From an optimization exercise on the open Yosys and OpenROAD flow, aimed at a short achievable clock period and few clock cycles; shortcuts taken in it are not production practice.
Where RTL was checked, it was by simulation tests only, not by an equivalence proof against the original.
The series may have gaps, and a smaller design here may also do less where the tests do not look.
No functional check of the RTL was part of run 2.
No activity file was given, so power comes from the tool's default toggle rates.

run_1/wire_density.png
(1 px per um) The die is cut into 30 by 30 equal tiles; dark blue is low, red is high, scaled to the fullest tile. Values are wire area over tile area, all layers added.
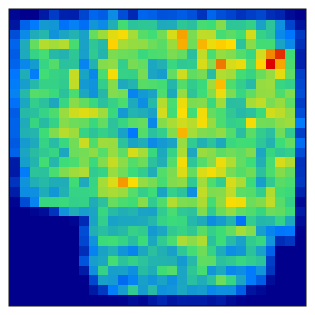
run_1/final_routing.png
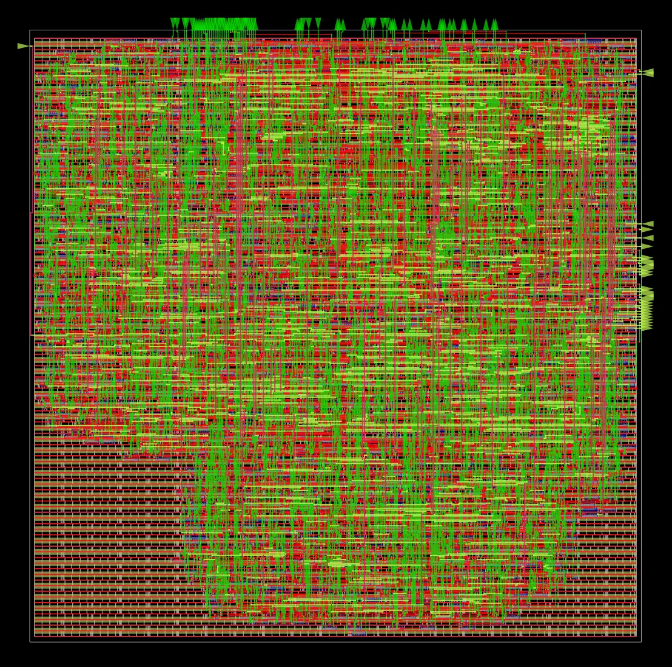
run_1/gate_families.png
(2 px per um)
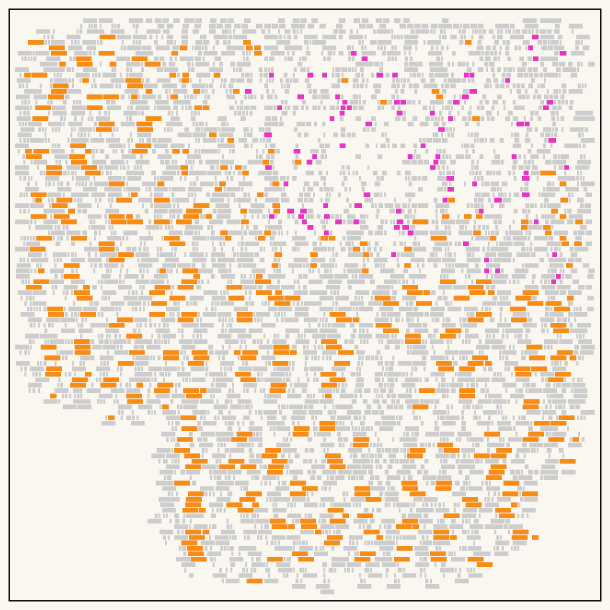
run_1/final_congestion.png
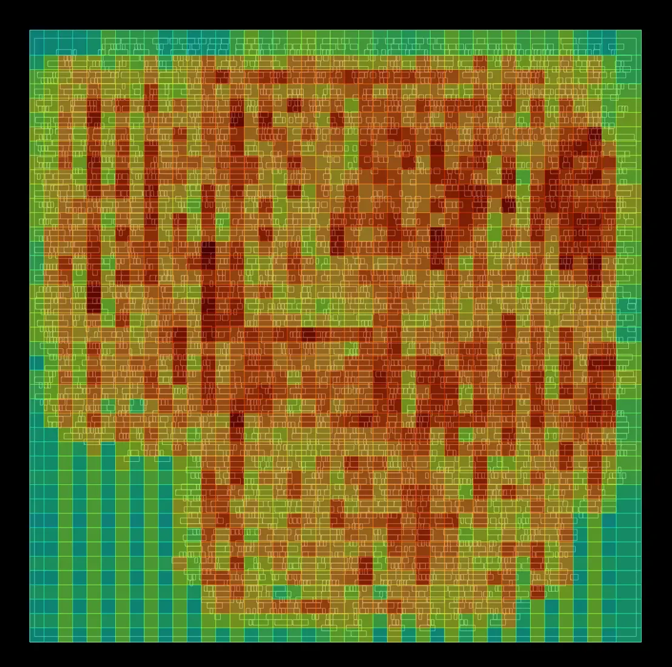
File: design/flow/config.mk
export PLATFORM = sky130hd
export DESIGN_NAME = MIPS_Multi
export DESIGN_NICKNAME = MIPS_Multi
export VERILOG_FILES = /design/flow/design.v
export SDC_FILE = /design/flow/constraint.sdc
export NUM_CORES = 4
export LEC_CHECK = 0
export CAP_MARGIN = 20
export CORE_MARGIN = 2
export CORE_UTILIZATION = 45
export PLACE_DENSITY = 0.6
export SLEW_MARGIN = 20
File: design/flow/constraint.sdc
create_clock -name core_clock -period 7.5 [get_ports {clk}]
set_input_delay 1.5000 -clock core_clock [delete_from_list [all_inputs] [get_ports {clk}]]
set_output_delay 1.5000 -clock core_clock [all_outputs]
set_load 0.01 [all_outputs]
File: design/flow/design.v
`timescale 1ns/1ns
module ALU(A, B, ALU_control, ALU_out, zero, negative, carry, overflow);
	input [31:0]A, B;
	input [2:0] ALU_control;
	output [31:0] ALU_out;
	output zero, negative, carry, overflow;
	reg zero, negative, carry, overflow;
	reg [31:0] ALU_out;
	reg addop, subop;
	wire [31:0] C;
	always@(*) begin
		case(ALU_control)
			3'd0:ALU_out = A+B;
			3'd1:ALU_out = A-B;
			3'd2:ALU_out = A&B;
			3'd3:ALU_out = 32'd0 - B;
			3'd4:ALU_out = B;
			default:ALU_out = B;
		endcase
	end
	assign carry = 1'b0;
	always@(*) begin
	{addop , subop}=2'b0;
		case(ALU_control)
			3'd0:addop = 1'b1;
			3'd1:subop = 1'b1;
		endcase
	end
	assign C = 32'd0 - B;
	assign overflow = addop ? ( (A[31]&B[31]&(~ALU_out[31]))|(~A[31]&(~B[31])&ALU_out[31]) ) : ( subop ?  ((A[31]&(C[31])&(~ALU_out[31]))|(~A[31]&(~C[31])&ALU_out[31])) : 1'b0 );
	assign negative = ALU_out[31];
	assign zero = (ALU_out==32'b0) ?1'b1:1'b0;
endmodule
module mux2to1_4(A, B, Sel, Out);
	input [3:0] A, B;
	input Sel;
	output [3:0] Out;
	assign Out = (~Sel)?A:
		 (Sel)?B:4'bx;
endmodule
module mux2to1_32(A, B, Sel, Out);
	input [31:0] A, B;
	input Sel;
	output [31:0] Out;
	assign Out = (~Sel)?A:
		 (Sel)?B:32'bx;
endmodule
module Sign_Extend_26(Input, Output);
	input [25:0]Input;
	output [31:0]Output;
	assign Output = (Input[25])?{6'd63, Input}:{6'b0, Input};
endmodule
module Sign_Extend_12(Input, Output);
	input [11:0] Input;
	output [31:0] Output;
	assign Output = (Input[11])?{12'b1, Input}:{12'b0, Input};
endmodule
module Register_File(clk, rst, Read_Reg1, Read_Reg2, Write_Reg, Write_Data, RegWrite, Read1, Read2);
	input [3:0] Read_Reg1, Read_Reg2, Write_Reg;
	input [31:0] Write_Data;
	input RegWrite, clk, rst;
	output [31:0] Read1, Read2;
	reg [0:15][31:0] registers;
	integer n;
	always@(posedge clk)begin
		if(rst)
			for(n=0; n<16; n = n+1)begin
				registers[n] <= 32'b0;
			end
		else if(RegWrite)begin
			registers[Write_Reg][31:0] <= Write_Data;
		end
	end
	assign Read1 = registers[Read_Reg1][31:0];
	assign Read2 = registers[Read_Reg2][31:0];
endmodule
module Register_1(clk, rst, Reg_Write, Input, Output);
	input Input, clk, rst, Reg_Write;
	output Output;
	reg Output;
	always@(posedge clk)begin
		if(rst) 
			Output <= 1'b0;
		else if (Reg_Write)
			Output <= Input;
		else Output <= Output;
	end
endmodule
module Register_ctrl(clk, rst, Reg_Write, Input, Output);
	input [31:0] Input;
	input clk, rst, Reg_Write;
	output [31:0] Output;
	reg [31:0] Output;
	always@(posedge clk)begin
		if(rst) 
			Output <= 32'b0;
		else if (Reg_Write)
			Output <= Input;
		else Output <= Output;
	end
endmodule
module Register(clk, rst, Input, Output);
	input [31:0] Input;
	input clk, rst;
	output [31:0] Output;
	reg [31:0] Output;
	always@(posedge clk)begin
		if(rst) 
			Output <= 32'b0;
		else Output <= Input;
	end
endmodule
`timescale 1ns/1ns
module DataPath(clk, rst, ALU_control, Memory_out, regwrite, PC_Write, IR_Write, ld_V, ld_N, ld_Z, ld_C, I_or_D, WD_sel, MDR_sel, OP_sel, OP2_sel, MUX_sel, Pc_set, Data_sel, rr_sel, wr_sel, condition, Adr, B_out, V_in, C_in, Z_in, N_in, IR_out);
	input [31:0]Memory_out;
	input [2:0]ALU_control;
	input clk, rst, PC_Write, IR_Write, regwrite, ld_V, ld_N, ld_Z, ld_C, I_or_D, WD_sel, MDR_sel, OP_sel, OP2_sel, MUX_sel, Pc_set, Data_sel, rr_sel, wr_sel;
	output [31:0] B_out, Adr;
	output condition, V_in, C_in, Z_in, N_in;
	output [31:0] IR_out;
	wire [3:0] read_data2, Write;
	wire [31:0] ALU_out, PC_out, IR_out ,MDR_out, mux_MDR_out, A_out, data1, data2, ALU_in, Write_Data, OpSel_out, Op2Sel_out, ALU_a, ALU_b, PcSet_out, SE1_out, SE2_out;
	wire V_out, C_out, Z_out, N_out, line1, line2, line3, line4;
	Register_ctrl PC(clk, rst, PC_Write, ALU_in, PC_out);
	Register_ctrl IR(clk, rst, IR_Write, Memory_out, IR_out);
	Register_1 V(clk, rst, ld_V, V_in, V_out);
	Register_1 N(clk, rst, ld_N, N_in, N_out);
	Register_1 Z(clk, rst, ld_Z, Z_in, Z_out);
	Register_1 C(clk, rst, ld_C, C_in, C_out);
	Register MDR(clk, rst, Memory_out, MDR_out);
	Register A(clk, rst, data1, A_out);
	Register B(clk, rst, data2, B_out);
	Register Aluout(clk, rst, ALU_in, ALU_out);
	mux2to1_32 IorD(PC_out, ALU_out, I_or_D, Adr);
	mux2to1_32 MUX_MDR(MDR_out, ALU_out, MDR_sel, mux_MDR_out);
	mux2to1_32 WrData(mux_MDR_out, PC_out, WD_sel, Write_Data);
	mux2to1_32 OpSel(A_out, PC_out, OP_sel, OpSel_out);
	mux2to1_32 Op2Sel(B_out, SE2_out, OP2_sel, Op2Sel_out);
	mux2to1_32 MuxSel(OpSel_out, ALU_out, MUX_sel, ALU_a);
	mux2to1_32 PcSet(32'b1, SE1_out, Pc_set, PcSet_out);
	mux2to1_32 DataSel(Op2Sel_out, PcSet_out, Data_sel, ALU_b);
	mux2to1_4 RrSel(IR_out[3:0], IR_out[15:12], rr_sel, read_data2);
	mux2to1_4 WrSel(IR_out[15:12], 4'd15, wr_sel, Write);
	Register_File RF(clk, rst, IR_out[19:16], read_data2, Write, Write_Data, regwrite, data1, data2);
	Sign_Extend_26 SE1(IR_out[25:0], SE1_out);
	Sign_Extend_12 SE2(IR_out[11:0], SE2_out);
	ALU ALU_(ALU_a, ALU_b, ALU_control, ALU_in, Z_in, N_in, C_in, V_in);
	assign line1 = Z_out&(~(IR_out[30] | IR_out[31]));
	assign line2 = ~Z_out&(V_out~^N_out)&(~(~IR_out[30] | IR_out[31]));
	assign line3 = ~(V_out~^N_out)&(~(~IR_out[31] | IR_out[30]));
	assign line4 = IR_out[30]&IR_out[31];
	assign condition = line1|line2|line3|line4;
endmodule
`timescale 1ns/1ns
module ALU_controller(ALUop, alu_function, ALU_control);
	input [1:0] ALUop;
	input [2:0] alu_function;
	output [2:0] ALU_control;
	reg [2:0] ALU_control;
	always @(*)begin
		if(ALUop == 2'd2)
			case(alu_function)
				3'd0:ALU_control = 3'd0;
				3'd1:ALU_control = 3'd1;
				3'd2:ALU_control = 3'd1;
				3'd3:ALU_control = 3'd2;
				3'd4:ALU_control = 3'd3;
				3'd5:ALU_control = 3'd2;
				3'd6:ALU_control = 3'd1;
				3'd7:ALU_control = 3'd4;
			endcase
		else if(ALUop == 2'd0)
			ALU_control = 3'd0;
		else if(ALUop == 2'd1)
			ALU_control = 3'd1;
		else
			ALU_control = 3'd0;
	end
endmodule
module controller(clk, rst, condition, Memory_out, ALUop, PC_Write, IR_Write, regwrite, ld_V, ld_N, ld_Z, ld_C, I_or_D, WD_sel, MDR_sel, OP_sel, OP2_sel, MUX_sel, Pc_set, Data_sel, rr_sel, wr_sel, MemWrite, MemRead);
	input clk, rst, condition;
	input [31:0] Memory_out;
	output PC_Write, IR_Write, regwrite, ld_V, ld_N, ld_Z, ld_C, I_or_D, WD_sel, MDR_sel, OP_sel, OP2_sel, MUX_sel, Pc_set, Data_sel, rr_sel, wr_sel, MemWrite, MemRead;
	output [1:0]ALUop;
	reg [1:0]ALUop;
	reg PC_Write, IR_Write, regwrite, ld_V, ld_N, ld_Z, ld_C, I_or_D, WD_sel, MDR_sel, OP_sel, OP2_sel, MUX_sel, Pc_set, Data_sel, rr_sel, wr_sel, MemWrite, MemRead;
	reg [4:0] ps,ns;
	wire L1, L2, I, DPI, DTI, BI, ADD, SUB;
	assign L1 = Memory_out[20];
	assign L2 = Memory_out[26];
	assign I = Memory_out[23];
	assign DPI = (Memory_out[29:24] == 6'b0)?1'b1:1'b0;
	assign DTI = (Memory_out[29:21] == 9'b010000000)?1'b1:1'b0;
	assign BI = (Memory_out[29:27] == 3'b101)?1'b1:1'b0;
	always @(posedge clk)begin
		if(rst)
			ps <= 5'd0;
		else
			ps <= ns;
	end
	always @(*)begin
		ns=5'd0;
		case(ps)
			5'd0:ns =5'd1;
			5'd1:if (condition == 1'b1)begin 
				if(DTI == 1'b1)begin 
					if(L1 == 1'b1) ns=5'd2;
					else ns=5'd4;
				end
				else if(DPI == 1'b1)begin
					if(I == 1'b1) ns=5'd11;
					else ns=5'd10;
				end
				else if(BI==1'b1) ns=5'd7;
			end
			else begin
				ns=5'd16;end 
			5'd2:ns = 5'd3;
			5'd3:ns = 5'd16;
			5'd4:ns = 5'd5;
			5'd5:ns = 5'd6;
			5'd6:ns = 5'd16;
			5'd7:ns = L2?5'd9:5'd8;
			5'd8:ns =5'd16;
			5'd9:ns = 5'd16;
			5'd10:ns = (Memory_out[22:20] == 3'd0 | Memory_out[22:20] == 3'd1 | Memory_out[22:20] == 3'd2 | Memory_out[22:20] == 3'd6)?5'd12:5'd14;
			5'd11:ns = (Memory_out[22:20] == 3'd0 | Memory_out[22:20] == 3'd1 | Memory_out[22:20] == 3'd2 | Memory_out[22:20] == 3'd6)?5'd12:5'd14;
			5'd12:ns = 5'd16;
			5'd14:ns = 5'd16;
			5'd16:ns = 5'd0;
			default:ns = 5'd0;
		endcase
	end
	always @(*)begin
		case(ps)
			5'd0: begin {MemRead, IR_Write}=2'b11;ALUop=2'b00;{PC_Write, regwrite, ld_V, ld_N, ld_Z, ld_C, I_or_D, WD_sel, MDR_sel, OP_sel, OP2_sel, MUX_sel, Pc_set, Data_sel, rr_sel, wr_sel, MemWrite}=17'd0;end
			5'd1:{PC_Write, IR_Write, regwrite, ld_V, ld_N, ld_Z, ld_C, I_or_D, WD_sel, MDR_sel, OP_sel, OP2_sel, MUX_sel, Pc_set, Data_sel, rr_sel, wr_sel, MemWrite, MemRead, ALUop}=21'd0;
			5'd2: begin {OP2_sel, rr_sel}=2'b11;{PC_Write, IR_Write, regwrite, ld_V, ld_N, ld_Z, ld_C, I_or_D, WD_sel, MDR_sel, OP_sel, MUX_sel, Pc_set, Data_sel, wr_sel, MemWrite, MemRead, ALUop}=19'd0;end
			5'd3: begin {I_or_D, MemWrite} = 2'b11;rr_sel=1'b1;{PC_Write, IR_Write, regwrite, ld_V, ld_N, ld_Z, ld_C, WD_sel, MDR_sel, OP_sel, OP2_sel, MUX_sel, Pc_set, Data_sel, wr_sel, MemRead, ALUop}=18'd0;end
			5'd4: begin {OP2_sel} = 1'b1;{PC_Write, IR_Write, regwrite, ld_V, ld_N, ld_Z, ld_C, I_or_D, WD_sel, MDR_sel, OP_sel, MUX_sel, Pc_set, Data_sel, rr_sel, wr_sel, MemWrite, MemRead, ALUop}=20'd0;end
			5'd5: begin {I_or_D, MemRead} = 2'b11;{PC_Write, IR_Write, regwrite, ld_V, ld_N, ld_Z, ld_C, WD_sel, MDR_sel, OP_sel, OP2_sel, MUX_sel, Pc_set, Data_sel, rr_sel, wr_sel, MemWrite, ALUop}=19'd0;end
			5'd6: begin regwrite = 1'b1;{PC_Write, IR_Write, ld_V, ld_N, ld_Z, ld_C, I_or_D, WD_sel, MDR_sel, OP_sel, OP2_sel, MUX_sel, Pc_set, Data_sel, rr_sel, wr_sel, MemWrite, MemRead, ALUop}=20'd0;end
			5'd7: begin {Data_sel, Pc_set, OP_sel} = 3'b111;{PC_Write, IR_Write, regwrite, ld_V, ld_N, ld_Z, ld_C, I_or_D, WD_sel, MDR_sel, OP2_sel, MUX_sel, rr_sel, wr_sel, MemWrite, MemRead, ALUop}=18'd0;end
			5'd8: begin {PC_Write}=1'b1;{OP_sel, MUX_sel, Pc_set, Data_sel}=4'b1011;{IR_Write, regwrite, ld_V, ld_N, ld_Z, ld_C, I_or_D, WD_sel, MDR_sel, OP2_sel, rr_sel, wr_sel, MemWrite, MemRead, ALUop}=16'd0;end
			5'd9: begin {Pc_set, MUX_sel, PC_Write, wr_sel, regwrite, WD_sel} = 6'b111111;{IR_Write, ld_V, ld_N, ld_Z, ld_C, I_or_D, MDR_sel, OP_sel, OP2_sel, Data_sel, rr_sel, MemWrite, MemRead, ALUop}=15'd0;end
			5'd10: begin {ALUop} = 2'b10;{PC_Write, IR_Write, regwrite, ld_V, ld_N, ld_Z, ld_C, I_or_D, WD_sel, MDR_sel, OP_sel, OP2_sel, MUX_sel, Pc_set, Data_sel, rr_sel, wr_sel, MemWrite, MemRead}=19'd0;end
			5'd11: begin {OP2_sel, ALUop} = 3'b110;{PC_Write, IR_Write, regwrite, ld_V, ld_N, ld_Z, ld_C, I_or_D, WD_sel, MDR_sel, OP_sel, MUX_sel, Pc_set, Data_sel, rr_sel, wr_sel, MemWrite, MemRead}=18'd0;end
			5'd12: begin {regwrite, MDR_sel, ld_V, ld_N, ld_Z, ld_C}=6'b111111;OP2_sel=I;ALUop=2'b10;{PC_Write, IR_Write, I_or_D, WD_sel, OP_sel, MUX_sel, Pc_set, Data_sel, rr_sel, wr_sel, MemWrite, MemRead}=12'd0;end
			5'd13:{PC_Write, IR_Write, regwrite, ld_V, ld_N, ld_Z, ld_C, I_or_D, WD_sel, MDR_sel, OP_sel, OP2_sel, MUX_sel, Pc_set, Data_sel, rr_sel, wr_sel, MemWrite, MemRead, ALUop}=21'd0;
			5'd14: begin {regwrite, MDR_sel, ld_Z, ld_N}=4'b1111;{PC_Write, IR_Write, ld_V, ld_C, I_or_D, WD_sel, OP2_sel, OP_sel, MUX_sel, Pc_set, Data_sel, rr_sel, wr_sel, MemWrite, MemRead, ALUop}=17'd0;end
		        5'd15:{PC_Write, IR_Write, regwrite, ld_V, ld_N, ld_Z, ld_C, I_or_D, WD_sel, MDR_sel, OP_sel, OP2_sel, MUX_sel, Pc_set, Data_sel, rr_sel, wr_sel, MemWrite, MemRead, ALUop}=21'd0;
			5'd16: begin {PC_Write, Data_sel, OP_sel}=3'b111;{IR_Write, regwrite, ld_V, ld_N, ld_Z, ld_C, I_or_D, WD_sel, MDR_sel, OP2_sel, MUX_sel, Pc_set, rr_sel, wr_sel, MemWrite, MemRead, ALUop}=18'd0;end
			default:{PC_Write, IR_Write, regwrite, ld_V, ld_N, ld_Z, ld_C, I_or_D, WD_sel, MDR_sel, OP_sel, OP2_sel, MUX_sel, Pc_set, Data_sel, rr_sel, wr_sel, MemWrite, MemRead, ALUop}=21'd0;
		endcase
	end
endmodule
`timescale 1ns/1ns
module MIPS_Multi(clk, rst, Memory_out, MemWrite, MemRead, Adr, B_out);
	input clk, rst;
	input [31:0] Memory_out;
	output MemWrite, MemRead;
	wire V_in, C_in, Z_in, N_in;
	wire [31:0] IR_out;
	output [31:0] Adr, B_out;
	wire MemWrite, MemRead, regwrite, PC_Write, IR_Write, ld_V, ld_N, ld_Z, ld_C, I_or_D, WD_sel, MDR_sel, OP_sel, OP2_sel, MUX_sel, Pc_set, Data_sel, rr_sel, wr_sel, condition;
	wire [31:0] Adr, B_out;
	wire [1:0]ALUop;
	wire [2:0] alu_function, ALU_control;
	assign alu_function = IR_out[22:20];
	DataPath DP(clk, rst, ALU_control, Memory_out, regwrite, PC_Write, IR_Write, ld_V, ld_N, ld_Z, ld_C, I_or_D, WD_sel, MDR_sel, OP_sel, OP2_sel, MUX_sel, Pc_set, Data_sel, rr_sel, wr_sel, condition, Adr, B_out, V_in, C_in, Z_in, N_in, IR_out);
	controller CL(clk, rst, condition, IR_out, ALUop, PC_Write, IR_Write, regwrite, ld_V, ld_N, ld_Z, ld_C, I_or_D, WD_sel, MDR_sel, OP_sel, OP2_sel, MUX_sel, Pc_set, Data_sel, rr_sel, wr_sel, MemWrite, MemRead);
	ALU_controller ALUCL(ALUop, alu_function, ALU_control);
endmodule
File: design/flow/run.sh
#!/bin/bash
# synth_recipe.tcl (not shown) runs the flow's synth.tcl, then flattens the netlist and writes it again
# the make line also repeats each setting of config.mk as NAME=value (left out here)
make -C /OpenROAD-flow-scripts/flow DESIGN_CONFIG=/design/flow/config.mk WORK_HOME=/design/flow/orfs CLKGATE_MAP_FILE= SYNTH_SCRIPT=/design/flow/synth_recipe.tcl finish
==> impl_metrics.py, run 1 <==
metrics = {
    "run_status": {
        "status": "timing/DRC/antenna clean",
    },
    "global_routing": {
        "first_pass_grt_wire_length_mm": 215,
        "first_global_vias": 32300,
        "global_route.peak_usage_layer": "met2",
        "overflow": 0,
        "met1_usage_pct": 44.9,
        "grt_antenna_before_repair": 4,
    },
    "cells_and_area": {
        "finalNonFillerCells": 5443,
        "filler_cell_count": 7824,
        "final_design_area_no_fill_um2": 43000,
        "finalNetCount": 4319,
        "drive_above_1_share_pct": 14.9,
        "final_core_utilization_pct": 51.4,
    },
    "routing": {
        "vias_per_cell": 6.31,
        "met3RoutedLength_mm": 13.5,
        "drt_iter0_markers": 4093,
        "drc": 0,
        "final_antenna_net_count": 0,
        "routed-via-count": 34400,
        "first_pass_iters": 8,
    },
    "worst_setup_path": {
        "cp.required_ps": 8060,
        "worstSetupStartpointType": "register",
        "crit_path_end_kind": "register",
        "critical_path_arrival_ps": 7640,
    },
    "placed_design": {
        "preCtsSetupSlack_ps": 408,
        "hpwlAfterDp_mm": 96.6,
        "port-buffer-count": 99,
        "dpl_cell_area_um2": 40300,
        "place_inst": 5301,
        "gpl.final_weighted_congestion": 1.03,
    },
    "logic_synthesis": {
        "synth_seq_cells": 715,
        "post_synth_most_frequent_cells": "sky130_fd_sc_hd__dfxtp_1 (715), sky130_fd_sc_hd__nand2_1 (670), sky130_fd_sc_hd__nor2_1 (660), sky130_fd_sc_hd__a21oi_1 (516), sky130_fd_sc_hd__clkbuf_1 (304)",
        "post_synthesis_area_per_instance_um2": 8.82,
        "post_synth_and_or_nand_nor_area_fraction_pct": 18.4,
        "synth_top_flop_cell": "sky130_fd_sc_hd__dfxtp_1",
        "largest_family_of_logic_cells_by_synthesized_area": "multiplexers",
        "synth_compound_area_share_pct": 16.9,
        "yosys.area.top_type": "sky130_fd_sc_hd__dfxtp_1",
        "synth.most_common_cell": "sky130_fd_sc_hd__dfxtp_1",
        "yosys_warnings": 11,
        "syn_area_um2": 38100,
        "post_synth_mux_area_share_pct": 20.4,
        "postSynthCellCount": 4320,
        "yosysSeqAreaShare_pct": 37.6,
    },
    "cts": {
        "postCtsHoldBufs": 0,
        "worst_setup_hold_path_clk_slew_ps": 60,
        "cts_max_level": 3,
        "clock_tree.root_cell": "sky130_fd_sc_hd__clkbuf_16",
        "cts_num_sinks": 715,
        "clock_path_buffers": 3,
    },
    "timing": {
        "totalNegativeSetupSlack_ps": 0,
        "maxSlewViolCount": 0,
        "finalHoldViolCount": 0,
        "final.period_utilization_pct": 94.4,
        "final-setup-viol-count": 0,
        "hold_slack_ps": 464,
        "slew-limit-headroom_pct": 27.9,
        "rsz_0062_raised_after_global_routing": "false",
        "skew_ps": 34.0,
    },
    "min_path": {
        "worst_hold_check_path_type": "register to register",
    },
    "die": {
        "floorplan.die.height_um": 295,
        "floorplan.rows": 106,
        "dieWidth_um": 295,
        "start_util_pct": 45.5,
        "num_io_pins": 100,
    },
    "run": {
        "maxCapViolations": 0,
    },
}
Testbench counts for the RTL of run 1, summed over its fixed seeds: cycles 342,790.
About wire_density.png:
tiles over half the peak: 35%
emptiest ninth of the die: bottom left
mean over tiles: 0.28
nearly empty tiles: 12%

About final_routing.png:
highest signal layer in the routed design: met4
wire length the detailed router placed on met1: 59.5 mm
global routing usage summed across all routing layers: 33.0%
Routed met2 length: 65.2 mm

About gate_families.png:
[magenta] AND-OR and OR-AND gates | cells: 88 | most used: o21a_1
[orange] multiplexers | cells: 414 | most used: mux4_2 | where: all over the die

About final_congestion.png:
global routing met3 resource utilization: 5.51%
global-route met2 utilization: 51.3%

-- run 1: worst paths after layout --
check,start,end,slack (ps),depth (start not counted)
setup reg to reg,CL.ps[0]$_SDFF_PP0_,DP.Z.Output$_SDFFE_PP0P_,420,24
hold / removal,DP.RF.registers[228]$_SDFFE_PP0P_,DP.RF.registers[228]$_SDFFE_PP0P_,460,2
hold reg to reg,DP.RF.registers[228]$_SDFFE_PP0P_,DP.RF.registers[228]$_SDFFE_PP0P_,460,2
setup / recovery,CL.ps[0]$_SDFF_PP0_,DP.Z.Output$_SDFFE_PP0P_,420,24
-- run 1: worst max-delay path: stages, from the launching register on --
cell and delay [ps]:
sky130_fd_sc_hd__dfxtp_1 640, sky130_fd_sc_hd__and2b_1 270, sky130_fd_sc_hd__a221o_1 390, sky130_fd_sc_hd__and3_1 190, sky130_fd_sc_hd__a31oi_1 290, sky130_fd_sc_hd__ha_1 300
sky130_fd_sc_hd__inv_1 100, sky130_fd_sc_hd__o41ai_2 300, sky130_fd_sc_hd__buf_4 280, sky130_fd_sc_hd__nand2_1 110, sky130_fd_sc_hd__nor3_1 420, sky130_fd_sc_hd__nor2_1 100
sky130_fd_sc_hd__xnor2_1 150, sky130_fd_sc_hd__ha_1 480, sky130_fd_sc_hd__and3_1 250, sky130_fd_sc_hd__nand2_1 70, sky130_fd_sc_hd__o31ai_1 610, sky130_fd_sc_hd__xnor2_1 200
sky130_fd_sc_hd__nor2_1 80, sky130_fd_sc_hd__a221oi_2 250, sky130_fd_sc_hd__nand4_1 270, sky130_fd_sc_hd__or4_1 550, sky130_fd_sc_hd__nor4_1 350, sky130_fd_sc_hd__nand4b_1 200
sky130_fd_sc_hd__o32ai_1 140
-- run 1: final cells by class --
type,count,area (um2),share of cell area (%)
Clock buffer,113,2310,5.36
Clock inverter,29,395,0.919
Inverter,23,86.3,0.201
Multi-Input combinational cell,3207,22500,52.3
Sequential cell,715,14300,33.3
Tap cell,1134,1420,3.30
Timing Repair Buffer,222,2010,4.66
-- run 1: cell usage in the layout, fill, tap and decap left out, types with 15 or more instances in the layout --
master	n
sky130_fd_sc_hd__and2_1	18
sky130_fd_sc_hd__buf_4	116
sky130_fd_sc_hd__mux4_2	288
sky130_fd_sc_hd__a21oi_1	515
sky130_fd_sc_hd__o21ai_0	61
sky130_fd_sc_hd__mux2i_1	91
sky130_fd_sc_hd__clkbuf_8	18
sky130_fd_sc_hd__clkbuf_1	15
sky130_fd_sc_hd__a211oi_1	108
sky130_fd_sc_hd__xnor2_1	39
sky130_fd_sc_hd__inv_1	23
sky130_fd_sc_hd__ha_1	35
sky130_fd_sc_hd__nor2_1	654
sky130_fd_sc_hd__and3_1	25
sky130_fd_sc_hd__o21a_1	22
sky130_fd_sc_hd__clkdlybuf4s50_1	98
sky130_fd_sc_hd__nor2b_1	113
sky130_fd_sc_hd__a22oi_1	144
sky130_fd_sc_hd__dfxtp_1	711
sky130_fd_sc_hd__mux2_2	32
sky130_fd_sc_hd__nand3_1	37
sky130_fd_sc_hd__a21o_1	17
sky130_fd_sc_hd__nand2_1	661
sky130_fd_sc_hd__a31oi_1	37
sky130_fd_sc_hd__nor3_1	30
sky130_fd_sc_hd__xor2_1	25
sky130_fd_sc_hd__clkbuf_16	80
-- run 1: logic make-up (layout without fill, tap and decap cells) --
family                   Yosys count  after routing
AND/OR/NAND/NOR                 1657           1657
buffers and inverters            398            387
AO/OA/AOI/OAI                   1036           1036
XOR/XNOR                          64             64
adder cells (fa/ha/maj)           36             36
multiplexers                     414            414
flip-flops                       715            715
-- run 1: power breakdown --
group	total [W]	internal, W	switching [W]	leakage (nW)
registers	0.00418	0.00395	0.000231	5.79
clock network	0.00406	0.00237	0.00170	1.34
logic	0.00277	0.000999	0.00177	8.17
total	0.0110	0.00732	0.00370	15.3
-- run 1: flip-flops by register name, summed over array words and instances, names as in the netlist, named ones only --
name and flops:
CL.ps 5, DP.V.Output 1, DP.A.Output 32, DP.RF.registers 512, DP.Z.Output 1, DP.Aluout.Output 32
DP.IR.Output 32, DP.PC.Output 32, DP.B.Output 32, DP.MDR.Output 32, DP.N.Output 1
-- run 1: what timing repair did --
| action | in CTS | in global routing |
|---|---|---|
| endpoints found under the hold margin | 0 | 0 |
| setup endpoints to repair | 0 | 1 |
| resized for setup | 0 | 1 |
run_1/pins.png
(1.5 px per um) Pins as bars across the die edge, other pins in grey.
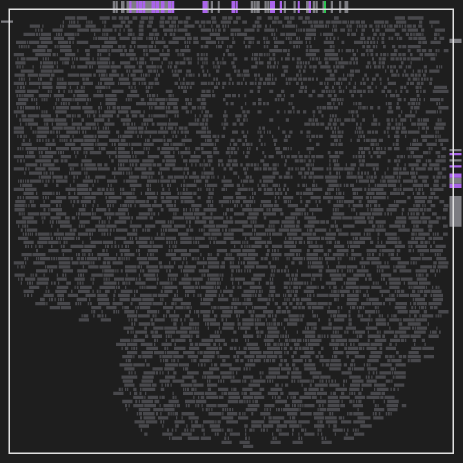

## Run 2: files that changed since run 1, shown whole
==> design/flow/design.v <==
`timescale 1ns/1ns
module MIPS_Multi(clk, rst, Memory_out, MemWrite, MemRead, Adr, B_out);
	input clk, rst;
	input [31:0] Memory_out;
	output MemWrite, MemRead;
	output [31:0] Adr, B_out;
	reg [31:0] R [0:15];
	reg fZ, fN, fV;
	reg [31:0] adr_q;      
	reg [31:0] adr_n;      
	reg [31:0] bo_q;
	reg        rd_q, wr_q;
	assign Adr = adr_q;
	assign MemRead = rd_q;
	assign MemWrite = wr_q;
	assign B_out = bo_q;
	wire [31:0] adr = ~adr_n;
	reg        mp;         
	reg        mload;      
	reg        mstore;     
	reg [3:0]  mrd;        
	reg        halted;     
	reg        ev;         
	reg [31:0] ir;
	reg [31:0] pce;        
	reg [31:0] fpce;       
	reg [31:0] btgt;       
	reg        pt;         
	reg [31:0] opA;        
	reg [31:0] opM;        
	reg [31:0] opB;        
	reg [31:0] opD;        
	reg        selA, selM, selB, selD;    
	reg [31:0] res_q;      
	reg        c_dti, c_dpi, c_bi, c_inv, c_arith, c_add, c_mov, c_logic_res, c_zx, c_sub;
	function [31:0] ext12(input [11:0] x);
		ext12 = {19'd0, x[11], x};
	endfunction
	function condf(input [1:0] c, input z, input n, input v);
		condf = (c == 2'b00) ? z :
		        (c == 2'b01) ? (~z & (n == v)) :
		        (c == 2'b10) ? (n != v) : 1'b1;
	endfunction
	function [31:0] ksadd(input [31:0] a, input [31:0] b, input ci);
		reg [31:0] g, p, gn, pn;
		integer i, s;
		begin
			g = a & b;
			p = a ^ b;
			g[0] = g[0] | (p[0] & ci);
			for (s = 1; s < 32; s = s * 2) begin
				gn = g; pn = p;
				for (i = s; i < 32; i = i + 1) begin
					gn[i] = g[i] | (p[i] & g[i - s]);
					pn[i] = p[i] & p[i - s];
				end
				g = gn; p = pn;
			end
			ksadd = (a ^ b) ^ {g[30:0], ci};
		end
	endfunction
	wire cond  = condf(ir[31:30], fZ, fN, fV);
	wire ex    = ev & ~mp & cond;
	wire e_dp  = ex & c_dpi;
	wire e_mem = ex & c_dti;
	wire e_bl  = ex & c_bi & ir[26];
	wire e_inv = ex & c_inv;
	wire e_miss = ev & ~mp & c_bi & ~ir[26] & (cond != pt);
	wire [31:0] a_e = selA ? res_q : opA;
	wire [31:0] m_e = selM ? res_q : opM;
	wire [31:0] b_e = selB ? res_q : opB;
	wire [31:0] d_e = selD ? res_q : opD;
	wire [31:0] x_e = c_zx ? 32'd0 : a_e;
	wire [31:0] y_e = c_sub ? ~b_e : b_e;
	wire [31:0] sum1 = ksadd(x_e, y_e, c_sub);
	wire [31:0] sum2 = ksadd(a_e, m_e, 1'b0);
	wire z1 = ((x_e[0] ^ y_e[0]) == c_sub) & ((x_e[31:1] ^ y_e[31:1]) == (x_e[30:0] | y_e[30:0]));
	wire z2 = ~(a_e[0] ^ m_e[0]) & ((a_e[31:1] ^ m_e[31:1]) == (a_e[30:0] | m_e[30:0]));
	wire y31 = c_add ? b_e[31] : (b_e[31] ^ (b_e[30:0] != 31'd0));
	wire v1 = (x_e[31] & y31 & ~sum1[31]) | (~x_e[31] & ~y31 & sum1[31]);
	wire [31:0] lres = c_mov ? b_e : (a_e & b_e);
	wire [31:0] eres = c_logic_res ? lres : sum1;
	wire        we = mp ? mload : (e_dp | e_bl);
	wire [3:0]  wa = mp ? mrd : (e_bl ? 4'd15 : ir[15:12]);
	wire [31:0] wd = mp ? Memory_out : (e_bl ? pce : eres);
	wire [31:0] wf = Memory_out;
	wire keep = ~mp & ~halted & ~e_miss & ~e_bl & ~e_inv;
	wire f_bnl = (wf[29:27] == 3'b101) & ~wf[26];
	wire f_pt = f_bnl & ((wf[31:30] == 2'b11) | e_dp | condf(wf[31:30], fZ, fN, fV));
	wire [31:0] f_tgt = ksadd(adr, {{6{wf[25]}}, wf[25:0]}, 1'b1);
	wire [31:0] f_seq = adr + 32'd1;
	function [127:0] rdops(input [31:0] w);
		reg [31:0] a, m, d;
		begin
			a = (mp && mload && mrd == w[19:16]) ? Memory_out : R[w[19:16]];
			m = (mp && mload && mrd == w[3:0]) ? Memory_out : R[w[3:0]];
			d = (mp && mload && mrd == w[15:12]) ? Memory_out : R[w[15:12]];
			rdops = {a, m, (w[29:24] == 6'd0 && !w[23]) ? m : ext12(w[11:0]), d};
		end
	endfunction
	function [9:0] dec(input [31:0] w);
		reg [2:0] op;
		reg dpi, dti, bi, neg, sub, ar;
		begin
			op = w[22:20];
			dti = (w[29:21] == 9'b010000000);
			dpi = (w[29:24] == 6'd0);
			bi = (w[29:27] == 3'b101);
			neg = (op == 3'd4);
			sub = (op == 3'd1) | (op == 3'd2) | (op == 3'd6) | neg;
			ar = (op == 3'd0) | (op == 3'd1) | (op == 3'd2) | (op == 3'd6);
			dec = {dti, dpi, bi, ~dti & ~dpi & ~bi, ar, op == 3'd0, op == 3'd7,
			       dpi & ~ar & ~neg, dpi & neg, dpi & sub};
		end
	endfunction
	wire [31:0] w_n = mp ? ir : wf;
	wire [127:0] ops_n = rdops(w_n);
	wire [9:0] dec_n = dec(w_n);
	wire [3:0] e_rd = ir[15:12];
	wire f_selA = ~mp & e_dp & (e_rd == wf[19:16]);
	wire f_selM = ~mp & e_dp & (e_rd == wf[3:0]);
	wire f_selB = f_selM & (wf[29:24] == 6'd0) & ~wf[23];
	wire f_selD = ~mp & e_dp & (e_rd == wf[15:12]);
	integer k;
	always @(posedge clk) begin
		if (rst) begin
			for (k = 0; k < 16; k = k + 1) R[k] <= 32'd0;
			fZ <= 1'b0; fN <= 1'b0; fV <= 1'b0;
			adr_q <= 32'd0; adr_n <= 32'hffffffff; bo_q <= 32'd0; rd_q <= 1'b1; wr_q <= 1'b0;
			mp <= 1'b0; mload <= 1'b0; mstore <= 1'b0; mrd <= 4'd0; halted <= 1'b0;
			ev <= 1'b0; ir <= 32'd0; pce <= 32'd0; fpce <= 32'd0; btgt <= 32'd0; pt <= 1'b0;
			opA <= 32'd0; opM <= 32'd0; opB <= 32'd0; opD <= 32'd0; res_q <= 32'd0;
			selA <= 1'b0; selM <= 1'b0; selB <= 1'b0; selD <= 1'b0;
			{c_dti, c_dpi, c_bi, c_inv, c_arith, c_add, c_mov, c_logic_res, c_zx, c_sub} <= 10'd0;
		end else begin
			if (we) R[wa] <= wd;
			if (e_dp) begin
				if (c_arith) begin
					fZ <= z1; fN <= sum1[31]; fV <= v1;
				end else begin
					fZ <= z2; fN <= sum2[31];
				end
			end
			if (e_inv) halted <= 1'b1;
			res_q <= eres;
			mp <= e_mem;
			mload <= e_mem & ~ir[20];
			mstore <= e_mem & ir[20];
			mrd <= ir[15:12];
			bo_q <= d_e;
			wr_q <= e_mem & ir[20];
			rd_q <= ~(e_mem & ir[20]) & ~e_inv & ~halted;
			{opA, opM, opB, opD} <= ops_n;
			{c_dti, c_dpi, c_bi, c_inv, c_arith, c_add, c_mov, c_logic_res, c_zx, c_sub} <= dec_n;
			{selA, selM, selB, selD} <= {f_selA, f_selM, f_selB, f_selD};
			if (!mp) begin
				ir <= wf;
				pce <= adr;
				fpce <= f_seq;
				btgt <= f_tgt;
				pt <= f_pt;
			end
			if (mp) begin
				if (mstore && adr == pce) begin
					ev <= 1'b0;
					adr_q <= pce; adr_n <= ~pce;
				end else begin
					adr_q <= pt ? btgt : fpce; adr_n <= ~(pt ? btgt : fpce);
				end
			end else begin
				ev <= keep;
				if (e_mem) begin
					adr_q <= sum1; adr_n <= ~sum1;
				end else if (e_miss) begin
					adr_q <= cond ? btgt : fpce; adr_n <= ~(cond ? btgt : fpce);
				end else if (e_bl) begin
					adr_q <= ksadd(btgt, m_e, 1'b0); adr_n <= ~ksadd(btgt, m_e, 1'b0);
				end else begin
					adr_q <= f_pt ? f_tgt : f_seq; adr_n <= ~(f_pt ? f_tgt : f_seq);
				end
			end
		end
	end
endmodule
==> design/flow/config.mk <==
export PLATFORM = sky130hd
export DESIGN_NAME = MIPS_Multi
export DESIGN_NICKNAME = MIPS_Multi
export VERILOG_FILES = /design/flow/design.v
export SDC_FILE = /design/flow/constraint.sdc
export NUM_CORES = 4
export LEC_CHECK = 0
export ABC_CLOCK_PERIOD_IN_PS = 3000
export CAP_MARGIN = 20
export CORE_MARGIN = 2
export CORE_UTILIZATION = 45
export PLACE_DENSITY = 0.6
export SETUP_SLACK_MARGIN = 4.0
export SLEW_MARGIN = 20
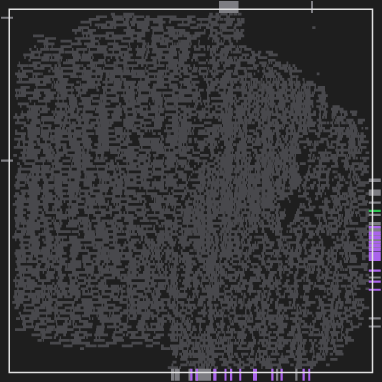
run_2/pins.png
(1 px per um) Pins as bars across the die edge, other pins in grey.
[green] `MemRead` | pins: 1 | direction: output | edge: right
[purple] `Adr` | pins: 32 | direction: output | edge: 19 right, 13 bottom
all pins by edge: 41 right, 36 bottom, 21 top, 2 left

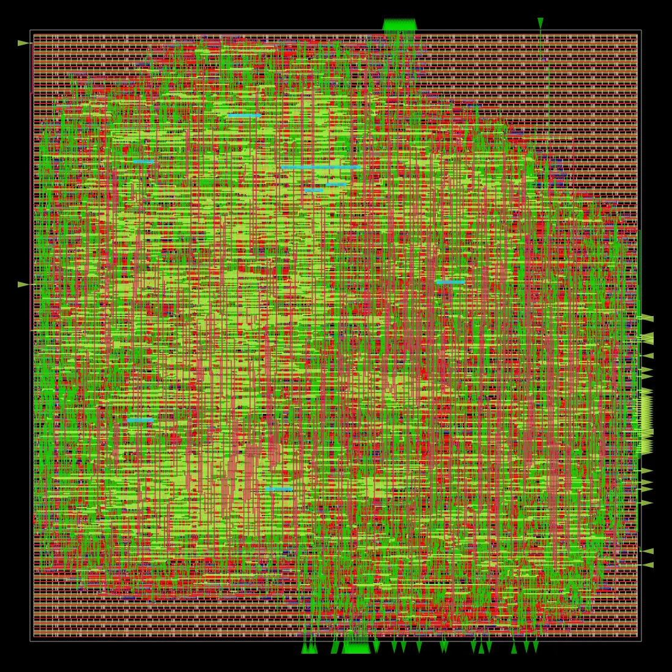
run_2/final_routing.png
global routing usage summed across all routing layers: 39.6%
Routed Wire Length: 270 mm
highest signal layer in the routed design: met5

==> run 2 against run 1 <==
  * Still clean on timing, DRC and antenna
  * First-iteration DRC count up 92%
  * Synthesized cell count grew 32%
  * Non-clock buffer count increased by 383
  * Critical path type unchanged
  * Critical endpoint is now R[5][25]$_SDFFCE_PN0P_
  * Largest cell class unchanged
  * Largest power group unchanged
==> impl_metrics.py, run 2 <==
metrics = {
    "timing": {
        "worst-slew-pin-transition_ps": 1270,
        "maxSlewViolCount": 0,
        "final.period_utilization_pct": 55.9,
        "totalNegativeSetupSlack_ps": 0,
        "slew-limit-headroom_pct": 15.1,
        "finalHoldViolCount": 0,
        "final-setup-viol-count": 0,
        "rsz_0062_raised_after_global_routing": "true",
        "skew_ps": 57.4,
        "fmax_mhz": 238,
        "fin_crit_ps": 4190,
    },
    "die": {
        "floorplan.rows": 131,
        "coreArea_um2": 127000,
        "num_io_pins": 100,
        "start_util_pct": 45.3,
        "floorplan.die_area_um2": 131000,
        "floorplan.die.height_um": 362,
        "dieWidth_um": 362,
    },
    "logic_synthesis": {
        "ys_async_sr_fraction_pct": 0,
        "synth.most_common_cell": "sky130_fd_sc_hd__nor2_1",
        "yosys.area.top_type": "sky130_fd_sc_hd__edfxtp_1",
        "synth_compound_area_share_pct": 12.2,
        "synth_top_flop_cell": "sky130_fd_sc_hd__edfxtp_1",
        "parity_gate_share_of_the_synthesized_area_counting_xor_and_xnor_cells_pct": 4.06,
        "synth_seq_cells": 924,
        "largest_family_of_logic_cells_by_synthesized_area": "multiplexers",
        "post_synthesis_area_per_instance_um2": 10.1,
        "post_synth_mux_area_share_pct": 19.5,
        "post_synth_and_or_nand_nor_area_fraction_pct": 14.7,
        "synth_enable_flop_cells": 512,
        "synth-adder-area-share_pct": 4.17,
        "synth_cell_types": 81,
        "yosys_warnings": 1,
        "syn_area_um2": 57600,
        "post_synth_most_frequent_cells": "sky130_fd_sc_hd__nor2_1 (1016), sky130_fd_sc_hd__edfxtp_1 (512), sky130_fd_sc_hd__nand2_1 (485), sky130_fd_sc_hd__dfxtp_1 (412), sky130_fd_sc_hd__mux4_2 (384)",
        "synth_top_area_share_pct": 26.7,
        "cell_types_occupying_the_most_area_after_synthesis": "sky130_fd_sc_hd__edfxtp_1 (27%), sky130_fd_sc_hd__mux4_2 (15%), sky130_fd_sc_hd__dfxtp_1 (14%)",
        "yosysSeqAreaShare_pct": 41.0,
        "postSynthCellCount": 5703,
    },
    "cells_and_area": {
        "syn2layout_area_growth_pct": 29.5,
        "largest-register": "R",
        "mostFrequentLayoutCell": "sky130_fd_sc_hd__nor2_1",
        "largest_register_ff_count": 512,
        "drive_above_1_share_pct": 31.3,
        "mostFrequentLayoutCells": "sky130_fd_sc_hd__nor2_1 (828), sky130_fd_sc_hd__edfxtp_1 (512), sky130_fd_sc_hd__nand2_1 (434)",
        "finalNetCount": 6193,
    },
    "run": {
        "maxCapViolations": 0,
    },
    "power": {
        "vdd_ir_drop_max_uv": 186,
        "cellPowerDensity_nw_per_um2": 193,
    },
    "worst_setup_path": {
        "cp.required_ps": 7960,
        "worst_path_most_repeated_cell": "sky130_fd_sc_hd__buf_6",
        "worstSetupStartpointType": "register",
        "critical_path_arrival_ps": 4660,
        "list_of_cells_traversed_by_the_critical_path": "buf_12, mux2i_4, xnor2_2, ha_1, and3_1, a221o_1, buf_6, o21bai_4, a311oi_4, or4b_4, nand4_1, nand3_1, a22oi_2, buf_6, clkbuf_16, nor2_1",
        "crit_path_end_kind": "register",
        "cpMaxStageDelayCell": "sky130_fd_sc_hd__or4b_4",
        "sum_of_buffers_and_inverters_on_the_critical_path": 4,
        "critPathKind": "register to register",
        "critical_path.top_delay_family": "compound AO/OA/AOI/OAI gates",
        "critical_path_max_stage_delay_ps": 540,
    },
    "routing": {
        "drc": 0,
        "drt_iter0_markers": 7872,
        "first_pass_iters": 9,
        "vias_per_cell": 6.83,
        "detail_route.wl_per_cell_um": 35.0,
        "routed-via-count": 52800,
        "final_antenna_net_count": 0,
    },
    "cts": {
        "clock_path_buffers": 3,
        "cts_max_level": 3,
        "tritoncts": "built",
        "postCtsHoldBufs": 0,
        "clock_tree.root_cell": "sky130_fd_sc_hd__clkbuf_16",
        "cts_num_sinks": 924,
        "cts-buffers-inserted": 106,
        "worst_setup_hold_path_clk_slew_ps": 60,
    },
    "global_routing": {
        "first_global_vias": 50000,
        "pin_count_of_the_biggest_net_entering_global_routing": 80,
        "grt_antenna_before_repair": 14,
        "first_pass_grt_wire_length_mm": 371,
        "overflow": 0,
    },
    "run_status": {
        "status": "timing/DRC/antenna clean",
    },
    "placed_design": {
        "gpl.final_weighted_congestion": 1.09,
        "port-buffer-count": 99,
        "hpwlAfterDp_mm": 164,
    },
    "min_path": {
        "worst_hold_check_path_type": "register to register",
    },
}
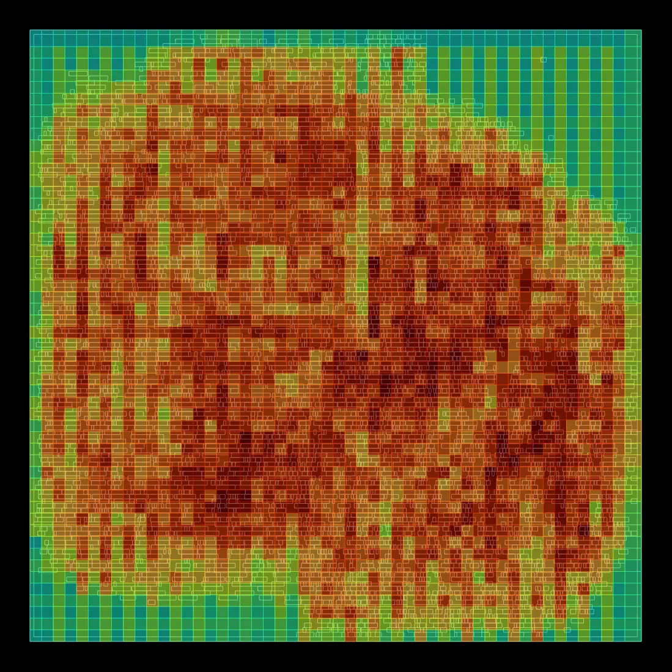
run_2/final_congestion.png
GRT met1 Usage: 47.8%
post-layout utilization of the core: 58.6%

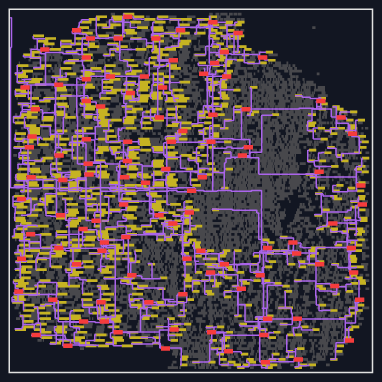
run_2/clock_map.png
(1 px per um)
[purple] clock wires | length: 13400 um
[red] cells driving clock nets | count: 106
[yellow] flip-flops | count: 924
routed clock nets: 107
flops lie: all over the die
clock-net power: 0.00551 W
clock latency at the later pin of the worst-skew pair: 780 ps
fraction of power consumed by the clock network: 38.4%

==> run 2: changes by cell type after synthesis, moves of 97 or more <==
cell                       previous run  this run
sky130_fd_sc_hd__edfxtp_1             0       512
sky130_fd_sc_hd__nor2_1             660      1016
sky130_fd_sc_hd__dfxtp_1            715       412
sky130_fd_sc_hd__nand2_1            670       485
sky130_fd_sc_hd__inv_1               23       197
sky130_fd_sc_hd__a21oi_1            516       355
sky130_fd_sc_hd__ha_1                35       187
sky130_fd_sc_hd__mux2i_1             94       236
sky130_fd_sc_hd__a22oi_1            144         4
sky130_fd_sc_hd__and2_1              19       142
sky130_fd_sc_hd__xnor2_1             39       158
sky130_fd_sc_hd__a311oi_1             5       102
sky130_fd_sc_hd__nor2b_1            113        16
==> run 2: routing by layer <==
metal / vias up / GRT usage [%] / wire length [um]
li1: 21500 / - / -
met1: 26100 / 47.8 / 93100
met4: 16 / 27.7 / 22700
met3: 1083 / 14.1 / 38200
met5: - / 0 / 134
met2: 4157 / 59.1 / 116000
==> run 2: metrics by stage <==
step | hold slack [ps] | area (um2) | total power [W] | instances | setup slack, ps
CTS | 485 | 71000 | 0.0139 | 7600 | 3490
detailed placement | 471 | 61100 | 0.00809 | 7137 | 1940
global route | 510 | 74500 | 0.0146 | 7723 | 3260
global placement | 458 | 61100 | 0.00807 | 7136 | 2000
finish | 479 | 74600 | 0.0144 | 7729 | 3310
floorplan | 406 | 58600 | 0.00720 | 5703 | 3400
==> run 2: cell type report <==
| class | count | area [um2] |
|---|---|---|
| Antenna cell | 6 | 15.0 |
| Multi-Input combinational cell | 4135 | 37500 |
| Sequential cell | 924 | 23700 |
| Clock buffer | 142 | 3000 |
| Tap cell | 1662 | 2080 |
| Inverter | 197 | 756 |
| Clock inverter | 58 | 633 |
| Fill cell | 10500 | 52600 |
| Timing Repair Buffer | 605 | 6930 |
==> run 2: worst min-delay path, stage by stage (launching register included) <==
cell	delay [ps]
sky130_fd_sc_hd__dfxtp_1	300
sky130_fd_sc_hd__mux2i_1	60
sky130_fd_sc_hd__nor2_1	80
==> run 2: kinds of logic after synthesis <==
kind of cell | after synthesis
flip-flops | 924
buffers and inverters | 662
AND/OR/NAND/NOR | 1968
XOR/XNOR | 267
multiplexers | 637
AO/OA/AOI/OAI | 1055
adder cells (fa/ha/maj) | 190
==> run 2: report_power, final <==
group,internal (W),switching [W]
clock,0.00313,0.00238
sequential,0.00554,0.000225
combinational,0.00124,0.00184
total,0.00991,0.00445
==> run 2: worst paths after layout <==
check / end / from / depth (start not counted) / slack (ps)
max: R[5][25]$_SDFFCE_PN0P_ / selB$_SDFF_PP0_ / 16 / 3310
min: bo_q[27]$_SDFF_PP0_ / opD[27]$_SDFF_PP0_ / 2 / 480
max reg2reg: R[5][25]$_SDFFCE_PN0P_ / selB$_SDFF_PP0_ / 16 / 3310
min reg2reg: bo_q[27]$_SDFF_PP0_ / opD[27]$_SDFF_PP0_ / 2 / 480
==> run 2: what timing repair did <==
| action | 4_1_cts | 5_1_grt |
|---|---|---|
| endpoints found under the setup margin | 1275 | 997 |
| buffers inserted | 235 | 106 |
| pin swaps | 119 | 127 |
| gates resized for setup | 775 | 562 |
| cloned | 28 | 17 |
run_2/gate_families.png
(1.5 px per um)
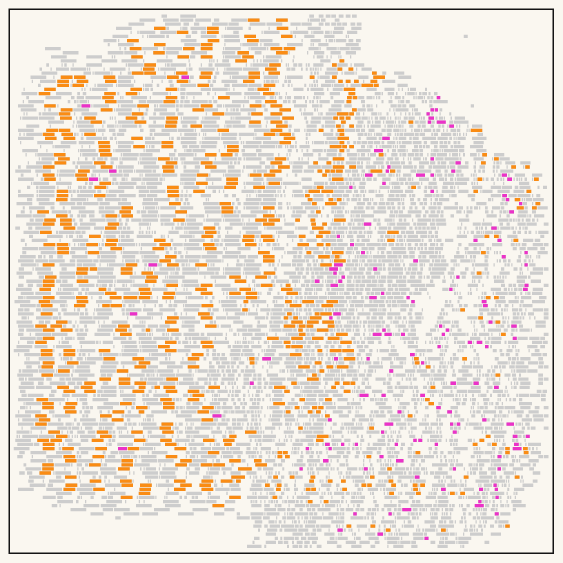

## Run 3: what changed since run 2
--- a/design/flow/design.v
+++ b/design/flow/design.v
@@ -33,4 +33,6 @@
 	reg        selA, selM, selB, selD;    
 	reg [31:0] res_q;      
+	reg        wb_en;      
+	reg [3:0]  wb_a;
 	reg        c_dti, c_dpi, c_bi, c_inv, c_arith, c_add, c_mov, c_logic_res, c_zx, c_sub;
 	function [31:0] ext12(input [11:0] x);
@@ -90,13 +92,15 @@
 	wire [31:0] f_tgt = ksadd(adr, {{6{wf[25]}}, wf[25:0]}, 1'b1);
 	wire [31:0] f_seq = adr + 32'd1;
-	function [127:0] rdops(input [31:0] w);
-		reg [31:0] a, m, d;
-		begin
-			a = (mp && mload && mrd == w[19:16]) ? Memory_out : R[w[19:16]];
-			m = (mp && mload && mrd == w[3:0]) ? Memory_out : R[w[3:0]];
-			d = (mp && mload && mrd == w[15:12]) ? Memory_out : R[w[15:12]];
-			rdops = {a, m, (w[29:24] == 6'd0 && !w[23]) ? m : ext12(w[11:0]), d};
-		end
+	function [31:0] rdreg(input [3:0] idx);
+		rdreg = (wb_en && wb_a == idx) ? res_q : R[idx];
 	endfunction
+	wire [31:0] f_a = rdreg(wf[19:16]);
+	wire [31:0] f_m = rdreg(wf[3:0]);
+	wire [31:0] f_d = rdreg(wf[15:12]);
+	wire [31:0] f_b = ((wf[29:24] == 6'd0) && !wf[23]) ? f_m : ext12(wf[11:0]);
+	wire p_a = mload && mrd == ir[19:16];
+	wire p_m = mload && mrd == ir[3:0];
+	wire p_b = p_m && c_dpi && !ir[23];
+	wire p_d = mload && mrd == ir[15:12];
 	function [9:0] dec(input [31:0] w);
 		reg [2:0] op;
@@ -114,7 +118,5 @@
 		end
 	endfunction
-	wire [31:0] w_n = mp ? ir : wf;
-	wire [127:0] ops_n = rdops(w_n);
-	wire [9:0] dec_n = dec(w_n);
+	wire [9:0] dec_f = dec(wf);
 	wire [3:0] e_rd = ir[15:12];
 	wire f_selA = ~mp & e_dp & (e_rd == wf[19:16]);
@@ -131,8 +133,12 @@
 			ev <= 1'b0; ir <= 32'd0; pce <= 32'd0; fpce <= 32'd0; btgt <= 32'd0; pt <= 1'b0;
 			opA <= 32'd0; opM <= 32'd0; opB <= 32'd0; opD <= 32'd0; res_q <= 32'd0;
+			wb_en <= 1'b0; wb_a <= 4'd0;
 			selA <= 1'b0; selM <= 1'b0; selB <= 1'b0; selD <= 1'b0;
 			{c_dti, c_dpi, c_bi, c_inv, c_arith, c_add, c_mov, c_logic_res, c_zx, c_sub} <= 10'd0;
 		end else begin
-			if (we) R[wa] <= wd;
+			if (wb_en) R[wb_a] <= res_q;
+			wb_en <= we;
+			wb_a <= wa;
+			res_q <= wd;
 			if (e_dp) begin
 				if (c_arith) begin
@@ -143,5 +149,4 @@
 			end
 			if (e_inv) halted <= 1'b1;
-			res_q <= eres;
 			mp <= e_mem;
 			mload <= e_mem & ~ir[20];
@@ -151,6 +156,13 @@
 			wr_q <= e_mem & ir[20];
 			rd_q <= ~(e_mem & ir[20]) & ~e_inv & ~halted;
-			{opA, opM, opB, opD} <= ops_n;
-			{c_dti, c_dpi, c_bi, c_inv, c_arith, c_add, c_mov, c_logic_res, c_zx, c_sub} <= dec_n;
+			if (mp) begin
+				if (p_a) opA <= Memory_out;
+				if (p_m) opM <= Memory_out;
+				if (p_b) opB <= Memory_out;
+				if (p_d) opD <= Memory_out;
+			end else begin
+				opA <= f_a; opM <= f_m; opB <= f_b; opD <= f_d;
+				{c_dti, c_dpi, c_bi, c_inv, c_arith, c_add, c_mov, c_logic_res, c_zx, c_sub} <= dec_f;
+			end
 			{selA, selM, selB, selD} <= {f_selA, f_selM, f_selB, f_selD};
 			if (!mp) begin
--- a/design/flow/config.mk
+++ b/design/flow/config.mk
@@ -6,9 +6,9 @@
 export NUM_CORES = 4
 export LEC_CHECK = 0
-export ABC_CLOCK_PERIOD_IN_PS = 3000
+export ABC_CLOCK_PERIOD_IN_PS = 1500
 export CAP_MARGIN = 20
 export CORE_MARGIN = 2
 export CORE_UTILIZATION = 45
 export PLACE_DENSITY = 0.6
-export SETUP_SLACK_MARGIN = 4.0
+export SETUP_SLACK_MARGIN = 5.0
 export SLEW_MARGIN = 20
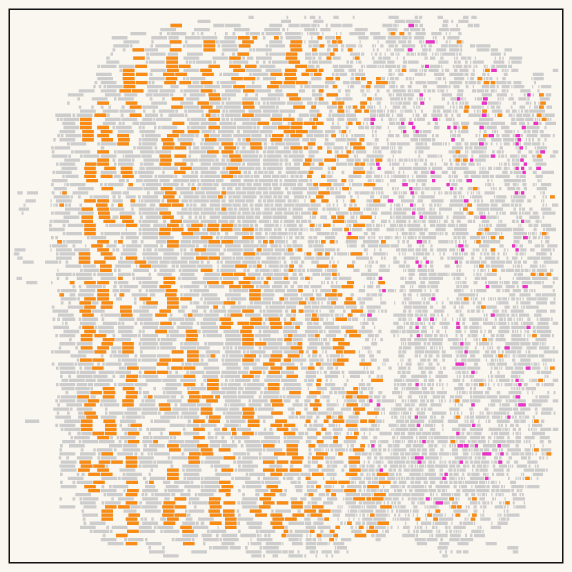
run_3/gate_families.png
(1.5 px per um)
[orange] multiplexers | cells: 812 | most used: mux4_2
[magenta] AND-OR and OR-AND gates | cells: 122 | most used: a21o_1

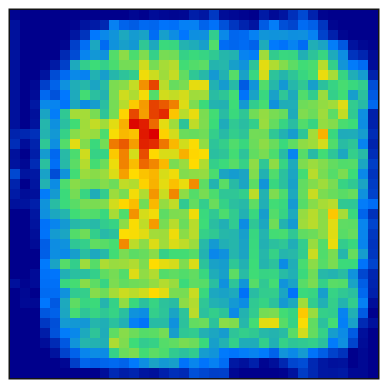
run_3/wire_density.png
(1 px per um) The die is cut into 37 by 37 equal tiles; dark blue is low, red is high, scaled to the fullest tile. Values are wire area over tile area, all layers added.
densest ninth of the die: middle
fullest tile: 0.88
nearly empty tiles: 11%
mean over tiles: 0.34
tiles over half the peak: 34%
Routed wire per std cell: 34.2 um
Routed Wire Length: 260 mm

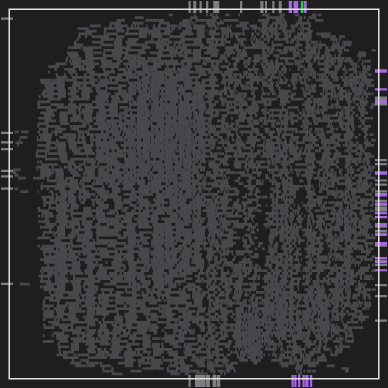
run_3/pins.png
(1 px per um) Pins as bars across the die edge, other pins in grey.
[green] `MemRead` | pins: 1 | direction: output | edge: top
[purple] `Adr` | pins: 32 | direction: output | edge: 19 right, 7 bottom, 6 top
IO Port Bufs: 99
width of the die: 368 um
floorplan die height: 368 um

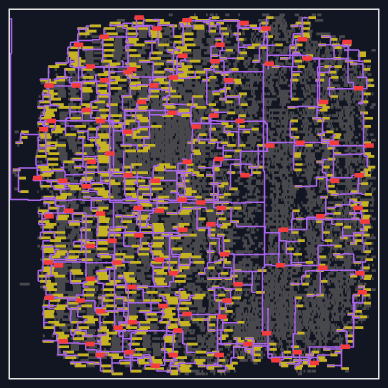
run_3/clock_map.png
(1 px per um)
[red] cells driving clock nets | count: 104
[yellow] flip-flops | count: 914
[purple] clock wires | length: 13400 um
flops lie: all over the die

==> run 3 against run 2 <==
  * Register-to-register slack gained 350 ps
  * First-iteration DRC count shrank 20%
  * Critical path depth shrank 1
  * Sequential share of layout area shrank 1.9 points
  * Sequential cell count shrank 10
  * Synthesized cell count shrank 4.6%
  * Clock skew shrank 10 ps
  * Cell count shrank 1.6%
  * Synthesized area grew 3.6%
  * Highest routed layer unchanged
==> impl_metrics.py, run 3 <==
metrics = {
    "run_status": {
        "status": "timing/DRC/antenna clean",
    },
    "die": {
        "floorplan.rows": 133,
        "coreArea_um2": 131000,
        "start_util_pct": 45.4,
        "num_io_pins": 100,
        "floorplan.die_area_um2": 135000,
    },
    "timing": {
        "final-setup-viol-count": 0,
        "fmax_mhz": 259,
        "totalNegativeSetupSlack_ps": 0,
        "maxSlewViolCount": 0,
        "final.period_utilization_pct": 51.6,
        "worst-slew-pin-transition_ps": 1000,
        "slew-limit-headroom_pct": 32.7,
        "skew_ps": 47.0,
        "rsz_0062_raised_after_global_routing": "true",
        "fin_crit_ps": 3870,
        "finalHoldViolCount": 0,
    },
    "logic_synthesis": {
        "yosys.area.top_type": "sky130_fd_sc_hd__edfxtp_1",
        "synth_cell_types": 97,
        "yosysSeqAreaShare_pct": 39.3,
        "synth.most_common_cell": "sky130_fd_sc_hd__and2_1",
        "synth_top_area_share_pct": 25.8,
        "synth_seq_cells": 914,
        "post_synthesis_area_per_instance_um2": 11.0,
        "postSynthCellCount": 5443,
        "yosys_warnings": 1,
        "syn_area_um2": 59600,
        "synth_top_flop_cell": "sky130_fd_sc_hd__edfxtp_1",
        "ys_async_sr_fraction_pct": 0,
        "post_synth_most_frequent_cells": "sky130_fd_sc_hd__and2_1 (527), sky130_fd_sc_hd__edfxtp_1 (512), sky130_fd_sc_hd__mux4_2 (480), sky130_fd_sc_hd__nor2_1 (441), sky130_fd_sc_hd__dfxtp_1 (402)",
        "synth_enable_flop_cells": 512,
        "cell_types_occupying_the_most_area_after_synthesis": "sky130_fd_sc_hd__edfxtp_1 (26%), sky130_fd_sc_hd__mux4_2 (18%), sky130_fd_sc_hd__dfxtp_1 (13%)",
    },
    "power": {
        "p_leak_nw": 29.8,
        "power.total_w": 0.0142,
        "cellPowerDensity_nw_per_um2": 179,
        "vdd_ir_drop_max_uv": 193,
    },
    "worst_setup_path": {
        "crit_path_end_kind": "register",
        "critical_path_arrival_ps": 4510,
        "cp.required_ps": 8140,
        "critPathMaxFanout": 3,
        "worstSetupStartpointType": "input port",
        "critPathKind": "input port to register",
        "rr_worst_depth": 15,
    },
    "cts": {
        "postCtsHoldBufs": 0,
        "clock_path_buffers": 3,
        "cts_num_sinks": 914,
        "tritoncts": "built",
        "cts-buffers-inserted": 104,
        "clock_tree.root_cell": "sky130_fd_sc_hd__clkbuf_16",
        "worst_setup_hold_path_clk_slew_ps": 70,
        "clkLatencyLatePin_ps": 770,
        "cts_max_level": 3,
    },
    "global_routing": {
        "overflow": 0,
        "grt_antenna_before_repair": 7,
        "pin_count_of_the_biggest_net_entering_global_routing": 161,
        "first_global_vias": 48100,
        "first_pass_grt_wire_length_mm": 355,
        "grt_use_total_pct": 36.6,
    },
    "run": {
        "maxCapViolations": 0,
    },
    "min_path": {
        "hold-path-cell-count": 2,
        "worst_hold_check_path_type": "register to register",
    },
    "routing": {
        "routed-via-count": 50200,
        "drt_iter0_markers": 6273,
        "first_pass_iters": 6,
        "drc": 0,
        "final_antenna_net_count": 0,
        "vias_per_cell": 6.61,
    },
    "cells_and_area": {
        "mostFrequentLayoutCells": "sky130_fd_sc_hd__and2_1 (522), sky130_fd_sc_hd__edfxtp_1 (512), sky130_fd_sc_hd__mux4_2 (480)",
        "filler_cell_count": 10100,
        "largest-register": "R",
        "largest_register_ff_count": 512,
        "register_area_um2": 23600,
        "footprint_of_the_multi_input_gates_um2": 39200,
        "drive_above_1_share_pct": 37.8,
        "mostFrequentLayoutCell": "sky130_fd_sc_hd__and2_1",
        "finalNetCount": 5977,
        "syn2layout_area_growth_pct": 33.0,
    },
    "placed_design": {
        "hpwlAfterDp_mm": 140,
        "gpl.final_weighted_congestion": 0.968,
    },
}
Testbench counts for the RTL of run 3, summed over its fixed seeds: cycles 97,001.
## run 3: cell types whose count changed after synthesis, moves of 40 or more
| cell | change |
|---|---|
| sky130_fd_sc_hd__nor2_1 | -575 |
| sky130_fd_sc_hd__and2_1 | +385 |
| sky130_fd_sc_hd__nand2_1 | -196 |
| sky130_fd_sc_hd__mux4_2 | +96 |
| sky130_fd_sc_hd__a311oi_1 | -87 |
| sky130_fd_sc_hd__mux2i_1 | +79 |
| sky130_fd_sc_hd__nor2b_1 | +73 |
| sky130_fd_sc_hd__a21oi_1 | -71 |
| sky130_fd_sc_hd__a211oi_1 | +40 |
## run 3: what timing repair did
action	in CTS	in global routing
setup buffers	265	117
gates cloned	96	15
resized for setup	1360	486
endpoints found under the setup margin	1354	1071
pin swaps	202	262
## run 3: cells by family after synthesis
kind of cell	count (synthesis)	synth area share, %
buf+inv	671	4.36
simple gates	1646	14.1
compound gates	928	10.3
flops	914	39.3
fa+ha+maj	190	4.02
xor+xnor	282	4.15
mux	812	23.7
## run 3: worst max-delay path, stage by stage
cell                        delay [ps]
sky130_fd_sc_hd__buf_16            130
sky130_fd_sc_hd__clkinv_8           60
sky130_fd_sc_hd__ha_4              110
sky130_fd_sc_hd__inv_2              30
sky130_fd_sc_hd__fa_2              400
sky130_fd_sc_hd__a21o_4            240
sky130_fd_sc_hd__a211o_4           350
sky130_fd_sc_hd__a211oi_4          340
sky130_fd_sc_hd__o21ai_4           160
sky130_fd_sc_hd__a22oi_2           250
sky130_fd_sc_hd__a2111oi_2         100
sky130_fd_sc_hd__a21oi_1           130
sky130_fd_sc_hd__nand3_1           100
sky130_fd_sc_hd__a221o_1           360
sky130_fd_sc_hd__a32o_1            210
## run 3: final cells by class
cell class | instances | share of cell area, %
antenna | 5 | 0.0158
clock buffer | 139 | 3.71
clock inverter | 58 | 0.956
inverter | 183 | 0.914
multi-input combinational | 3862 | 49.5
sequential | 914 | 29.8
tap | 1755 | 2.77
timing repair buffer | 687 | 12.3
timing repair inverter | 1 | 0.0110
## run 3: layer usage
| layer | global-route usage, % | share of wire [%] | vias to the layer above |
|---|---|---|---|
| met2 | 57.0 | 45 | 3447 |
| met5 | 0 | 0.0038 | - |
| met3 | 8.20 | 11 | 1012 |
| met4 | 25.3 | 8.9 | 2 |
| li1 | - | - | 20800 |
| met1 | 45.3 | 35 | 24900 |
## run 3: worst paths after layout
| kind | slack, ps | to | start |
|---|---|---|---|
| setup / recovery | 3630 | adr_q[28]$_SDFF_PP0_ | Memory_out[0] |
| hold / removal | 480 | fpce[23]$_SDFFE_PP0N_ | fpce[23]$_SDFFE_PP0N_ |
| setup reg to reg | 3660 | adr_q[28]$_SDFF_PP0_ | selM$_SDFF_PP0_ |
| hold reg to reg | 480 | fpce[23]$_SDFFE_PP0N_ | fpce[23]$_SDFFE_PP0N_ |
## run 3: where the power goes
group | leakage [nW] | switching, W | internal (W)
clock | 1.79 | 0.00234 | 0.00325
sequential | 8.62 | 0.000316 | 0.00549
combinational | 19.4 | 0.00148 | 0.00134
## run 3: per-stage QoR
| stage | hold slack [ps] | utilization (%) | instances | cell area (um2) | setup slack (ps) |
|---|---|---|---|---|---|
| after CTS | 483 | 57.4 | 7466 | 75500 | 3750 |
| after global routing | 491 | 60.3 | 7601 | 79300 | 3580 |
| final | 481 | 60.3 | 7604 | 79300 | 3630 |
| after detailed placement | 447 | 47.6 | 6908 | 62500 | 2190 |
| after floorplan | 406 | - | 5443 | 61500 | 3180 |
| after global placement | 440 | 47.6 | 6908 | 62500 | 2170 |
==> run 4: a larger rewrite; changed files in full <==
==> design/flow/design.v <==
`timescale 1ns/1ns
module MIPS_Multi(clk, rst, Memory_out, MemWrite, MemRead, Adr, B_out);
	input clk, rst;
	input [31:0] Memory_out;
	output MemWrite, MemRead;
	output [31:0] Adr, B_out;
	reg [31:0] R [0:15];
	reg fZ, fN, fV;
	reg [31:0] adr_q;      
	reg [31:0] adr_n;      
	reg [31:0] bo_q;
	reg        rd_q, wr_q;
	assign Adr = adr_q;
	assign MemRead = rd_q;
	assign MemWrite = wr_q;
	assign B_out = bo_q;
	wire [31:0] adr = ~adr_n;
	reg        mp;         
	reg        mload;      
	reg        mstore;     
	reg [3:0]  mrd;        
	reg        stl;        
	reg        big;        
	reg        bigl;       
	reg [31:0] blm;        
	reg        halted;     
	reg        ev;         
	reg [31:0] ir;
	reg [31:0] pce;        
	reg [31:0] fpce;       
	reg [31:0] btgt;       
	reg        pt;         
	reg        c_small;    
	reg [31:0] opX;        
	reg [31:0] opY;        
	reg [31:0] opA;        
	reg [31:0] opM;        
	reg [31:0] opB;        
	reg [31:0] opD;        
	reg [31:0] lres;       
	reg [31:0] res_q;      
	reg        wb_en;      
	reg [3:0]  wb_a;
	reg        c_dti, c_dpi, c_bi, c_inv, c_arith, c_add, c_logic_res, c_sub;
	function [31:0] ext12(input [11:0] x);
		ext12 = {19'd0, x[11], x};
	endfunction
	function condf(input [1:0] c, input z, input n, input v);
		condf = (c == 2'b00) ? z :
		        (c == 2'b01) ? (~z & (n == v)) :
		        (c == 2'b10) ? (n != v) : 1'b1;
	endfunction
	function zsum(input [31:0] a, input [31:0] b, input ci);
		zsum = ((a[0] ^ b[0]) == ci) & ((a[31:1] ^ b[31:1]) == (a[30:0] | b[30:0]));
	endfunction
	wire idle  = mp | stl | big;
	wire cond  = condf(ir[31:30], fZ, fN, fV);
	wire ex    = ev & ~idle & cond;
	wire e_dp  = ex & c_dpi;
	wire e_mem = ex & c_dti;
	wire e_bl  = ex & c_bi & ir[26];
	wire e_bls = e_bl & c_small;
	wire e_big = ex & c_bi & ~(ir[26] ? c_small : pt);
	wire e_inv = ex & c_inv;
	wire e_miss = ev & ~idle & c_bi & ~ir[26] & pt & ~cond;
	wire [31:0] sum1, sum2;
	add32 u_sum1(.a(opX), .b(opY), .ci(c_sub), .s(sum1));
	add32 u_sum2(.a(opA), .b(opM), .ci(1'b0), .s(sum2));
	wire z1 = zsum(opX, opY, c_sub);
	wire z2 = zsum(opA, opM, 1'b0);
	wire y31 = c_add ? opB[31] : (opB[31] ^ (opB[30:0] != 31'd0));
	wire v1 = (opX[31] & y31 & ~sum1[31]) | (~opX[31] & ~y31 & sum1[31]);
	wire [31:0] eres = c_logic_res ? lres : sum1;
	wire [31:0] e_tgt, bl_tgt, big_tgt;
	add32 u_etgt(.a(pce), .b({{6{ir[25]}}, ir[25:0]}), .ci(1'b1), .s(e_tgt));
	add32 u_bltgt(.a(btgt), .b(opM), .ci(1'b0), .s(bl_tgt));
	add32 u_bigtgt(.a(btgt), .b(blm), .ci(1'b0), .s(big_tgt));
	wire        we = mp ? mload : (e_dp | e_bl);
	wire [3:0]  wa = mp ? mrd : (e_bl ? 4'd15 : ir[15:12]);
	wire [31:0] wd = mp ? Memory_out : (e_bl ? pce : eres);
	wire [31:0] wf = Memory_out;
	wire keep = ~idle & ~halted & ~e_miss & ~e_bl & ~e_big & ~e_inv;
	wire f_small = (wf[25:7] == 19'd0) | (wf[25:7] == 19'h7ffff);
	wire f_bnl = (wf[29:27] == 3'b101) & ~wf[26] & f_small;
	wire f_pt = f_bnl & ((wf[31:30] == 2'b11) | e_dp | condf(wf[31:30], fZ, fN, fV));
	wire [31:0] f_seq = adr + 32'd1;
	wire [31:0] f_tgt;
	tgt8 u_tgt(.adr(adr), .off(wf[7:0]), .tgt(f_tgt));
	wire [511:0] rfv = {R[15], R[14], R[13], R[12], R[11], R[10], R[9], R[8],
	                    R[7], R[6], R[5], R[4], R[3], R[2], R[1], R[0]};
	wire [223:0] p_f, p_i;
	wire [9:0] dec_f;
	opsf u_opsf(.w(wf), .rf(rfv), .b_en(wb_en), .b_a(wb_a), .b_d(res_q), .ops(p_f), .dc(dec_f));
	opsi u_opsi(.w(ir), .rf(rfv), .b_en(wb_en), .b_a(wb_a), .b_d(res_q),
	            .l_en(mp & mload), .l_a(mrd), .l_d(Memory_out), .ops(p_i));
	wire [3:0] e_rd = ir[15:12];
	wire f_dti = (wf[29:21] == 9'b010000000);
	wire f_dpi = (wf[29:24] == 6'd0);
	wire f_logic = (wf[22:20] == 3'd3) | (wf[22:20] == 3'd4) | (wf[22:20] == 3'd5) | (wf[22:20] == 3'd7);
	wire f_dep = e_dp & (((e_rd == wf[19:16]) & (f_dti | f_dpi)) |
	                     ((e_rd == wf[3:0]) & ((f_dpi & (~wf[23] | f_logic)) | ((wf[29:27] == 3'b101) & wf[26]))) |
	                     ((e_rd == wf[15:12]) & f_dti & wf[20]));
	wire m_hit = mstore & (adr == pce);
	wire a_oth = e_mem | e_miss | e_bls;
	wire [31:0] a_o = e_mem ? sum1 : (e_miss ? fpce : bl_tgt);
	wire [31:0] a_early = rst ? 32'd0 :
	                      mp ? (m_hit ? pce : (pt ? btgt : fpce)) :
	                      stl ? adr :
	                      big ? (bigl ? big_tgt : btgt) :
	                      e_miss ? fpce : e_bls ? bl_tgt : f_seq;
	wire plain = ~rst & ~mp & ~stl & ~big;
	wire use_sum1 = plain & e_mem;
	wire use_tgt = plain & ~a_oth & f_pt;
	wire use_early = ~use_sum1 & ~use_tgt;
	wire [31:0] a_nxt = (f_tgt & {32{use_tgt}}) | (sum1 & {32{use_sum1}}) | (a_early & {32{use_early}});
	wire use_sum = ~mp & ~e_bl & ~c_logic_res;
	wire [31:0] r_oth = mp ? Memory_out : (e_bl ? pce : lres);
	wire [31:0] r_nxt = (sum1 & {32{use_sum}}) | (r_oth & {32{~use_sum}});
	always @(posedge clk) begin
		adr_q <= a_nxt;
		adr_n <= ~a_nxt;
		res_q <= r_nxt;
		bo_q <= opD;
		blm <= opM;
		{opX, opY, opA, opM, opB, opD, lres} <= (mp | stl) ? p_i : p_f;
		if (!mp && !stl && !big) begin
			ir <= wf;
			pce <= adr;
			fpce <= f_seq;
			btgt <= f_tgt;
		end
		if (e_big) btgt <= e_tgt;
	end
	integer k;
	always @(posedge clk) begin
		if (rst) begin
			for (k = 0; k < 16; k = k + 1) R[k] <= 32'd0;
			fZ <= 1'b0; fN <= 1'b0; fV <= 1'b0;
			rd_q <= 1'b1; wr_q <= 1'b0;
			mp <= 1'b0; mload <= 1'b0; mstore <= 1'b0; mrd <= 4'd0;
			stl <= 1'b0; big <= 1'b0; bigl <= 1'b0; halted <= 1'b0;
			ev <= 1'b0; pt <= 1'b0; c_small <= 1'b0;
			wb_en <= 1'b0; wb_a <= 4'd0;
			{c_dti, c_dpi, c_bi, c_inv, c_arith, c_add, c_logic_res, c_sub} <= 8'd0;
		end else begin
			if (wb_en) R[wb_a] <= res_q;
			wb_en <= we;
			wb_a <= wa;
			if (e_dp) begin
				if (c_arith) begin
					fZ <= z1; fN <= sum1[31]; fV <= v1;
				end else begin
					fZ <= z2; fN <= sum2[31];
				end
			end
			if (e_inv) halted <= 1'b1;
			mp <= e_mem;
			mload <= e_mem & ~ir[20];
			mstore <= e_mem & ir[20];
			mrd <= ir[15:12];
			wr_q <= e_mem & ir[20];
			rd_q <= ~(e_mem & ir[20]) & ~e_inv & ~halted;
			stl <= keep & f_dep;
			big <= e_big;
			bigl <= ir[26];
			if (!mp && !stl && !big) begin
				{c_dti, c_dpi, c_bi, c_inv, c_arith, c_add, c_logic_res, c_sub} <= dec_f[9:2];
				pt <= f_pt;
				c_small <= f_small;
			end
			if (mp) begin
				if (m_hit) ev <= 1'b0;    
			end else if (big)
				ev <= 1'b0;
			else if (!stl)
				ev <= keep;
		end
	end
endmodule
module add32(a, b, ci, s);
	input [31:0] a, b;
	input ci;
	output [31:0] s;
	function [31:0] ksadd(input [31:0] a, input [31:0] b, input ci);
		reg [31:0] g, p, gg, pp, gn, pn, c;
		integer i, s;
		begin
			g = a & b;
			p = a ^ b;
			gg = g; pp = p;
			for (i = 1; i < 32; i = i + 1) begin
				gg[i] = g[i] | ((p[i] & a[i - 1]) & b[i - 1]);
				pp[i] = p[i] & p[i - 1];
			end
			for (s = 2; s < 32; s = s * 2) begin
				gn = gg; pn = pp;
				for (i = s; i < 32; i = i + 1) begin
					gn[i] = gg[i] | (pp[i] & gg[i - s]);
					pn[i] = pp[i] & pp[i - s];
				end
				gg = gn; pp = pn;
			end
			c = {gg[30:0] | (pp[30:0] & {31{ci}}), ci};
			ksadd = p ^ c;
		end
	endfunction
	assign s = ksadd(a, b, ci);
endmodule
module tgt8(adr, off, tgt);
	input [31:0] adr;
	input [7:0] off;
	output [31:0] tgt;
	wire [31:0] lo;
	add32 u_lo(.a({24'd0, adr[7:0]}), .b({24'd0, off}), .ci(1'b1), .s(lo));
	wire [23:0] hi0 = adr[31:8];
	wire [23:0] hip = adr[31:8] + 24'd1;
	wire [23:0] him = adr[31:8] - 24'd1;
	wire up = lo[8] & ~off[7];
	wire dn = ~lo[8] & off[7];
	assign tgt = {(hip & {24{up}}) | (him & {24{dn}}) | (hi0 & {24{~up & ~dn}}), lo[7:0]};
endmodule
module opsf(w, rf, b_en, b_a, b_d, ops, dc);
	input [31:0] w;
	input [511:0] rf;
	input b_en;
	input [3:0] b_a;
	input [31:0] b_d;
	output [223:0] ops;
	output [9:0] dc;
	function [31:0] ext12(input [11:0] x);
		ext12 = {19'd0, x[11], x};
	endfunction
	function [9:0] dec(input [31:0] w);
		reg [2:0] op;
		reg dpi, dti, bi, neg, sub, ar;
		begin
			op = w[22:20];
			dti = (w[29:21] == 9'b010000000);
			dpi = (w[29:24] == 6'd0);
			bi = (w[29:27] == 3'b101);
			neg = (op == 3'd4);
			sub = (op == 3'd1) | (op == 3'd2) | (op == 3'd6) | neg;
			ar = (op == 3'd0) | (op == 3'd1) | (op == 3'd2) | (op == 3'd6);
			dec = {dti, dpi, bi, ~dti & ~dpi & ~bi, ar, op == 3'd0,
			       dpi & ~ar & ~neg, dpi & sub, dpi & neg, op == 3'd7};
		end
	endfunction
	function [223:0] prep(input [31:0] w, input [31:0] a, input [31:0] m, input [31:0] d);
		reg [9:0] dc;
		reg [31:0] b, x, y;
		begin
			dc = dec(w);
			b = ((w[29:24] == 6'd0) && !w[23]) ? m : ext12(w[11:0]);
			x = dc[1] ? 32'd0 : a;
			y = (w[29:24] != 6'd0) ? ext12(w[11:0]) : (dc[2] ? ~b : b);
			prep = {x, y, a, m, b, d, dc[0] ? b : (a & b)};
		end
	endfunction
	function [31:0] rd(input [3:0] idx);
		reg [31:0] v;
		integer r;
		begin
			v = 32'd0;
			for (r = 0; r < 16; r = r + 1)
				v = v | (rf[r * 32 +: 32] & {32{idx == r}});
			rd = (b_en && b_a == idx) ? b_d : v;
		end
	endfunction
	assign ops = prep(w, rd(w[19:16]), rd(w[3:0]), rd(w[15:12]));
	assign dc = dec(w);
endmodule
module opsi(w, rf, b_en, b_a, b_d, l_en, l_a, l_d, ops);
	input [31:0] w;
	input [511:0] rf;
	input b_en, l_en;
	input [3:0] b_a, l_a;
	input [31:0] b_d, l_d;
	output [223:0] ops;
	function [31:0] ext12(input [11:0] x);
		ext12 = {19'd0, x[11], x};
	endfunction
	function [9:0] dec(input [31:0] w);
		reg [2:0] op;
		reg dpi, dti, bi, neg, sub, ar;
		begin
			op = w[22:20];
			dti = (w[29:21] == 9'b010000000);
			dpi = (w[29:24] == 6'd0);
			bi = (w[29:27] == 3'b101);
			neg = (op == 3'd4);
			sub = (op == 3'd1) | (op == 3'd2) | (op == 3'd6) | neg;
			ar = (op == 3'd0) | (op == 3'd1) | (op == 3'd2) | (op == 3'd6);
			dec = {dti, dpi, bi, ~dti & ~dpi & ~bi, ar, op == 3'd0,
			       dpi & ~ar & ~neg, dpi & sub, dpi & neg, op == 3'd7};
		end
	endfunction
	function [223:0] prep(input [31:0] w, input [31:0] a, input [31:0] m, input [31:0] d);
		reg [9:0] dc;
		reg [31:0] b, x, y;
		begin
			dc = dec(w);
			b = ((w[29:24] == 6'd0) && !w[23]) ? m : ext12(w[11:0]);
			x = dc[1] ? 32'd0 : a;
			y = (w[29:24] != 6'd0) ? ext12(w[11:0]) : (dc[2] ? ~b : b);
			prep = {x, y, a, m, b, d, dc[0] ? b : (a & b)};
		end
	endfunction
	function [31:0] rd(input [3:0] idx);
		reg [31:0] v;
		integer r;
		begin
			v = 32'd0;
			for (r = 0; r < 16; r = r + 1)
				v = v | (rf[r * 32 +: 32] & {32{idx == r}});
			rd = (l_en && l_a == idx) ? l_d : (b_en && b_a == idx) ? b_d : v;
		end
	endfunction
	assign ops = prep(w, rd(w[19:16]), rd(w[3:0]), rd(w[15:12]));
endmodule
==> design/flow/config.mk <==
export PLATFORM = sky130hd
export DESIGN_NAME = MIPS_Multi
export DESIGN_NICKNAME = MIPS_Multi
export VERILOG_FILES = /design/flow/design.v
export SDC_FILE = /design/flow/constraint.sdc
export NUM_CORES = 4
export LEC_CHECK = 0
export ABC_CLOCK_PERIOD_IN_PS = 1500
export CAP_MARGIN = 20
export CORE_MARGIN = 2
export CORE_UTILIZATION = 40
export PLACE_DENSITY = 0.6
export SETUP_SLACK_MARGIN = 5.0
export SLEW_MARGIN = 20
export SYNTH_HIERARCHICAL = 1
export SYNTH_MINIMUM_KEEP_SIZE = 0
==> run 4 against run 3 <==
  * The run now fails in global routing (5_1_grt)
  * Synthesized area is 43% higher
  * Synthesized cell count rose by 79%
==> impl_metrics.py, run 4 <==
metrics = {
    "run_status": {
        "status": "aborted with a tool error",
        "flow.stopped_at": "global routing (5_1_grt)",
        "error_message": "[ERROR GRT-0116] Global routing finished with congestion. Check the congestion regions in the DRC Viewer.",
    },
    "cts": {
        "cts-buffers-inserted": 131,
        "clock_tree.root_cell": "sky130_fd_sc_hd__clkbuf_16",
        "postCtsHoldBufs": 0,
        "clock_path_buffers": 3,
        "cts_max_level": 4,
    },
    "global_routing": {
        "grt_use_total_pct": 89.1,
        "overflow": 4644,
        "first_pass_grt_wire_length_mm": 1370,
        "pin_count_of_the_biggest_net_entering_global_routing": 89,
        "first_global_vias": 129000,
    },
    "logic_synthesis": {
        "post_synthesis_area_per_instance_um2": 8.76,
        "syn_area_um2": 85400,
        "postSynthCellCount": 9741,
        "yosys_warnings": 10,
    },
    "die": {
        "dieWidth_um": 466,
        "num_io_pins": 100,
        "floorplan.die.height_um": 466,
        "floorplan.rows": 169,
        "start_util_pct": 40.3,
    },
    "placed_design": {
        "hpwlAfterDp_mm": 524,
        "preCtsSetupSlack_ps": 1880,
        "port-buffer-count": 99,
        "dpl_cell_area_um2": 92800,
        "gpl.final_weighted_congestion": 1.32,
    },
}
Testbench counts for the RTL of run 4, summed over its fixed seeds: cycles 99,136.
## run 4: what timing repair did
| item | CTS |
|---|---|
| resized for setup | 2963 |
| cloned | 140 |
| setup endpoints to repair | 1459 |
| setup buffers | 1208 |
| pin swaps | 682 |
## run 4: layer usage
| layer | GRT overflow | GRT usage [%] |
|---|---|---|
| met1 | 291 | 88.9 |
| met4 | 1323 | 88.5 |
| met3 | 350 | 80.1 |
| met5 | 54 | 58.4 |
| met2 | 2626 | 99.6 |
## run 4: per-stage QoR
stage               cells  util (%)
floorplan            9752         -
global placement    12300      43.7
detailed placement  12300      43.8
CTS                 13900      58.6
## run 4: power by group through the flow
stage          clock network (W)  registers [W]  logic (W)
2_1_floorplan                  0        0.00697    0.00283
3_3_place_gp                   0        0.00725    0.00543
3_5_place_dp                   0        0.00724    0.00549
4_1_cts                  0.00675        0.00714    0.00752
## run 4: worst max-delay path by stage
stage	cells past startpoint	slack (ps)	to	start
4_1_cts	13	4000	adr_n[24]$_DFF_P_	btgt[16]$_DFFE_PP_
3_5_place_dp	15	1880	btgt[30]$_DFFE_PP_	Memory_out[5]
3_3_place_gp	15	1750	btgt[30]$_DFFE_PP_	Memory_out[5]
2_1_floorplan	13	3690	btgt[22]$_DFFE_PP_	Memory_out[1]
## Run 5: what changed since run 4
--- a/design/flow/design.v
+++ b/design/flow/design.v
@@ -32,15 +32,12 @@
 	reg        pt;         
 	reg        c_small;    
-	reg [31:0] opX;        
-	reg [31:0] opY;        
 	reg [31:0] opA;        
 	reg [31:0] opM;        
 	reg [31:0] opB;        
 	reg [31:0] opD;        
-	reg [31:0] lres;       
 	reg [31:0] res_q;      
 	reg        wb_en;      
 	reg [3:0]  wb_a;
-	reg        c_dti, c_dpi, c_bi, c_inv, c_arith, c_add, c_logic_res, c_sub;
+	reg        c_dti, c_dpi, c_bi, c_inv, c_arith, c_add, c_logic_res, c_sub, c_zx, c_mov;
 	function [31:0] ext12(input [11:0] x);
 		ext12 = {19'd0, x[11], x};
@@ -65,4 +62,6 @@
 	wire e_miss = ev & ~idle & c_bi & ~ir[26] & pt & ~cond;
 	wire [31:0] sum1, sum2;
+	wire [31:0] opX = c_zx ? 32'd0 : opA;
+	wire [31:0] opY = c_sub ? ~opB : opB;
 	add32 u_sum1(.a(opX), .b(opY), .ci(c_sub), .s(sum1));
 	add32 u_sum2(.a(opA), .b(opM), .ci(1'b0), .s(sum2));
@@ -71,4 +70,5 @@
 	wire y31 = c_add ? opB[31] : (opB[31] ^ (opB[30:0] != 31'd0));
 	wire v1 = (opX[31] & y31 & ~sum1[31]) | (~opX[31] & ~y31 & sum1[31]);
+	wire [31:0] lres = c_mov ? opB : (opA & opB);
 	wire [31:0] eres = c_logic_res ? lres : sum1;
 	wire [31:0] e_tgt, bl_tgt, big_tgt;
@@ -89,5 +89,5 @@
 	wire [511:0] rfv = {R[15], R[14], R[13], R[12], R[11], R[10], R[9], R[8],
 	                    R[7], R[6], R[5], R[4], R[3], R[2], R[1], R[0]};
-	wire [223:0] p_f, p_i;
+	wire [127:0] p_f, p_i;
 	wire [9:0] dec_f;
 	opsf u_opsf(.w(wf), .rf(rfv), .b_en(wb_en), .b_a(wb_a), .b_d(res_q), .ops(p_f), .dc(dec_f));
@@ -107,11 +107,13 @@
 	                      mp ? (m_hit ? pce : (pt ? btgt : fpce)) :
 	                      stl ? adr :
-	                      big ? (bigl ? big_tgt : btgt) :
-	                      e_miss ? fpce : e_bls ? bl_tgt : f_seq;
+	                      big ? btgt :
+	                      e_miss ? fpce : f_seq;
 	wire plain = ~rst & ~mp & ~stl & ~big;
 	wire use_sum1 = plain & e_mem;
+	wire use_bl = plain & e_bls;
 	wire use_tgt = plain & ~a_oth & f_pt;
-	wire use_early = ~use_sum1 & ~use_tgt;
-	wire [31:0] a_nxt = (f_tgt & {32{use_tgt}}) | (sum1 & {32{use_sum1}}) | (a_early & {32{use_early}});
+	wire use_early = ~use_sum1 & ~use_bl & ~use_tgt;
+	wire [31:0] a_nxt = (f_tgt & {32{use_tgt}}) | (sum1 & {32{use_sum1}}) |
+	                    (bl_tgt & {32{use_bl}}) | (a_early & {32{use_early}});
 	wire use_sum = ~mp & ~e_bl & ~c_logic_res;
 	wire [31:0] r_oth = mp ? Memory_out : (e_bl ? pce : lres);
@@ -123,5 +125,5 @@
 		bo_q <= opD;
 		blm <= opM;
-		{opX, opY, opA, opM, opB, opD, lres} <= (mp | stl) ? p_i : p_f;
+		{opA, opM, opB, opD} <= (mp | stl) ? p_i : p_f;
 		if (!mp && !stl && !big) begin
 			ir <= wf;
@@ -131,4 +133,5 @@
 		end
 		if (e_big) btgt <= e_tgt;
+		if (big && bigl) btgt <= big_tgt;
 	end
 	integer k;
@@ -142,5 +145,5 @@
 			ev <= 1'b0; pt <= 1'b0; c_small <= 1'b0;
 			wb_en <= 1'b0; wb_a <= 4'd0;
-			{c_dti, c_dpi, c_bi, c_inv, c_arith, c_add, c_logic_res, c_sub} <= 8'd0;
+			{c_dti, c_dpi, c_bi, c_inv, c_arith, c_add, c_logic_res, c_sub, c_zx, c_mov} <= 10'd0;
 		end else begin
 			if (wb_en) R[wb_a] <= res_q;
@@ -162,8 +165,8 @@
 			rd_q <= ~(e_mem & ir[20]) & ~e_inv & ~halted;
 			stl <= keep & f_dep;
-			big <= e_big;
-			bigl <= ir[26];
+			big <= e_big | (big & bigl);
+			bigl <= e_big & ir[26];
 			if (!mp && !stl && !big) begin
-				{c_dti, c_dpi, c_bi, c_inv, c_arith, c_add, c_logic_res, c_sub} <= dec_f[9:2];
+				{c_dti, c_dpi, c_bi, c_inv, c_arith, c_add, c_logic_res, c_sub, c_zx, c_mov} <= dec_f;
 				pt <= f_pt;
 				c_small <= f_small;
@@ -226,5 +229,5 @@
 	input [3:0] b_a;
 	input [31:0] b_d;
-	output [223:0] ops;
+	output [127:0] ops;
 	output [9:0] dc;
 	function [31:0] ext12(input [11:0] x);
@@ -246,13 +249,9 @@
 		end
 	endfunction
-	function [223:0] prep(input [31:0] w, input [31:0] a, input [31:0] m, input [31:0] d);
-		reg [9:0] dc;
-		reg [31:0] b, x, y;
+	function [127:0] prep(input [31:0] w, input [31:0] a, input [31:0] m, input [31:0] d);
+		reg [31:0] b;
 		begin
-			dc = dec(w);
 			b = ((w[29:24] == 6'd0) && !w[23]) ? m : ext12(w[11:0]);
-			x = dc[1] ? 32'd0 : a;
-			y = (w[29:24] != 6'd0) ? ext12(w[11:0]) : (dc[2] ? ~b : b);
-			prep = {x, y, a, m, b, d, dc[0] ? b : (a & b)};
+			prep = {a, m, b, d};
 		end
 	endfunction
@@ -276,5 +275,5 @@
 	input [3:0] b_a, l_a;
 	input [31:0] b_d, l_d;
-	output [223:0] ops;
+	output [127:0] ops;
 	function [31:0] ext12(input [11:0] x);
 		ext12 = {19'd0, x[11], x};
@@ -295,13 +294,9 @@
 		end
 	endfunction
-	function [223:0] prep(input [31:0] w, input [31:0] a, input [31:0] m, input [31:0] d);
-		reg [9:0] dc;
-		reg [31:0] b, x, y;
+	function [127:0] prep(input [31:0] w, input [31:0] a, input [31:0] m, input [31:0] d);
+		reg [31:0] b;
 		begin
-			dc = dec(w);
 			b = ((w[29:24] == 6'd0) && !w[23]) ? m : ext12(w[11:0]);
-			x = dc[1] ? 32'd0 : a;
-			y = (w[29:24] != 6'd0) ? ext12(w[11:0]) : (dc[2] ? ~b : b);
-			prep = {x, y, a, m, b, d, dc[0] ? b : (a & b)};
+			prep = {a, m, b, d};
 		end
 	endfunction
--- a/design/flow/config.mk
+++ b/design/flow/config.mk
@@ -9,6 +9,6 @@
 export CAP_MARGIN = 20
 export CORE_MARGIN = 2
-export CORE_UTILIZATION = 40
-export PLACE_DENSITY = 0.6
+export CORE_UTILIZATION = 30
+export PLACE_DENSITY = 0.55
 export SETUP_SLACK_MARGIN = 5.0
 export SLEW_MARGIN = 20
==> run 5 against run 4 <==
  * The run again fails in global routing (5_1_grt)
  * Synthesized area shrank 5.6%
  * Synthesized cell count is 8.1% lower
==> impl_metrics.py, run 5 <==
metrics = {
    "logic_synthesis": {
        "syn_area_um2": 80600,
        "post_synthesis_area_per_instance_um2": 9.00,
        "postSynthCellCount": 8950,
        "yosys_warnings": 10,
    },
    "cts": {
        "clock_path_buffers": 4,
        "postCtsHoldBufs": 0,
        "clock_tree.root_cell": "sky130_fd_sc_hd__clkbuf_16",
        "cts-buffers-inserted": 125,
        "cts_max_level": 3,
    },
    "die": {
        "start_util_pct": 30.1,
        "dieWidth_um": 522,
        "floorplan.die.height_um": 522,
        "num_io_pins": 100,
        "floorplan.rows": 190,
    },
    "run_status": {
        "error_message": "[ERROR GRT-0232] Routing congestion too high. Check the congestion heatmap in the GUI.",
        "status": "aborted with a tool error",
        "flow.stopped_at": "global routing (5_1_grt)",
    },
    "placed_design": {
        "gpl.final_weighted_congestion": 1.23,
        "port-buffer-count": 99,
        "hpwlAfterDp_mm": 573,
        "preCtsSetupSlack_ps": 1710,
        "dpl_cell_area_um2": 89100,
    },
    "global_routing": {
        "overflow": 4,
        "pin_count_of_the_biggest_net_entering_global_routing": 68,
        "grt_use_total_pct": 71.7,
    },
}
Testbench counts for the RTL of run 5, summed over its fixed seeds: cycles 99,136.
-- run 5: repair_timing --
| item | in CTS |
|---|---|
| pin swaps | 466 |
| endpoints found under the hold margin | 0 |
| resized for setup | 2531 |
| gates cloned | 118 |
| buffers inserted | 964 |
| endpoints found under the setup margin | 1439 |
-- run 5: worst max-delay path by stage --
| stage | depth (start not counted) | to | slack, ps |
|---|---|---|---|
| global placement | 15 | btgt[22]$_DFFE_PP_ | 1490 |
| CTS | 13 | adr_q[30]$_DFF_P_ | 3910 |
| detailed placement | 15 | btgt[22]$_DFFE_PP_ | 1710 |
| floorplan | 14 | btgt[17]$_DFFE_PP_ | 3650 |
-- run 5: metal layers --
layer / global-route usage, % / overflow
met1: 72.1 / 1
met2: 84.9 / 2
met3: 58.9 / 0
met4: 69.9 / 1
met5: 39.9 / 0
-- run 5: per-stage QoR --
stage | utilization (%) | std cells
2_1_floorplan | - | 8961
3_3_place_gp | 33.3 | 12400
4_1_cts | 43.2 | 13700
3_5_place_dp | 33.3 | 12400
-- run 5: power groups by stage --
stage	clock [W]	sequential (W)	combinational, W
after CTS	0.00647	0.00665	0.00726
after detailed placement	0	0.00676	0.00559
after global placement	0	0.00677	0.00556
after floorplan	0	0.00639	0.00271
## Run 6: what changed since run 5
--- a/design/flow/design.v
+++ b/design/flow/design.v
@@ -64,5 +64,5 @@
 	wire [31:0] opX = c_zx ? 32'd0 : opA;
 	wire [31:0] opY = c_sub ? ~opB : opB;
-	add32 u_sum1(.a(opX), .b(opY), .ci(c_sub), .s(sum1));
+	add32cs u_sum1(.a(opX), .b(opY), .ci(c_sub), .s(sum1));
 	add32 u_sum2(.a(opA), .b(opM), .ci(1'b0), .s(sum2));
 	wire z1 = zsum(opX, opY, c_sub);
@@ -74,5 +74,5 @@
 	wire [31:0] e_tgt, bl_tgt, big_tgt;
 	add32 u_etgt(.a(pce), .b({{6{ir[25]}}, ir[25:0]}), .ci(1'b1), .s(e_tgt));
-	add32 u_bltgt(.a(btgt), .b(opM), .ci(1'b0), .s(bl_tgt));
+	add32cs u_bltgt(.a(btgt), .b(opM), .ci(1'b0), .s(bl_tgt));
 	add32 u_bigtgt(.a(btgt), .b(blm), .ci(1'b0), .s(big_tgt));
 	wire        we = mp ? mload : (e_dp | e_bl);
@@ -89,9 +89,9 @@
 	wire [511:0] rfv = {R[15], R[14], R[13], R[12], R[11], R[10], R[9], R[8],
 	                    R[7], R[6], R[5], R[4], R[3], R[2], R[1], R[0]};
-	wire [127:0] p_f, p_i;
+	wire [31:0] w_rd = (mp | stl) ? ir : wf;
+	wire [127:0] p_n;
 	wire [9:0] dec_f;
-	opsf u_opsf(.w(wf), .rf(rfv), .b_en(wb_en), .b_a(wb_a), .b_d(res_q), .ops(p_f), .dc(dec_f));
-	opsi u_opsi(.w(ir), .rf(rfv), .b_en(wb_en), .b_a(wb_a), .b_d(res_q),
-	            .l_en(mp & mload), .l_a(mrd), .l_d(Memory_out), .ops(p_i));
+	opsi u_ops(.w(w_rd), .rf(rfv), .b_en(wb_en), .b_a(wb_a), .b_d(res_q),
+	           .l_en(mp & mload), .l_a(mrd), .l_d(Memory_out), .ops(p_n), .dc(dec_f));
 	wire [3:0] e_rd = ir[15:12];
 	wire f_dti = (wf[29:21] == 9'b010000000);
@@ -125,5 +125,5 @@
 		bo_q <= opD;
 		blm <= opM;
-		{opA, opM, opB, opD} <= (mp | stl) ? p_i : p_f;
+		{opA, opM, opB, opD} <= p_n;
 		if (!mp && !stl && !big) begin
 			ir <= wf;
@@ -210,10 +210,64 @@
 	assign s = ksadd(a, b, ci);
 endmodule
+module add32cs(a, b, ci, s);
+	input [31:0] a, b;
+	input ci;
+	output [31:0] s;
+	wire [16:0] lo, h0, h1;
+	add16 u_lo(.a(a[15:0]), .b(b[15:0]), .ci(ci), .s(lo));
+	add16 u_h0(.a(a[31:16]), .b(b[31:16]), .ci(1'b0), .s(h0));
+	add16 u_h1(.a(a[31:16]), .b(b[31:16]), .ci(1'b1), .s(h1));
+	assign s = {lo[16] ? h1[15:0] : h0[15:0], lo[15:0]};
+endmodule
+module add16(a, b, ci, s);
+	input [15:0] a, b;
+	input ci;
+	output [16:0] s;
+	reg [15:0] g, p, gg, pp, gn, pn, c;
+	reg co;
+	integer i, k;
+	always @(*) begin
+		g = a & b;
+		p = a ^ b;
+		gg = g; pp = p;
+		for (i = 1; i < 16; i = i + 1) begin
+			gg[i] = g[i] | ((p[i] & a[i - 1]) & b[i - 1]);
+			pp[i] = p[i] & p[i - 1];
+		end
+		for (k = 2; k < 16; k = k * 2) begin
+			gn = gg; pn = pp;
+			for (i = k; i < 16; i = i + 1) begin
+				gn[i] = gg[i] | (pp[i] & gg[i - k]);
+				pn[i] = pp[i] & pp[i - k];
+			end
+			gg = gn; pp = pn;
+		end
+		c = {gg[14:0] | (pp[14:0] & {15{ci}}), ci};
+		co = gg[15] | (pp[15] & ci);
+	end
+	assign s = {co, p ^ c};
+endmodule
 module tgt8(adr, off, tgt);
 	input [31:0] adr;
 	input [7:0] off;
 	output [31:0] tgt;
-	wire [31:0] lo;
-	add32 u_lo(.a({24'd0, adr[7:0]}), .b({24'd0, off}), .ci(1'b1), .s(lo));
+	function [8:0] add8(input [7:0] a, input [7:0] b);
+		reg [7:0] g, p, gn, pn;
+		integer i, s;
+		begin
+			g = a & b;
+			p = a ^ b;
+			for (s = 1; s < 8; s = s * 2) begin
+				gn = g; pn = p;
+				for (i = s; i < 8; i = i + 1) begin
+					gn[i] = g[i] | (p[i] & g[i - s]);
+					pn[i] = p[i] & p[i - s];
+				end
+				g = gn; p = pn;
+			end
+			add8 = {g[7] | p[7], (a ^ b) ^ {g[6:0] | p[6:0], 1'b1}};
+		end
+	endfunction
+	wire [8:0] lo = add8(adr[7:0], off);
 	wire [23:0] hi0 = adr[31:8];
 	wire [23:0] hip = adr[31:8] + 24'd1;
@@ -223,51 +277,5 @@
 	assign tgt = {(hip & {24{up}}) | (him & {24{dn}}) | (hi0 & {24{~up & ~dn}}), lo[7:0]};
 endmodule
-module opsf(w, rf, b_en, b_a, b_d, ops, dc);
-	input [31:0] w;
-	input [511:0] rf;
-	input b_en;
-	input [3:0] b_a;
-	input [31:0] b_d;
-	output [127:0] ops;
-	output [9:0] dc;
-	function [31:0] ext12(input [11:0] x);
-		ext12 = {19'd0, x[11], x};
-	endfunction
-	function [9:0] dec(input [31:0] w);
-		reg [2:0] op;
-		reg dpi, dti, bi, neg, sub, ar;
-		begin
-			op = w[22:20];
-			dti = (w[29:21] == 9'b010000000);
-			dpi = (w[29:24] == 6'd0);
-			bi = (w[29:27] == 3'b101);
-			neg = (op == 3'd4);
-			sub = (op == 3'd1) | (op == 3'd2) | (op == 3'd6) | neg;
-			ar = (op == 3'd0) | (op == 3'd1) | (op == 3'd2) | (op == 3'd6);
-			dec = {dti, dpi, bi, ~dti & ~dpi & ~bi, ar, op == 3'd0,
-			       dpi & ~ar & ~neg, dpi & sub, dpi & neg, op == 3'd7};
-		end
-	endfunction
-	function [127:0] prep(input [31:0] w, input [31:0] a, input [31:0] m, input [31:0] d);
-		reg [31:0] b;
-		begin
-			b = ((w[29:24] == 6'd0) && !w[23]) ? m : ext12(w[11:0]);
-			prep = {a, m, b, d};
-		end
-	endfunction
-	function [31:0] rd(input [3:0] idx);
-		reg [31:0] v;
-		integer r;
-		begin
-			v = 32'd0;
-			for (r = 0; r < 16; r = r + 1)
-				v = v | (rf[r * 32 +: 32] & {32{idx == r}});
-			rd = (b_en && b_a == idx) ? b_d : v;
-		end
-	endfunction
-	assign ops = prep(w, rd(w[19:16]), rd(w[3:0]), rd(w[15:12]));
-	assign dc = dec(w);
-endmodule
-module opsi(w, rf, b_en, b_a, b_d, l_en, l_a, l_d, ops);
+module opsi(w, rf, b_en, b_a, b_d, l_en, l_a, l_d, ops, dc);
 	input [31:0] w;
 	input [511:0] rf;
@@ -276,4 +284,5 @@
 	input [31:0] b_d, l_d;
 	output [127:0] ops;
+	output [9:0] dc;
 	function [31:0] ext12(input [11:0] x);
 		ext12 = {19'd0, x[11], x};
@@ -302,13 +311,7 @@
 	endfunction
 	function [31:0] rd(input [3:0] idx);
-		reg [31:0] v;
-		integer r;
-		begin
-			v = 32'd0;
-			for (r = 0; r < 16; r = r + 1)
-				v = v | (rf[r * 32 +: 32] & {32{idx == r}});
-			rd = (l_en && l_a == idx) ? l_d : (b_en && b_a == idx) ? b_d : v;
-		end
+		rd = (l_en && l_a == idx) ? l_d : (b_en && b_a == idx) ? b_d : rf[idx * 32 +: 32];
 	endfunction
 	assign ops = prep(w, rd(w[19:16]), rd(w[3:0]), rd(w[15:12]));
+	assign dc = dec(w);
 endmodule
--- a/design/flow/config.mk
+++ b/design/flow/config.mk
@@ -9,5 +9,5 @@
 export CAP_MARGIN = 20
 export CORE_MARGIN = 2
-export CORE_UTILIZATION = 30
+export CORE_UTILIZATION = 35
 export PLACE_DENSITY = 0.55
 export SETUP_SLACK_MARGIN = 5.0
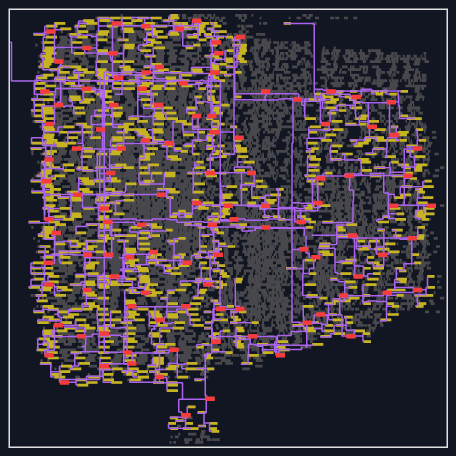
run_6/clock_map.png
(1 px per um)
[red] cells driving clock nets | count: 110
[purple] clock wires | length: 14700 um
[yellow] flip-flops | count: 961
routed clock nets: 111
flops lie: all over the die

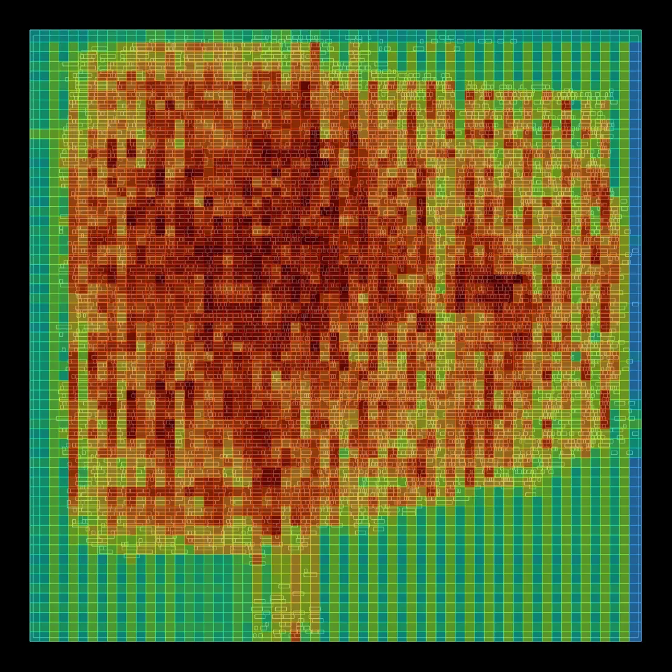
run_6/final_congestion.png
post-layout utilization of the core: 47.6%
global-route met2 utilization: 45.9%
Routed wire per std cell: 33.9 um
global routing met3 resource utilization: 7.34%

==> run 6 against run 5 <==
  * The run now finishes clean
  * Synthesized area shrank 19%
  * Synthesized cell count shrank 35%
==> impl_metrics.py, run 6 <==
metrics = {
    "cts": {
        "cts_num_sinks": 961,
        "cts-buffers-inserted": 110,
        "cts_max_level": 3,
        "tritoncts": "built",
        "clock_path_buffers": 3,
        "worst_setup_hold_path_clk_slew_ps": 60,
        "clock_tree.root_cell": "sky130_fd_sc_hd__clkbuf_16",
        "clkLatencyLatePin_ps": 810,
    },
    "timing": {
        "fin_crit_ps": 3740,
        "slew-limit-headroom_pct": 22.0,
        "final-setup-viol-count": 0,
        "worst-slew-pin-transition_ps": 1170,
        "final.setup.worst_slack_ps": 3760,
        "final.period_utilization_pct": 49.9,
        "skew_ps": 69.1,
        "fmax_mhz": 267,
        "maxSlewViolCount": 0,
        "finalHoldViolCount": 0,
        "rsz_0062_raised_after_global_routing": "true",
        "totalNegativeSetupSlack_ps": 0,
    },
    "power": {
        "clock_power_share_pct": 34.4,
        "cellPowerDensity_nw_per_um2": 193,
        "share_seq_of_total_power_pct": 38.8,
        "power.combinational.fraction_pct": 26.8,
        "p_leak_nw": 34.3,
        "p_sw_w": 0.00569,
        "power.share.switching_pct": 33.4,
        "power_report.internal_total_w": 0.0114,
        "vdd_ir_drop_max_uv": 207,
    },
    "global_routing": {
        "overflow": 0,
        "grt_antenna_before_repair": 24,
        "first_global_vias": 53900,
        "first_pass_grt_wire_length_mm": 411,
        "pin_count_of_the_biggest_net_entering_global_routing": 116,
    },
    "worst_setup_path": {
        "worstSetupStartpointType": "input port",
        "critical_path_max_stage_delay_ps": 330,
        "list_of_cells_traversed_by_the_critical_path": "buf_8, buf_8, clkinv_8, ha_4, o21ai_4, a211oi_2, and4_4, o31ai_4, nand2b_1, ha_4, nor2_4, buf_4, buf_6, nand4_1, nand3_2, o221ai_4, mux2i_1, o21ai_1",
        "critical_path.top_delay_family": "compound AO/OA/AOI/OAI gates",
        "crit_path_end_kind": "register",
        "critPathKind": "input port to register",
        "critPathMaxFanout": 5,
        "critical_path_arrival_ps": 4240,
        "cpMaxStageDelayCell": "sky130_fd_sc_hd__ha_4",
        "cp.required_ps": 7990,
        "sum_of_buffers_and_inverters_on_the_critical_path": 5,
    },
    "placed_design": {
        "place_inst": 8122,
        "preCtsSetupSlack_ps": 1620,
        "hpwlAfterDp_mm": 167,
        "port-buffer-count": 99,
        "gpl.final_weighted_congestion": 0.942,
    },
    "cells_and_area": {
        "finalNonFillerCells": 9046,
        "filler_cell_count": 16000,
        "largest-register": "R",
        "drive_above_1_share_pct": 36.0,
        "mostFrequentLayoutCell": "sky130_fd_sc_hd__edfxtp_1",
        "finalNetCount": 6763,
        "syn2layout_area_growth_pct": 35.0,
        "largest_register_ff_count": 512,
        "mostFrequentLayoutCells": "sky130_fd_sc_hd__edfxtp_1 (640), sky130_fd_sc_hd__and2_1 (533), sky130_fd_sc_hd__mux4_2 (449)",
    },
    "routing": {
        "first_pass_iters": 6,
        "drc": 0,
        "drt_iter0_markers": 8022,
        "final_antenna_net_count": 0,
        "vias_per_cell": 6.34,
    },
    "die": {
        "start_util_pct": 35.3,
        "floorplan.die.height_um": 436,
        "num_io_pins": 100,
        "coreArea_um2": 186000,
        "dieWidth_um": 436,
        "floorplan.die_area_um2": 190000,
        "floorplan.rows": 158,
    },
    "logic_synthesis": {
        "syn_area_um2": 65400,
        "postSynthCellCount": 5839,
        "post_synthesis_area_per_instance_um2": 11.2,
        "yosys_warnings": 11,
    },
    "run_status": {
        "status": "timing/DRC/antenna clean",
    },
    "min_path": {
        "worst_hold_check_path_type": "register to register",
    },
    "run": {
        "maxCapViolations": 0,
    },
}
Testbench counts for the RTL of run 6, summed over its fixed seeds: cycles 99,136.
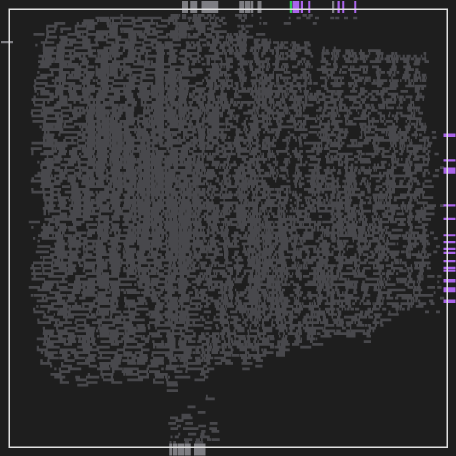
run_6/pins.png
(1 px per um) Pins as bars across the die edge, other pins in grey.
[purple] `Adr` | pins: 32 | direction: output | edge: 23 right, 9 top
[green] `MemRead` | pins: 1 | direction: output | edge: top

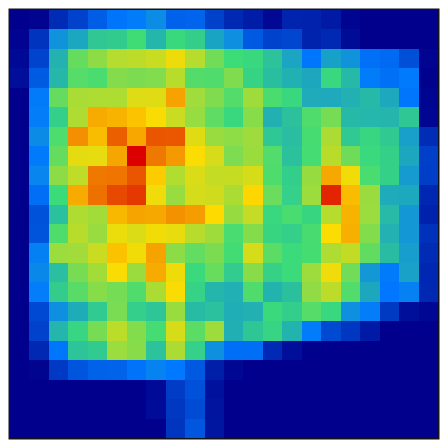
run_6/wire_density.png
The die is cut into 22 by 22 equal tiles; dark blue is low, red is high, scaled to the fullest tile. Values are wire area over tile area, all layers added.
emptiest ninth of the die: bottom right
densest ninth of the die: middle
nearly empty tiles: 23%
mean over tiles: 0.29
tiles over half the peak: 37%
fullest tile: 0.78
Routed Wire Length: 307 mm
Vias: 57400
global routing usage summed across all routing layers: 30.1%

run 6: worst reg2reg max path: cells and delay by family, from the launching register on:
kind                     cells  cell delay [ps]
adder cells (fa/ha/maj)      1              260
AO/OA/AOI/OAI                6             1440
flip-flops                   1              370
AND/OR/NAND/NOR              2              250
buffers and inverters        5              830
multiplexers                 1              350
run 6: layout make-up:
class                           instances  area, um2  area share (%)
Inverter                              262       1060            1.20
Antenna cell                           16       40.0          0.0453
Multi-Input combinational cell       4276      42800            48.5
Sequential cell                       961      25800            29.2
Timing Repair Buffer                  843      11600            13.2
Clock inverter                         56        724           0.820
Tap cell                             2480       3100            3.51
Clock buffer                          150       3130            3.54
Timing Repair inverter                  2       27.5          0.0312
run 6: per-layer routing:
metal  wire length (um)  vias to the layer above  global-route usage [%]
met3              35300                     1104                    7.34
met2             135000                     4014                    45.9
met5                 76                        -                       0
met4              26900                       10                    20.7
li1                   -                    23600                       -
met1             109000                    28700                    37.5
run 6: stage by stage:
step	hold WS, ps	util, %	area [um2]	total power (W)
floorplan	310	-	67300	0.00888
global placement	322	37.5	69700	0.0101
detailed placement	318	37.5	69700	0.0102
CTS	330	45.0	83600	0.0166
global route	338	47.6	88300	0.0175
finish	330	47.6	88300	0.0171
run 6: worst paths after layout:
check	cells past startpoint	start	end	slack, ps
worst max-delay path	18	Memory_out[0]	btgt[28]$_DFFE_PP_	3760
worst min-delay path	0	opD[25]$_DFF_P_	bo_q[25]$_DFF_P_	330
worst max register to register	15	c_zx$_SDFFE_PP0N_	adr_q[23]$_DFF_P_	3870
worst min register to register	0	opD[25]$_DFF_P_	bo_q[25]$_DFF_P_	330
run 6: what timing repair did:
item	4_1_cts	5_1_grt
resized for setup	1266	484
buffers inserted	396	158
hold buffers	0	0
cloned	107	40
pin swaps	165	185
endpoints found under the setup margin	1412	850
run 6: power by group through the flow:
stage / sequential, W / clock (W) / combinational, W
floorplan: 0.00632 / 0 / 0.00256
global placement: 0.00667 / 0 / 0.00346
detailed placement: 0.00668 / 0 / 0.00350
CTS: 0.00657 / 0.00586 / 0.00415
global route: 0.00664 / 0.00606 / 0.00478
finish: 0.00662 / 0.00586 / 0.00457
run_6/final_routing.png
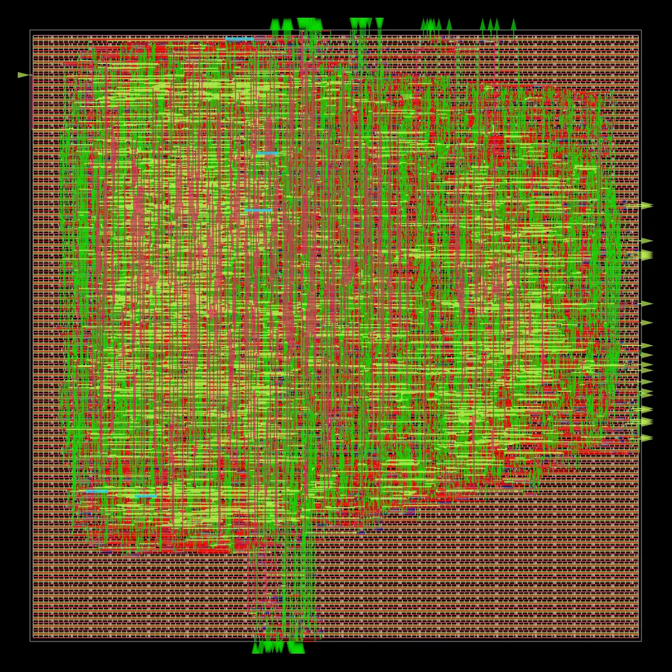

## Run 7: what changed since run 6
--- a/design/flow/config.mk
+++ b/design/flow/config.mk
@@ -13,4 +13,2 @@
 export SETUP_SLACK_MARGIN = 5.0
 export SLEW_MARGIN = 20
-export SYNTH_HIERARCHICAL = 1
-export SYNTH_MINIMUM_KEEP_SIZE = 0
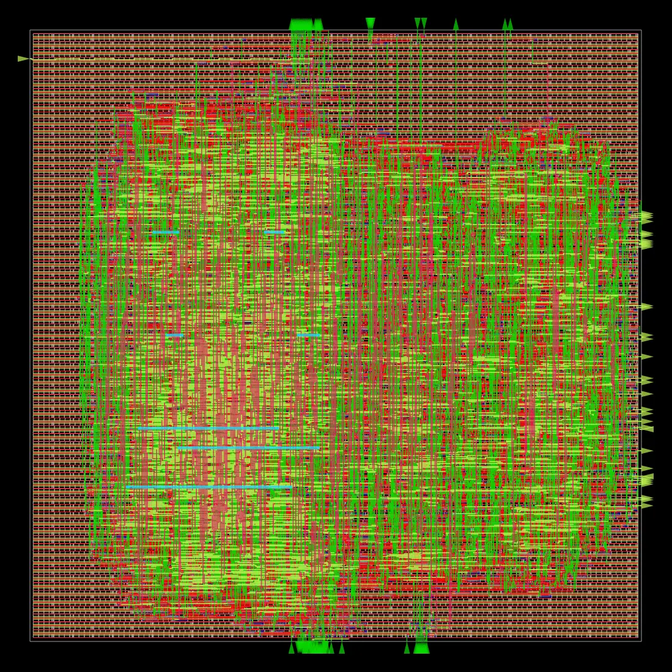
run_7/final_routing.png
wire length the detailed router placed on met1: 107 mm
global routing usage summed across all routing layers: 32.3%

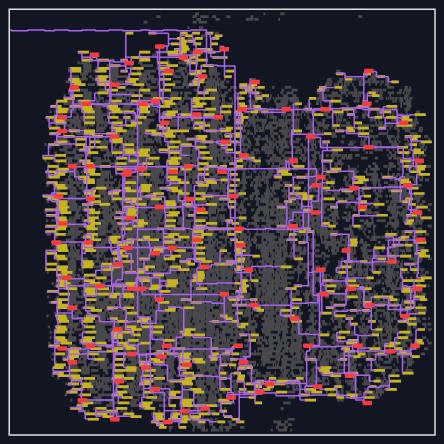
run_7/clock_map.png
(1 px per um)
[red] cells driving clock nets | count: 113
[purple] clock wires | length: 15000 um
[yellow] flip-flops | count: 961
flops lie: all over the die

==> run 7 against run 6 <==
  * Die area down 5.5%
  * Still clean on timing, DRC and antenna
  * Synthesized cell count about the same
  * Critical endpoint unchanged
  * Hold slack worse by 9.6 ps
  * Clock skew down 13 ps
  * Sequential power down 2%
  * Via count down 0.44%
  * Maximum frequency down 11%
==> impl_metrics.py, run 7 <==
metrics = {
    "placed_design": {
        "hpwlAfterDp_mm": 164,
        "dpl_cell_area_um2": 65900,
        "gpl.final_weighted_congestion": 0.945,
        "port-buffer-count": 99,
    },
    "power": {
        "p_leak_nw": 33.0,
        "cellPowerDensity_nw_per_um2": 189,
        "clock_power_share_pct": 36.4,
        "power.combinational.fraction_pct": 23.9,
        "power.share.switching_pct": 32.4,
        "share_seq_of_total_power_pct": 39.7,
        "vdd_ir_drop_max_uv": 227,
    },
    "logic_synthesis": {
        "post_synthesis_area_per_instance_um2": 10.6,
        "yosysSeqAreaShare_pct": 41.5,
        "synth_top_flop_cell": "sky130_fd_sc_hd__edfxtp_1",
        "synth_cell_types": 90,
        "yosys_warnings": 5,
        "synth_enable_flop_cells": 640,
        "postSynthCellCount": 5837,
        "synth.most_common_cell": "sky130_fd_sc_hd__edfxtp_1",
        "synth_seq_cells": 961,
    },
    "timing": {
        "rsz_0062_raised_after_global_routing": "true",
        "final.period_utilization_pct": 56.1,
        "final.setup.worst_slack_ps": 3290,
        "final-setup-viol-count": 0,
        "skew_ps": 56.6,
        "fmax_mhz": 238,
        "worst-slew-pin-transition_ps": 1140,
        "hold_slack_ps": 320,
        "totalNegativeSetupSlack_ps": 0,
    },
    "worst_setup_path": {
        "cpMaxStageDelayCell": "sky130_fd_sc_hd__or3_4",
        "critical_path_max_stage_delay_ps": 410,
        "crit_path_end_kind": "register",
        "cp.required_ps": 8140,
        "rr_worst_depth": 10,
        "reg2reg_slack_ps": 3410,
        "critPathMaxFanout": 3,
        "list_of_cells_traversed_by_the_critical_path": "buf_12, clkinvlp_4, ha_4, o21a_1, o21a_1, o21a_1, o21a_1, o21a_1, o211a_1, or3_4, inv_2, ha_4, buf_12, nand3_2, nor2_2, nor2_1, o22ai_2, o21ai_1, nand4_1, and3_1",
        "worstSetupStartpointType": "input port",
        "critPathKind": "input port to register",
        "worst_r2r_startpoint": "ir[14]$_DFFE_PN_",
    },
    "die": {
        "num_io_pins": 100,
        "floorplan.die.height_um": 424,
        "coreArea_um2": 176000,
        "dieWidth_um": 424,
        "floorplan.rows": 154,
        "start_util_pct": 35.2,
        "floorplan.die_area_um2": 180000,
    },
    "cells_and_area": {
        "drive_above_1_share_pct": 38.5,
        "final_design_area_no_fill_um2": 86400,
        "mostFrequentLayoutCells": "sky130_fd_sc_hd__edfxtp_1 (640), sky130_fd_sc_hd__and2_1 (552), sky130_fd_sc_hd__nand2_1 (524)",
        "syn2layout_area_growth_pct": 39.7,
        "finalNetCount": 6726,
    },
    "routing": {
        "vias_per_cell": 6.39,
        "first_pass_iters": 8,
        "drt_iter0_markers": 8089,
        "drc": 0,
    },
    "cts": {
        "worst_setup_hold_path_clk_slew_ps": 70,
        "clock_path_buffers": 3,
        "cts_max_level": 3,
        "clkLatencyLatePin_ps": 790,
    },
    "min_path": {
        "worst_hold_check_path_type": "register to register",
        "hp-start": "opD[0]$_DFF_P_",
        "hold-path-cell-count": 0,
    },
    "global_routing": {
        "first_pass_grt_wire_length_mm": 410,
        "first_global_vias": 53100,
        "pin_count_of_the_biggest_net_entering_global_routing": 64,
        "grt_antenna_before_repair": 27,
    },
    "run_status": {
        "status": "timing/DRC/antenna clean",
    },
}
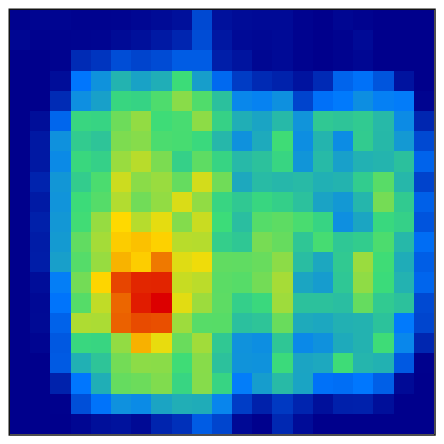
run_7/wire_density.png
(1 px per um) The die is cut into 21 by 21 equal tiles; dark blue is low, red is high, scaled to the fullest tile. Values are wire area over tile area, all layers added.
nearly empty tiles: 18%
tiles over half the peak: 26%
emptiest ninth of the die: top right
mean over tiles: 0.32
densest ninth of the die: middle
fullest tile: 0.99
Vias: 57100
Routed wire per std cell: 35.2 um
Routed Wire Length: 314 mm

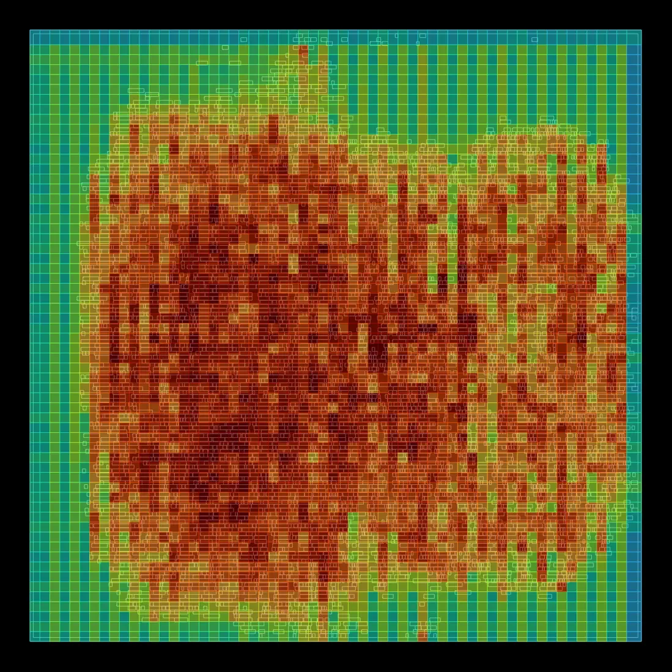
run_7/final_congestion.png
global-route met2 utilization: 49.9%
global routing met3 resource utilization: 7.55%
post-layout utilization of the core: 49.1%
global route hottest layer: met2

## run 7: changes by cell type in the layout (fill, tap and decap cells not counted), sizes merged, moves of 63 or more
cell	delta
buf	+140
mux4	-65
a31oi	-63
o21ai	+98
a21oi	+143
nand2	+94
a211oi	+112
a311oi	+99
and2	+78
a221o	-91
nand2b	-63
## run 7: how the worst max path moves through the flow
stage	startpoint	to	slack [ps]
floorplan	Memory_out[0]	adr_q[23]$_DFF_P_	2810
global placement	Memory_out[0]	btgt[28]$_DFFE_PP_	1400
detailed placement	Memory_out[0]	btgt[28]$_DFFE_PP_	1300
CTS	Memory_out[0]	btgt[31]$_DFFE_PP_	3200
global route	Memory_out[0]	btgt[13]$_DFFE_PP_	3180
finish	Memory_out[0]	btgt[28]$_DFFE_PP_	3290
## run 7: stage by stage
| step | power, W | std cells |
|---|---|---|
| floorplan | 0.00813 | 5837 |
| global placement | 0.00920 | 7916 |
| detailed placement | 0.00922 | 7916 |
| CTS | 0.0158 | 8660 |
| global route | 0.0167 | 8924 |
| finish | 0.0163 | 8939 |
## run 7: cell families (layout without fill, tap and decap cells)
kind of cell | count (synthesis) | in the layout | synth area share [%]
flops | 961 | 961 | 41.5
other cells | 0 | 25 | 0
mux | 480 | 481 | 15.6
fa+ha+maj | 218 | 218 | 4.41
simple gates | 1864 | 1884 | 15.6
xor+xnor | 324 | 324 | 4.59
compound gates | 1296 | 1296 | 13.8
buf+inv | 694 | 1410 | 4.49
## run 7: cell type report
type,count,area [um2]
inverters,206,832
fillers,15100,89400
diodes,25,62.6
clock inverters,39,462
clock buffers,176,3470
repair buffers,989,13400
well taps,2340,2930
flip-flops and latches,961,25800
multi-input cells,4203,39400
## run 7: per-layer routing
layer	routed length, um	part of all wire, %	global-route usage, %
met4	31200	9.9	24.1
met1	107000	34	39.2
met5	357	0.11	0
met3	40600	13	7.55
met2	136000	43	49.9
## run 7: critical path, delay by kind of cell
kind | cells | cell delay (ps)
adders and majority gates | 2 | 410
buffers and inverters | 4 | 400
AOI/OAI and AO/OA | 8 | 1450
and+or+nand+nor | 6 | 1060
## run 7: power groups by stage
stage / clock, W / combinational [W] / sequential (W)
after floorplan: 0 / 0.00194 / 0.00619
after global routing: 0.00614 / 0.00401 / 0.00650
after CTS: 0.00591 / 0.00346 / 0.00643
final: 0.00594 / 0.00391 / 0.00649
after global placement: 0 / 0.00268 / 0.00652
after detailed placement: 0 / 0.00269 / 0.00653
## run 7: repair_timing
item,in CTS,in global routing
pin swaps,247,322
buffers inserted,436,230
gates resized for setup,1465,528
hold buffers,0,0
setup endpoints to repair,1460,690
cloned,93,24

## static timing again, ports no longer ideal
No port has a modelled driver above. Below, the same layouts with a new extraction and two added sets of constraints. Step 1, drivers: a clkbuf_16 drives clk and a buf_2 each remaining input, both assumed. Step 2, shift: input delay + t, output delay - t, t = (earliest + latest rising clock arrival at the registers) / 2. This alone moves slack from input paths to output paths. Three values: ideal, step 1, step 2; two values: the first two.
run	t, ns	setup slack, ns	hold slack, ns
run 1	0.714	0.418 / 0.418 / 0.418	0.464 / 0.464 / 0.464
run 2	0.833	3.306 / 3.306 / 2.971	0.479 / 0.479 / 0.479
run 3	0.820	3.632 / 3.457 / 2.637	0.481 / 0.481 / 0.481
run 6	0.865	3.755 / 3.795 / 2.930	0.330 / 0.330 / 0.330
run 7	0.847	3.290 / 3.213 / 2.366	0.320 / 0.320 / 0.320
After both steps setup and hold are still met in every run listed. The setup slack of run 3, which loses most, moves by -0.175 ns with the drivers and by -0.995 ns with both steps.
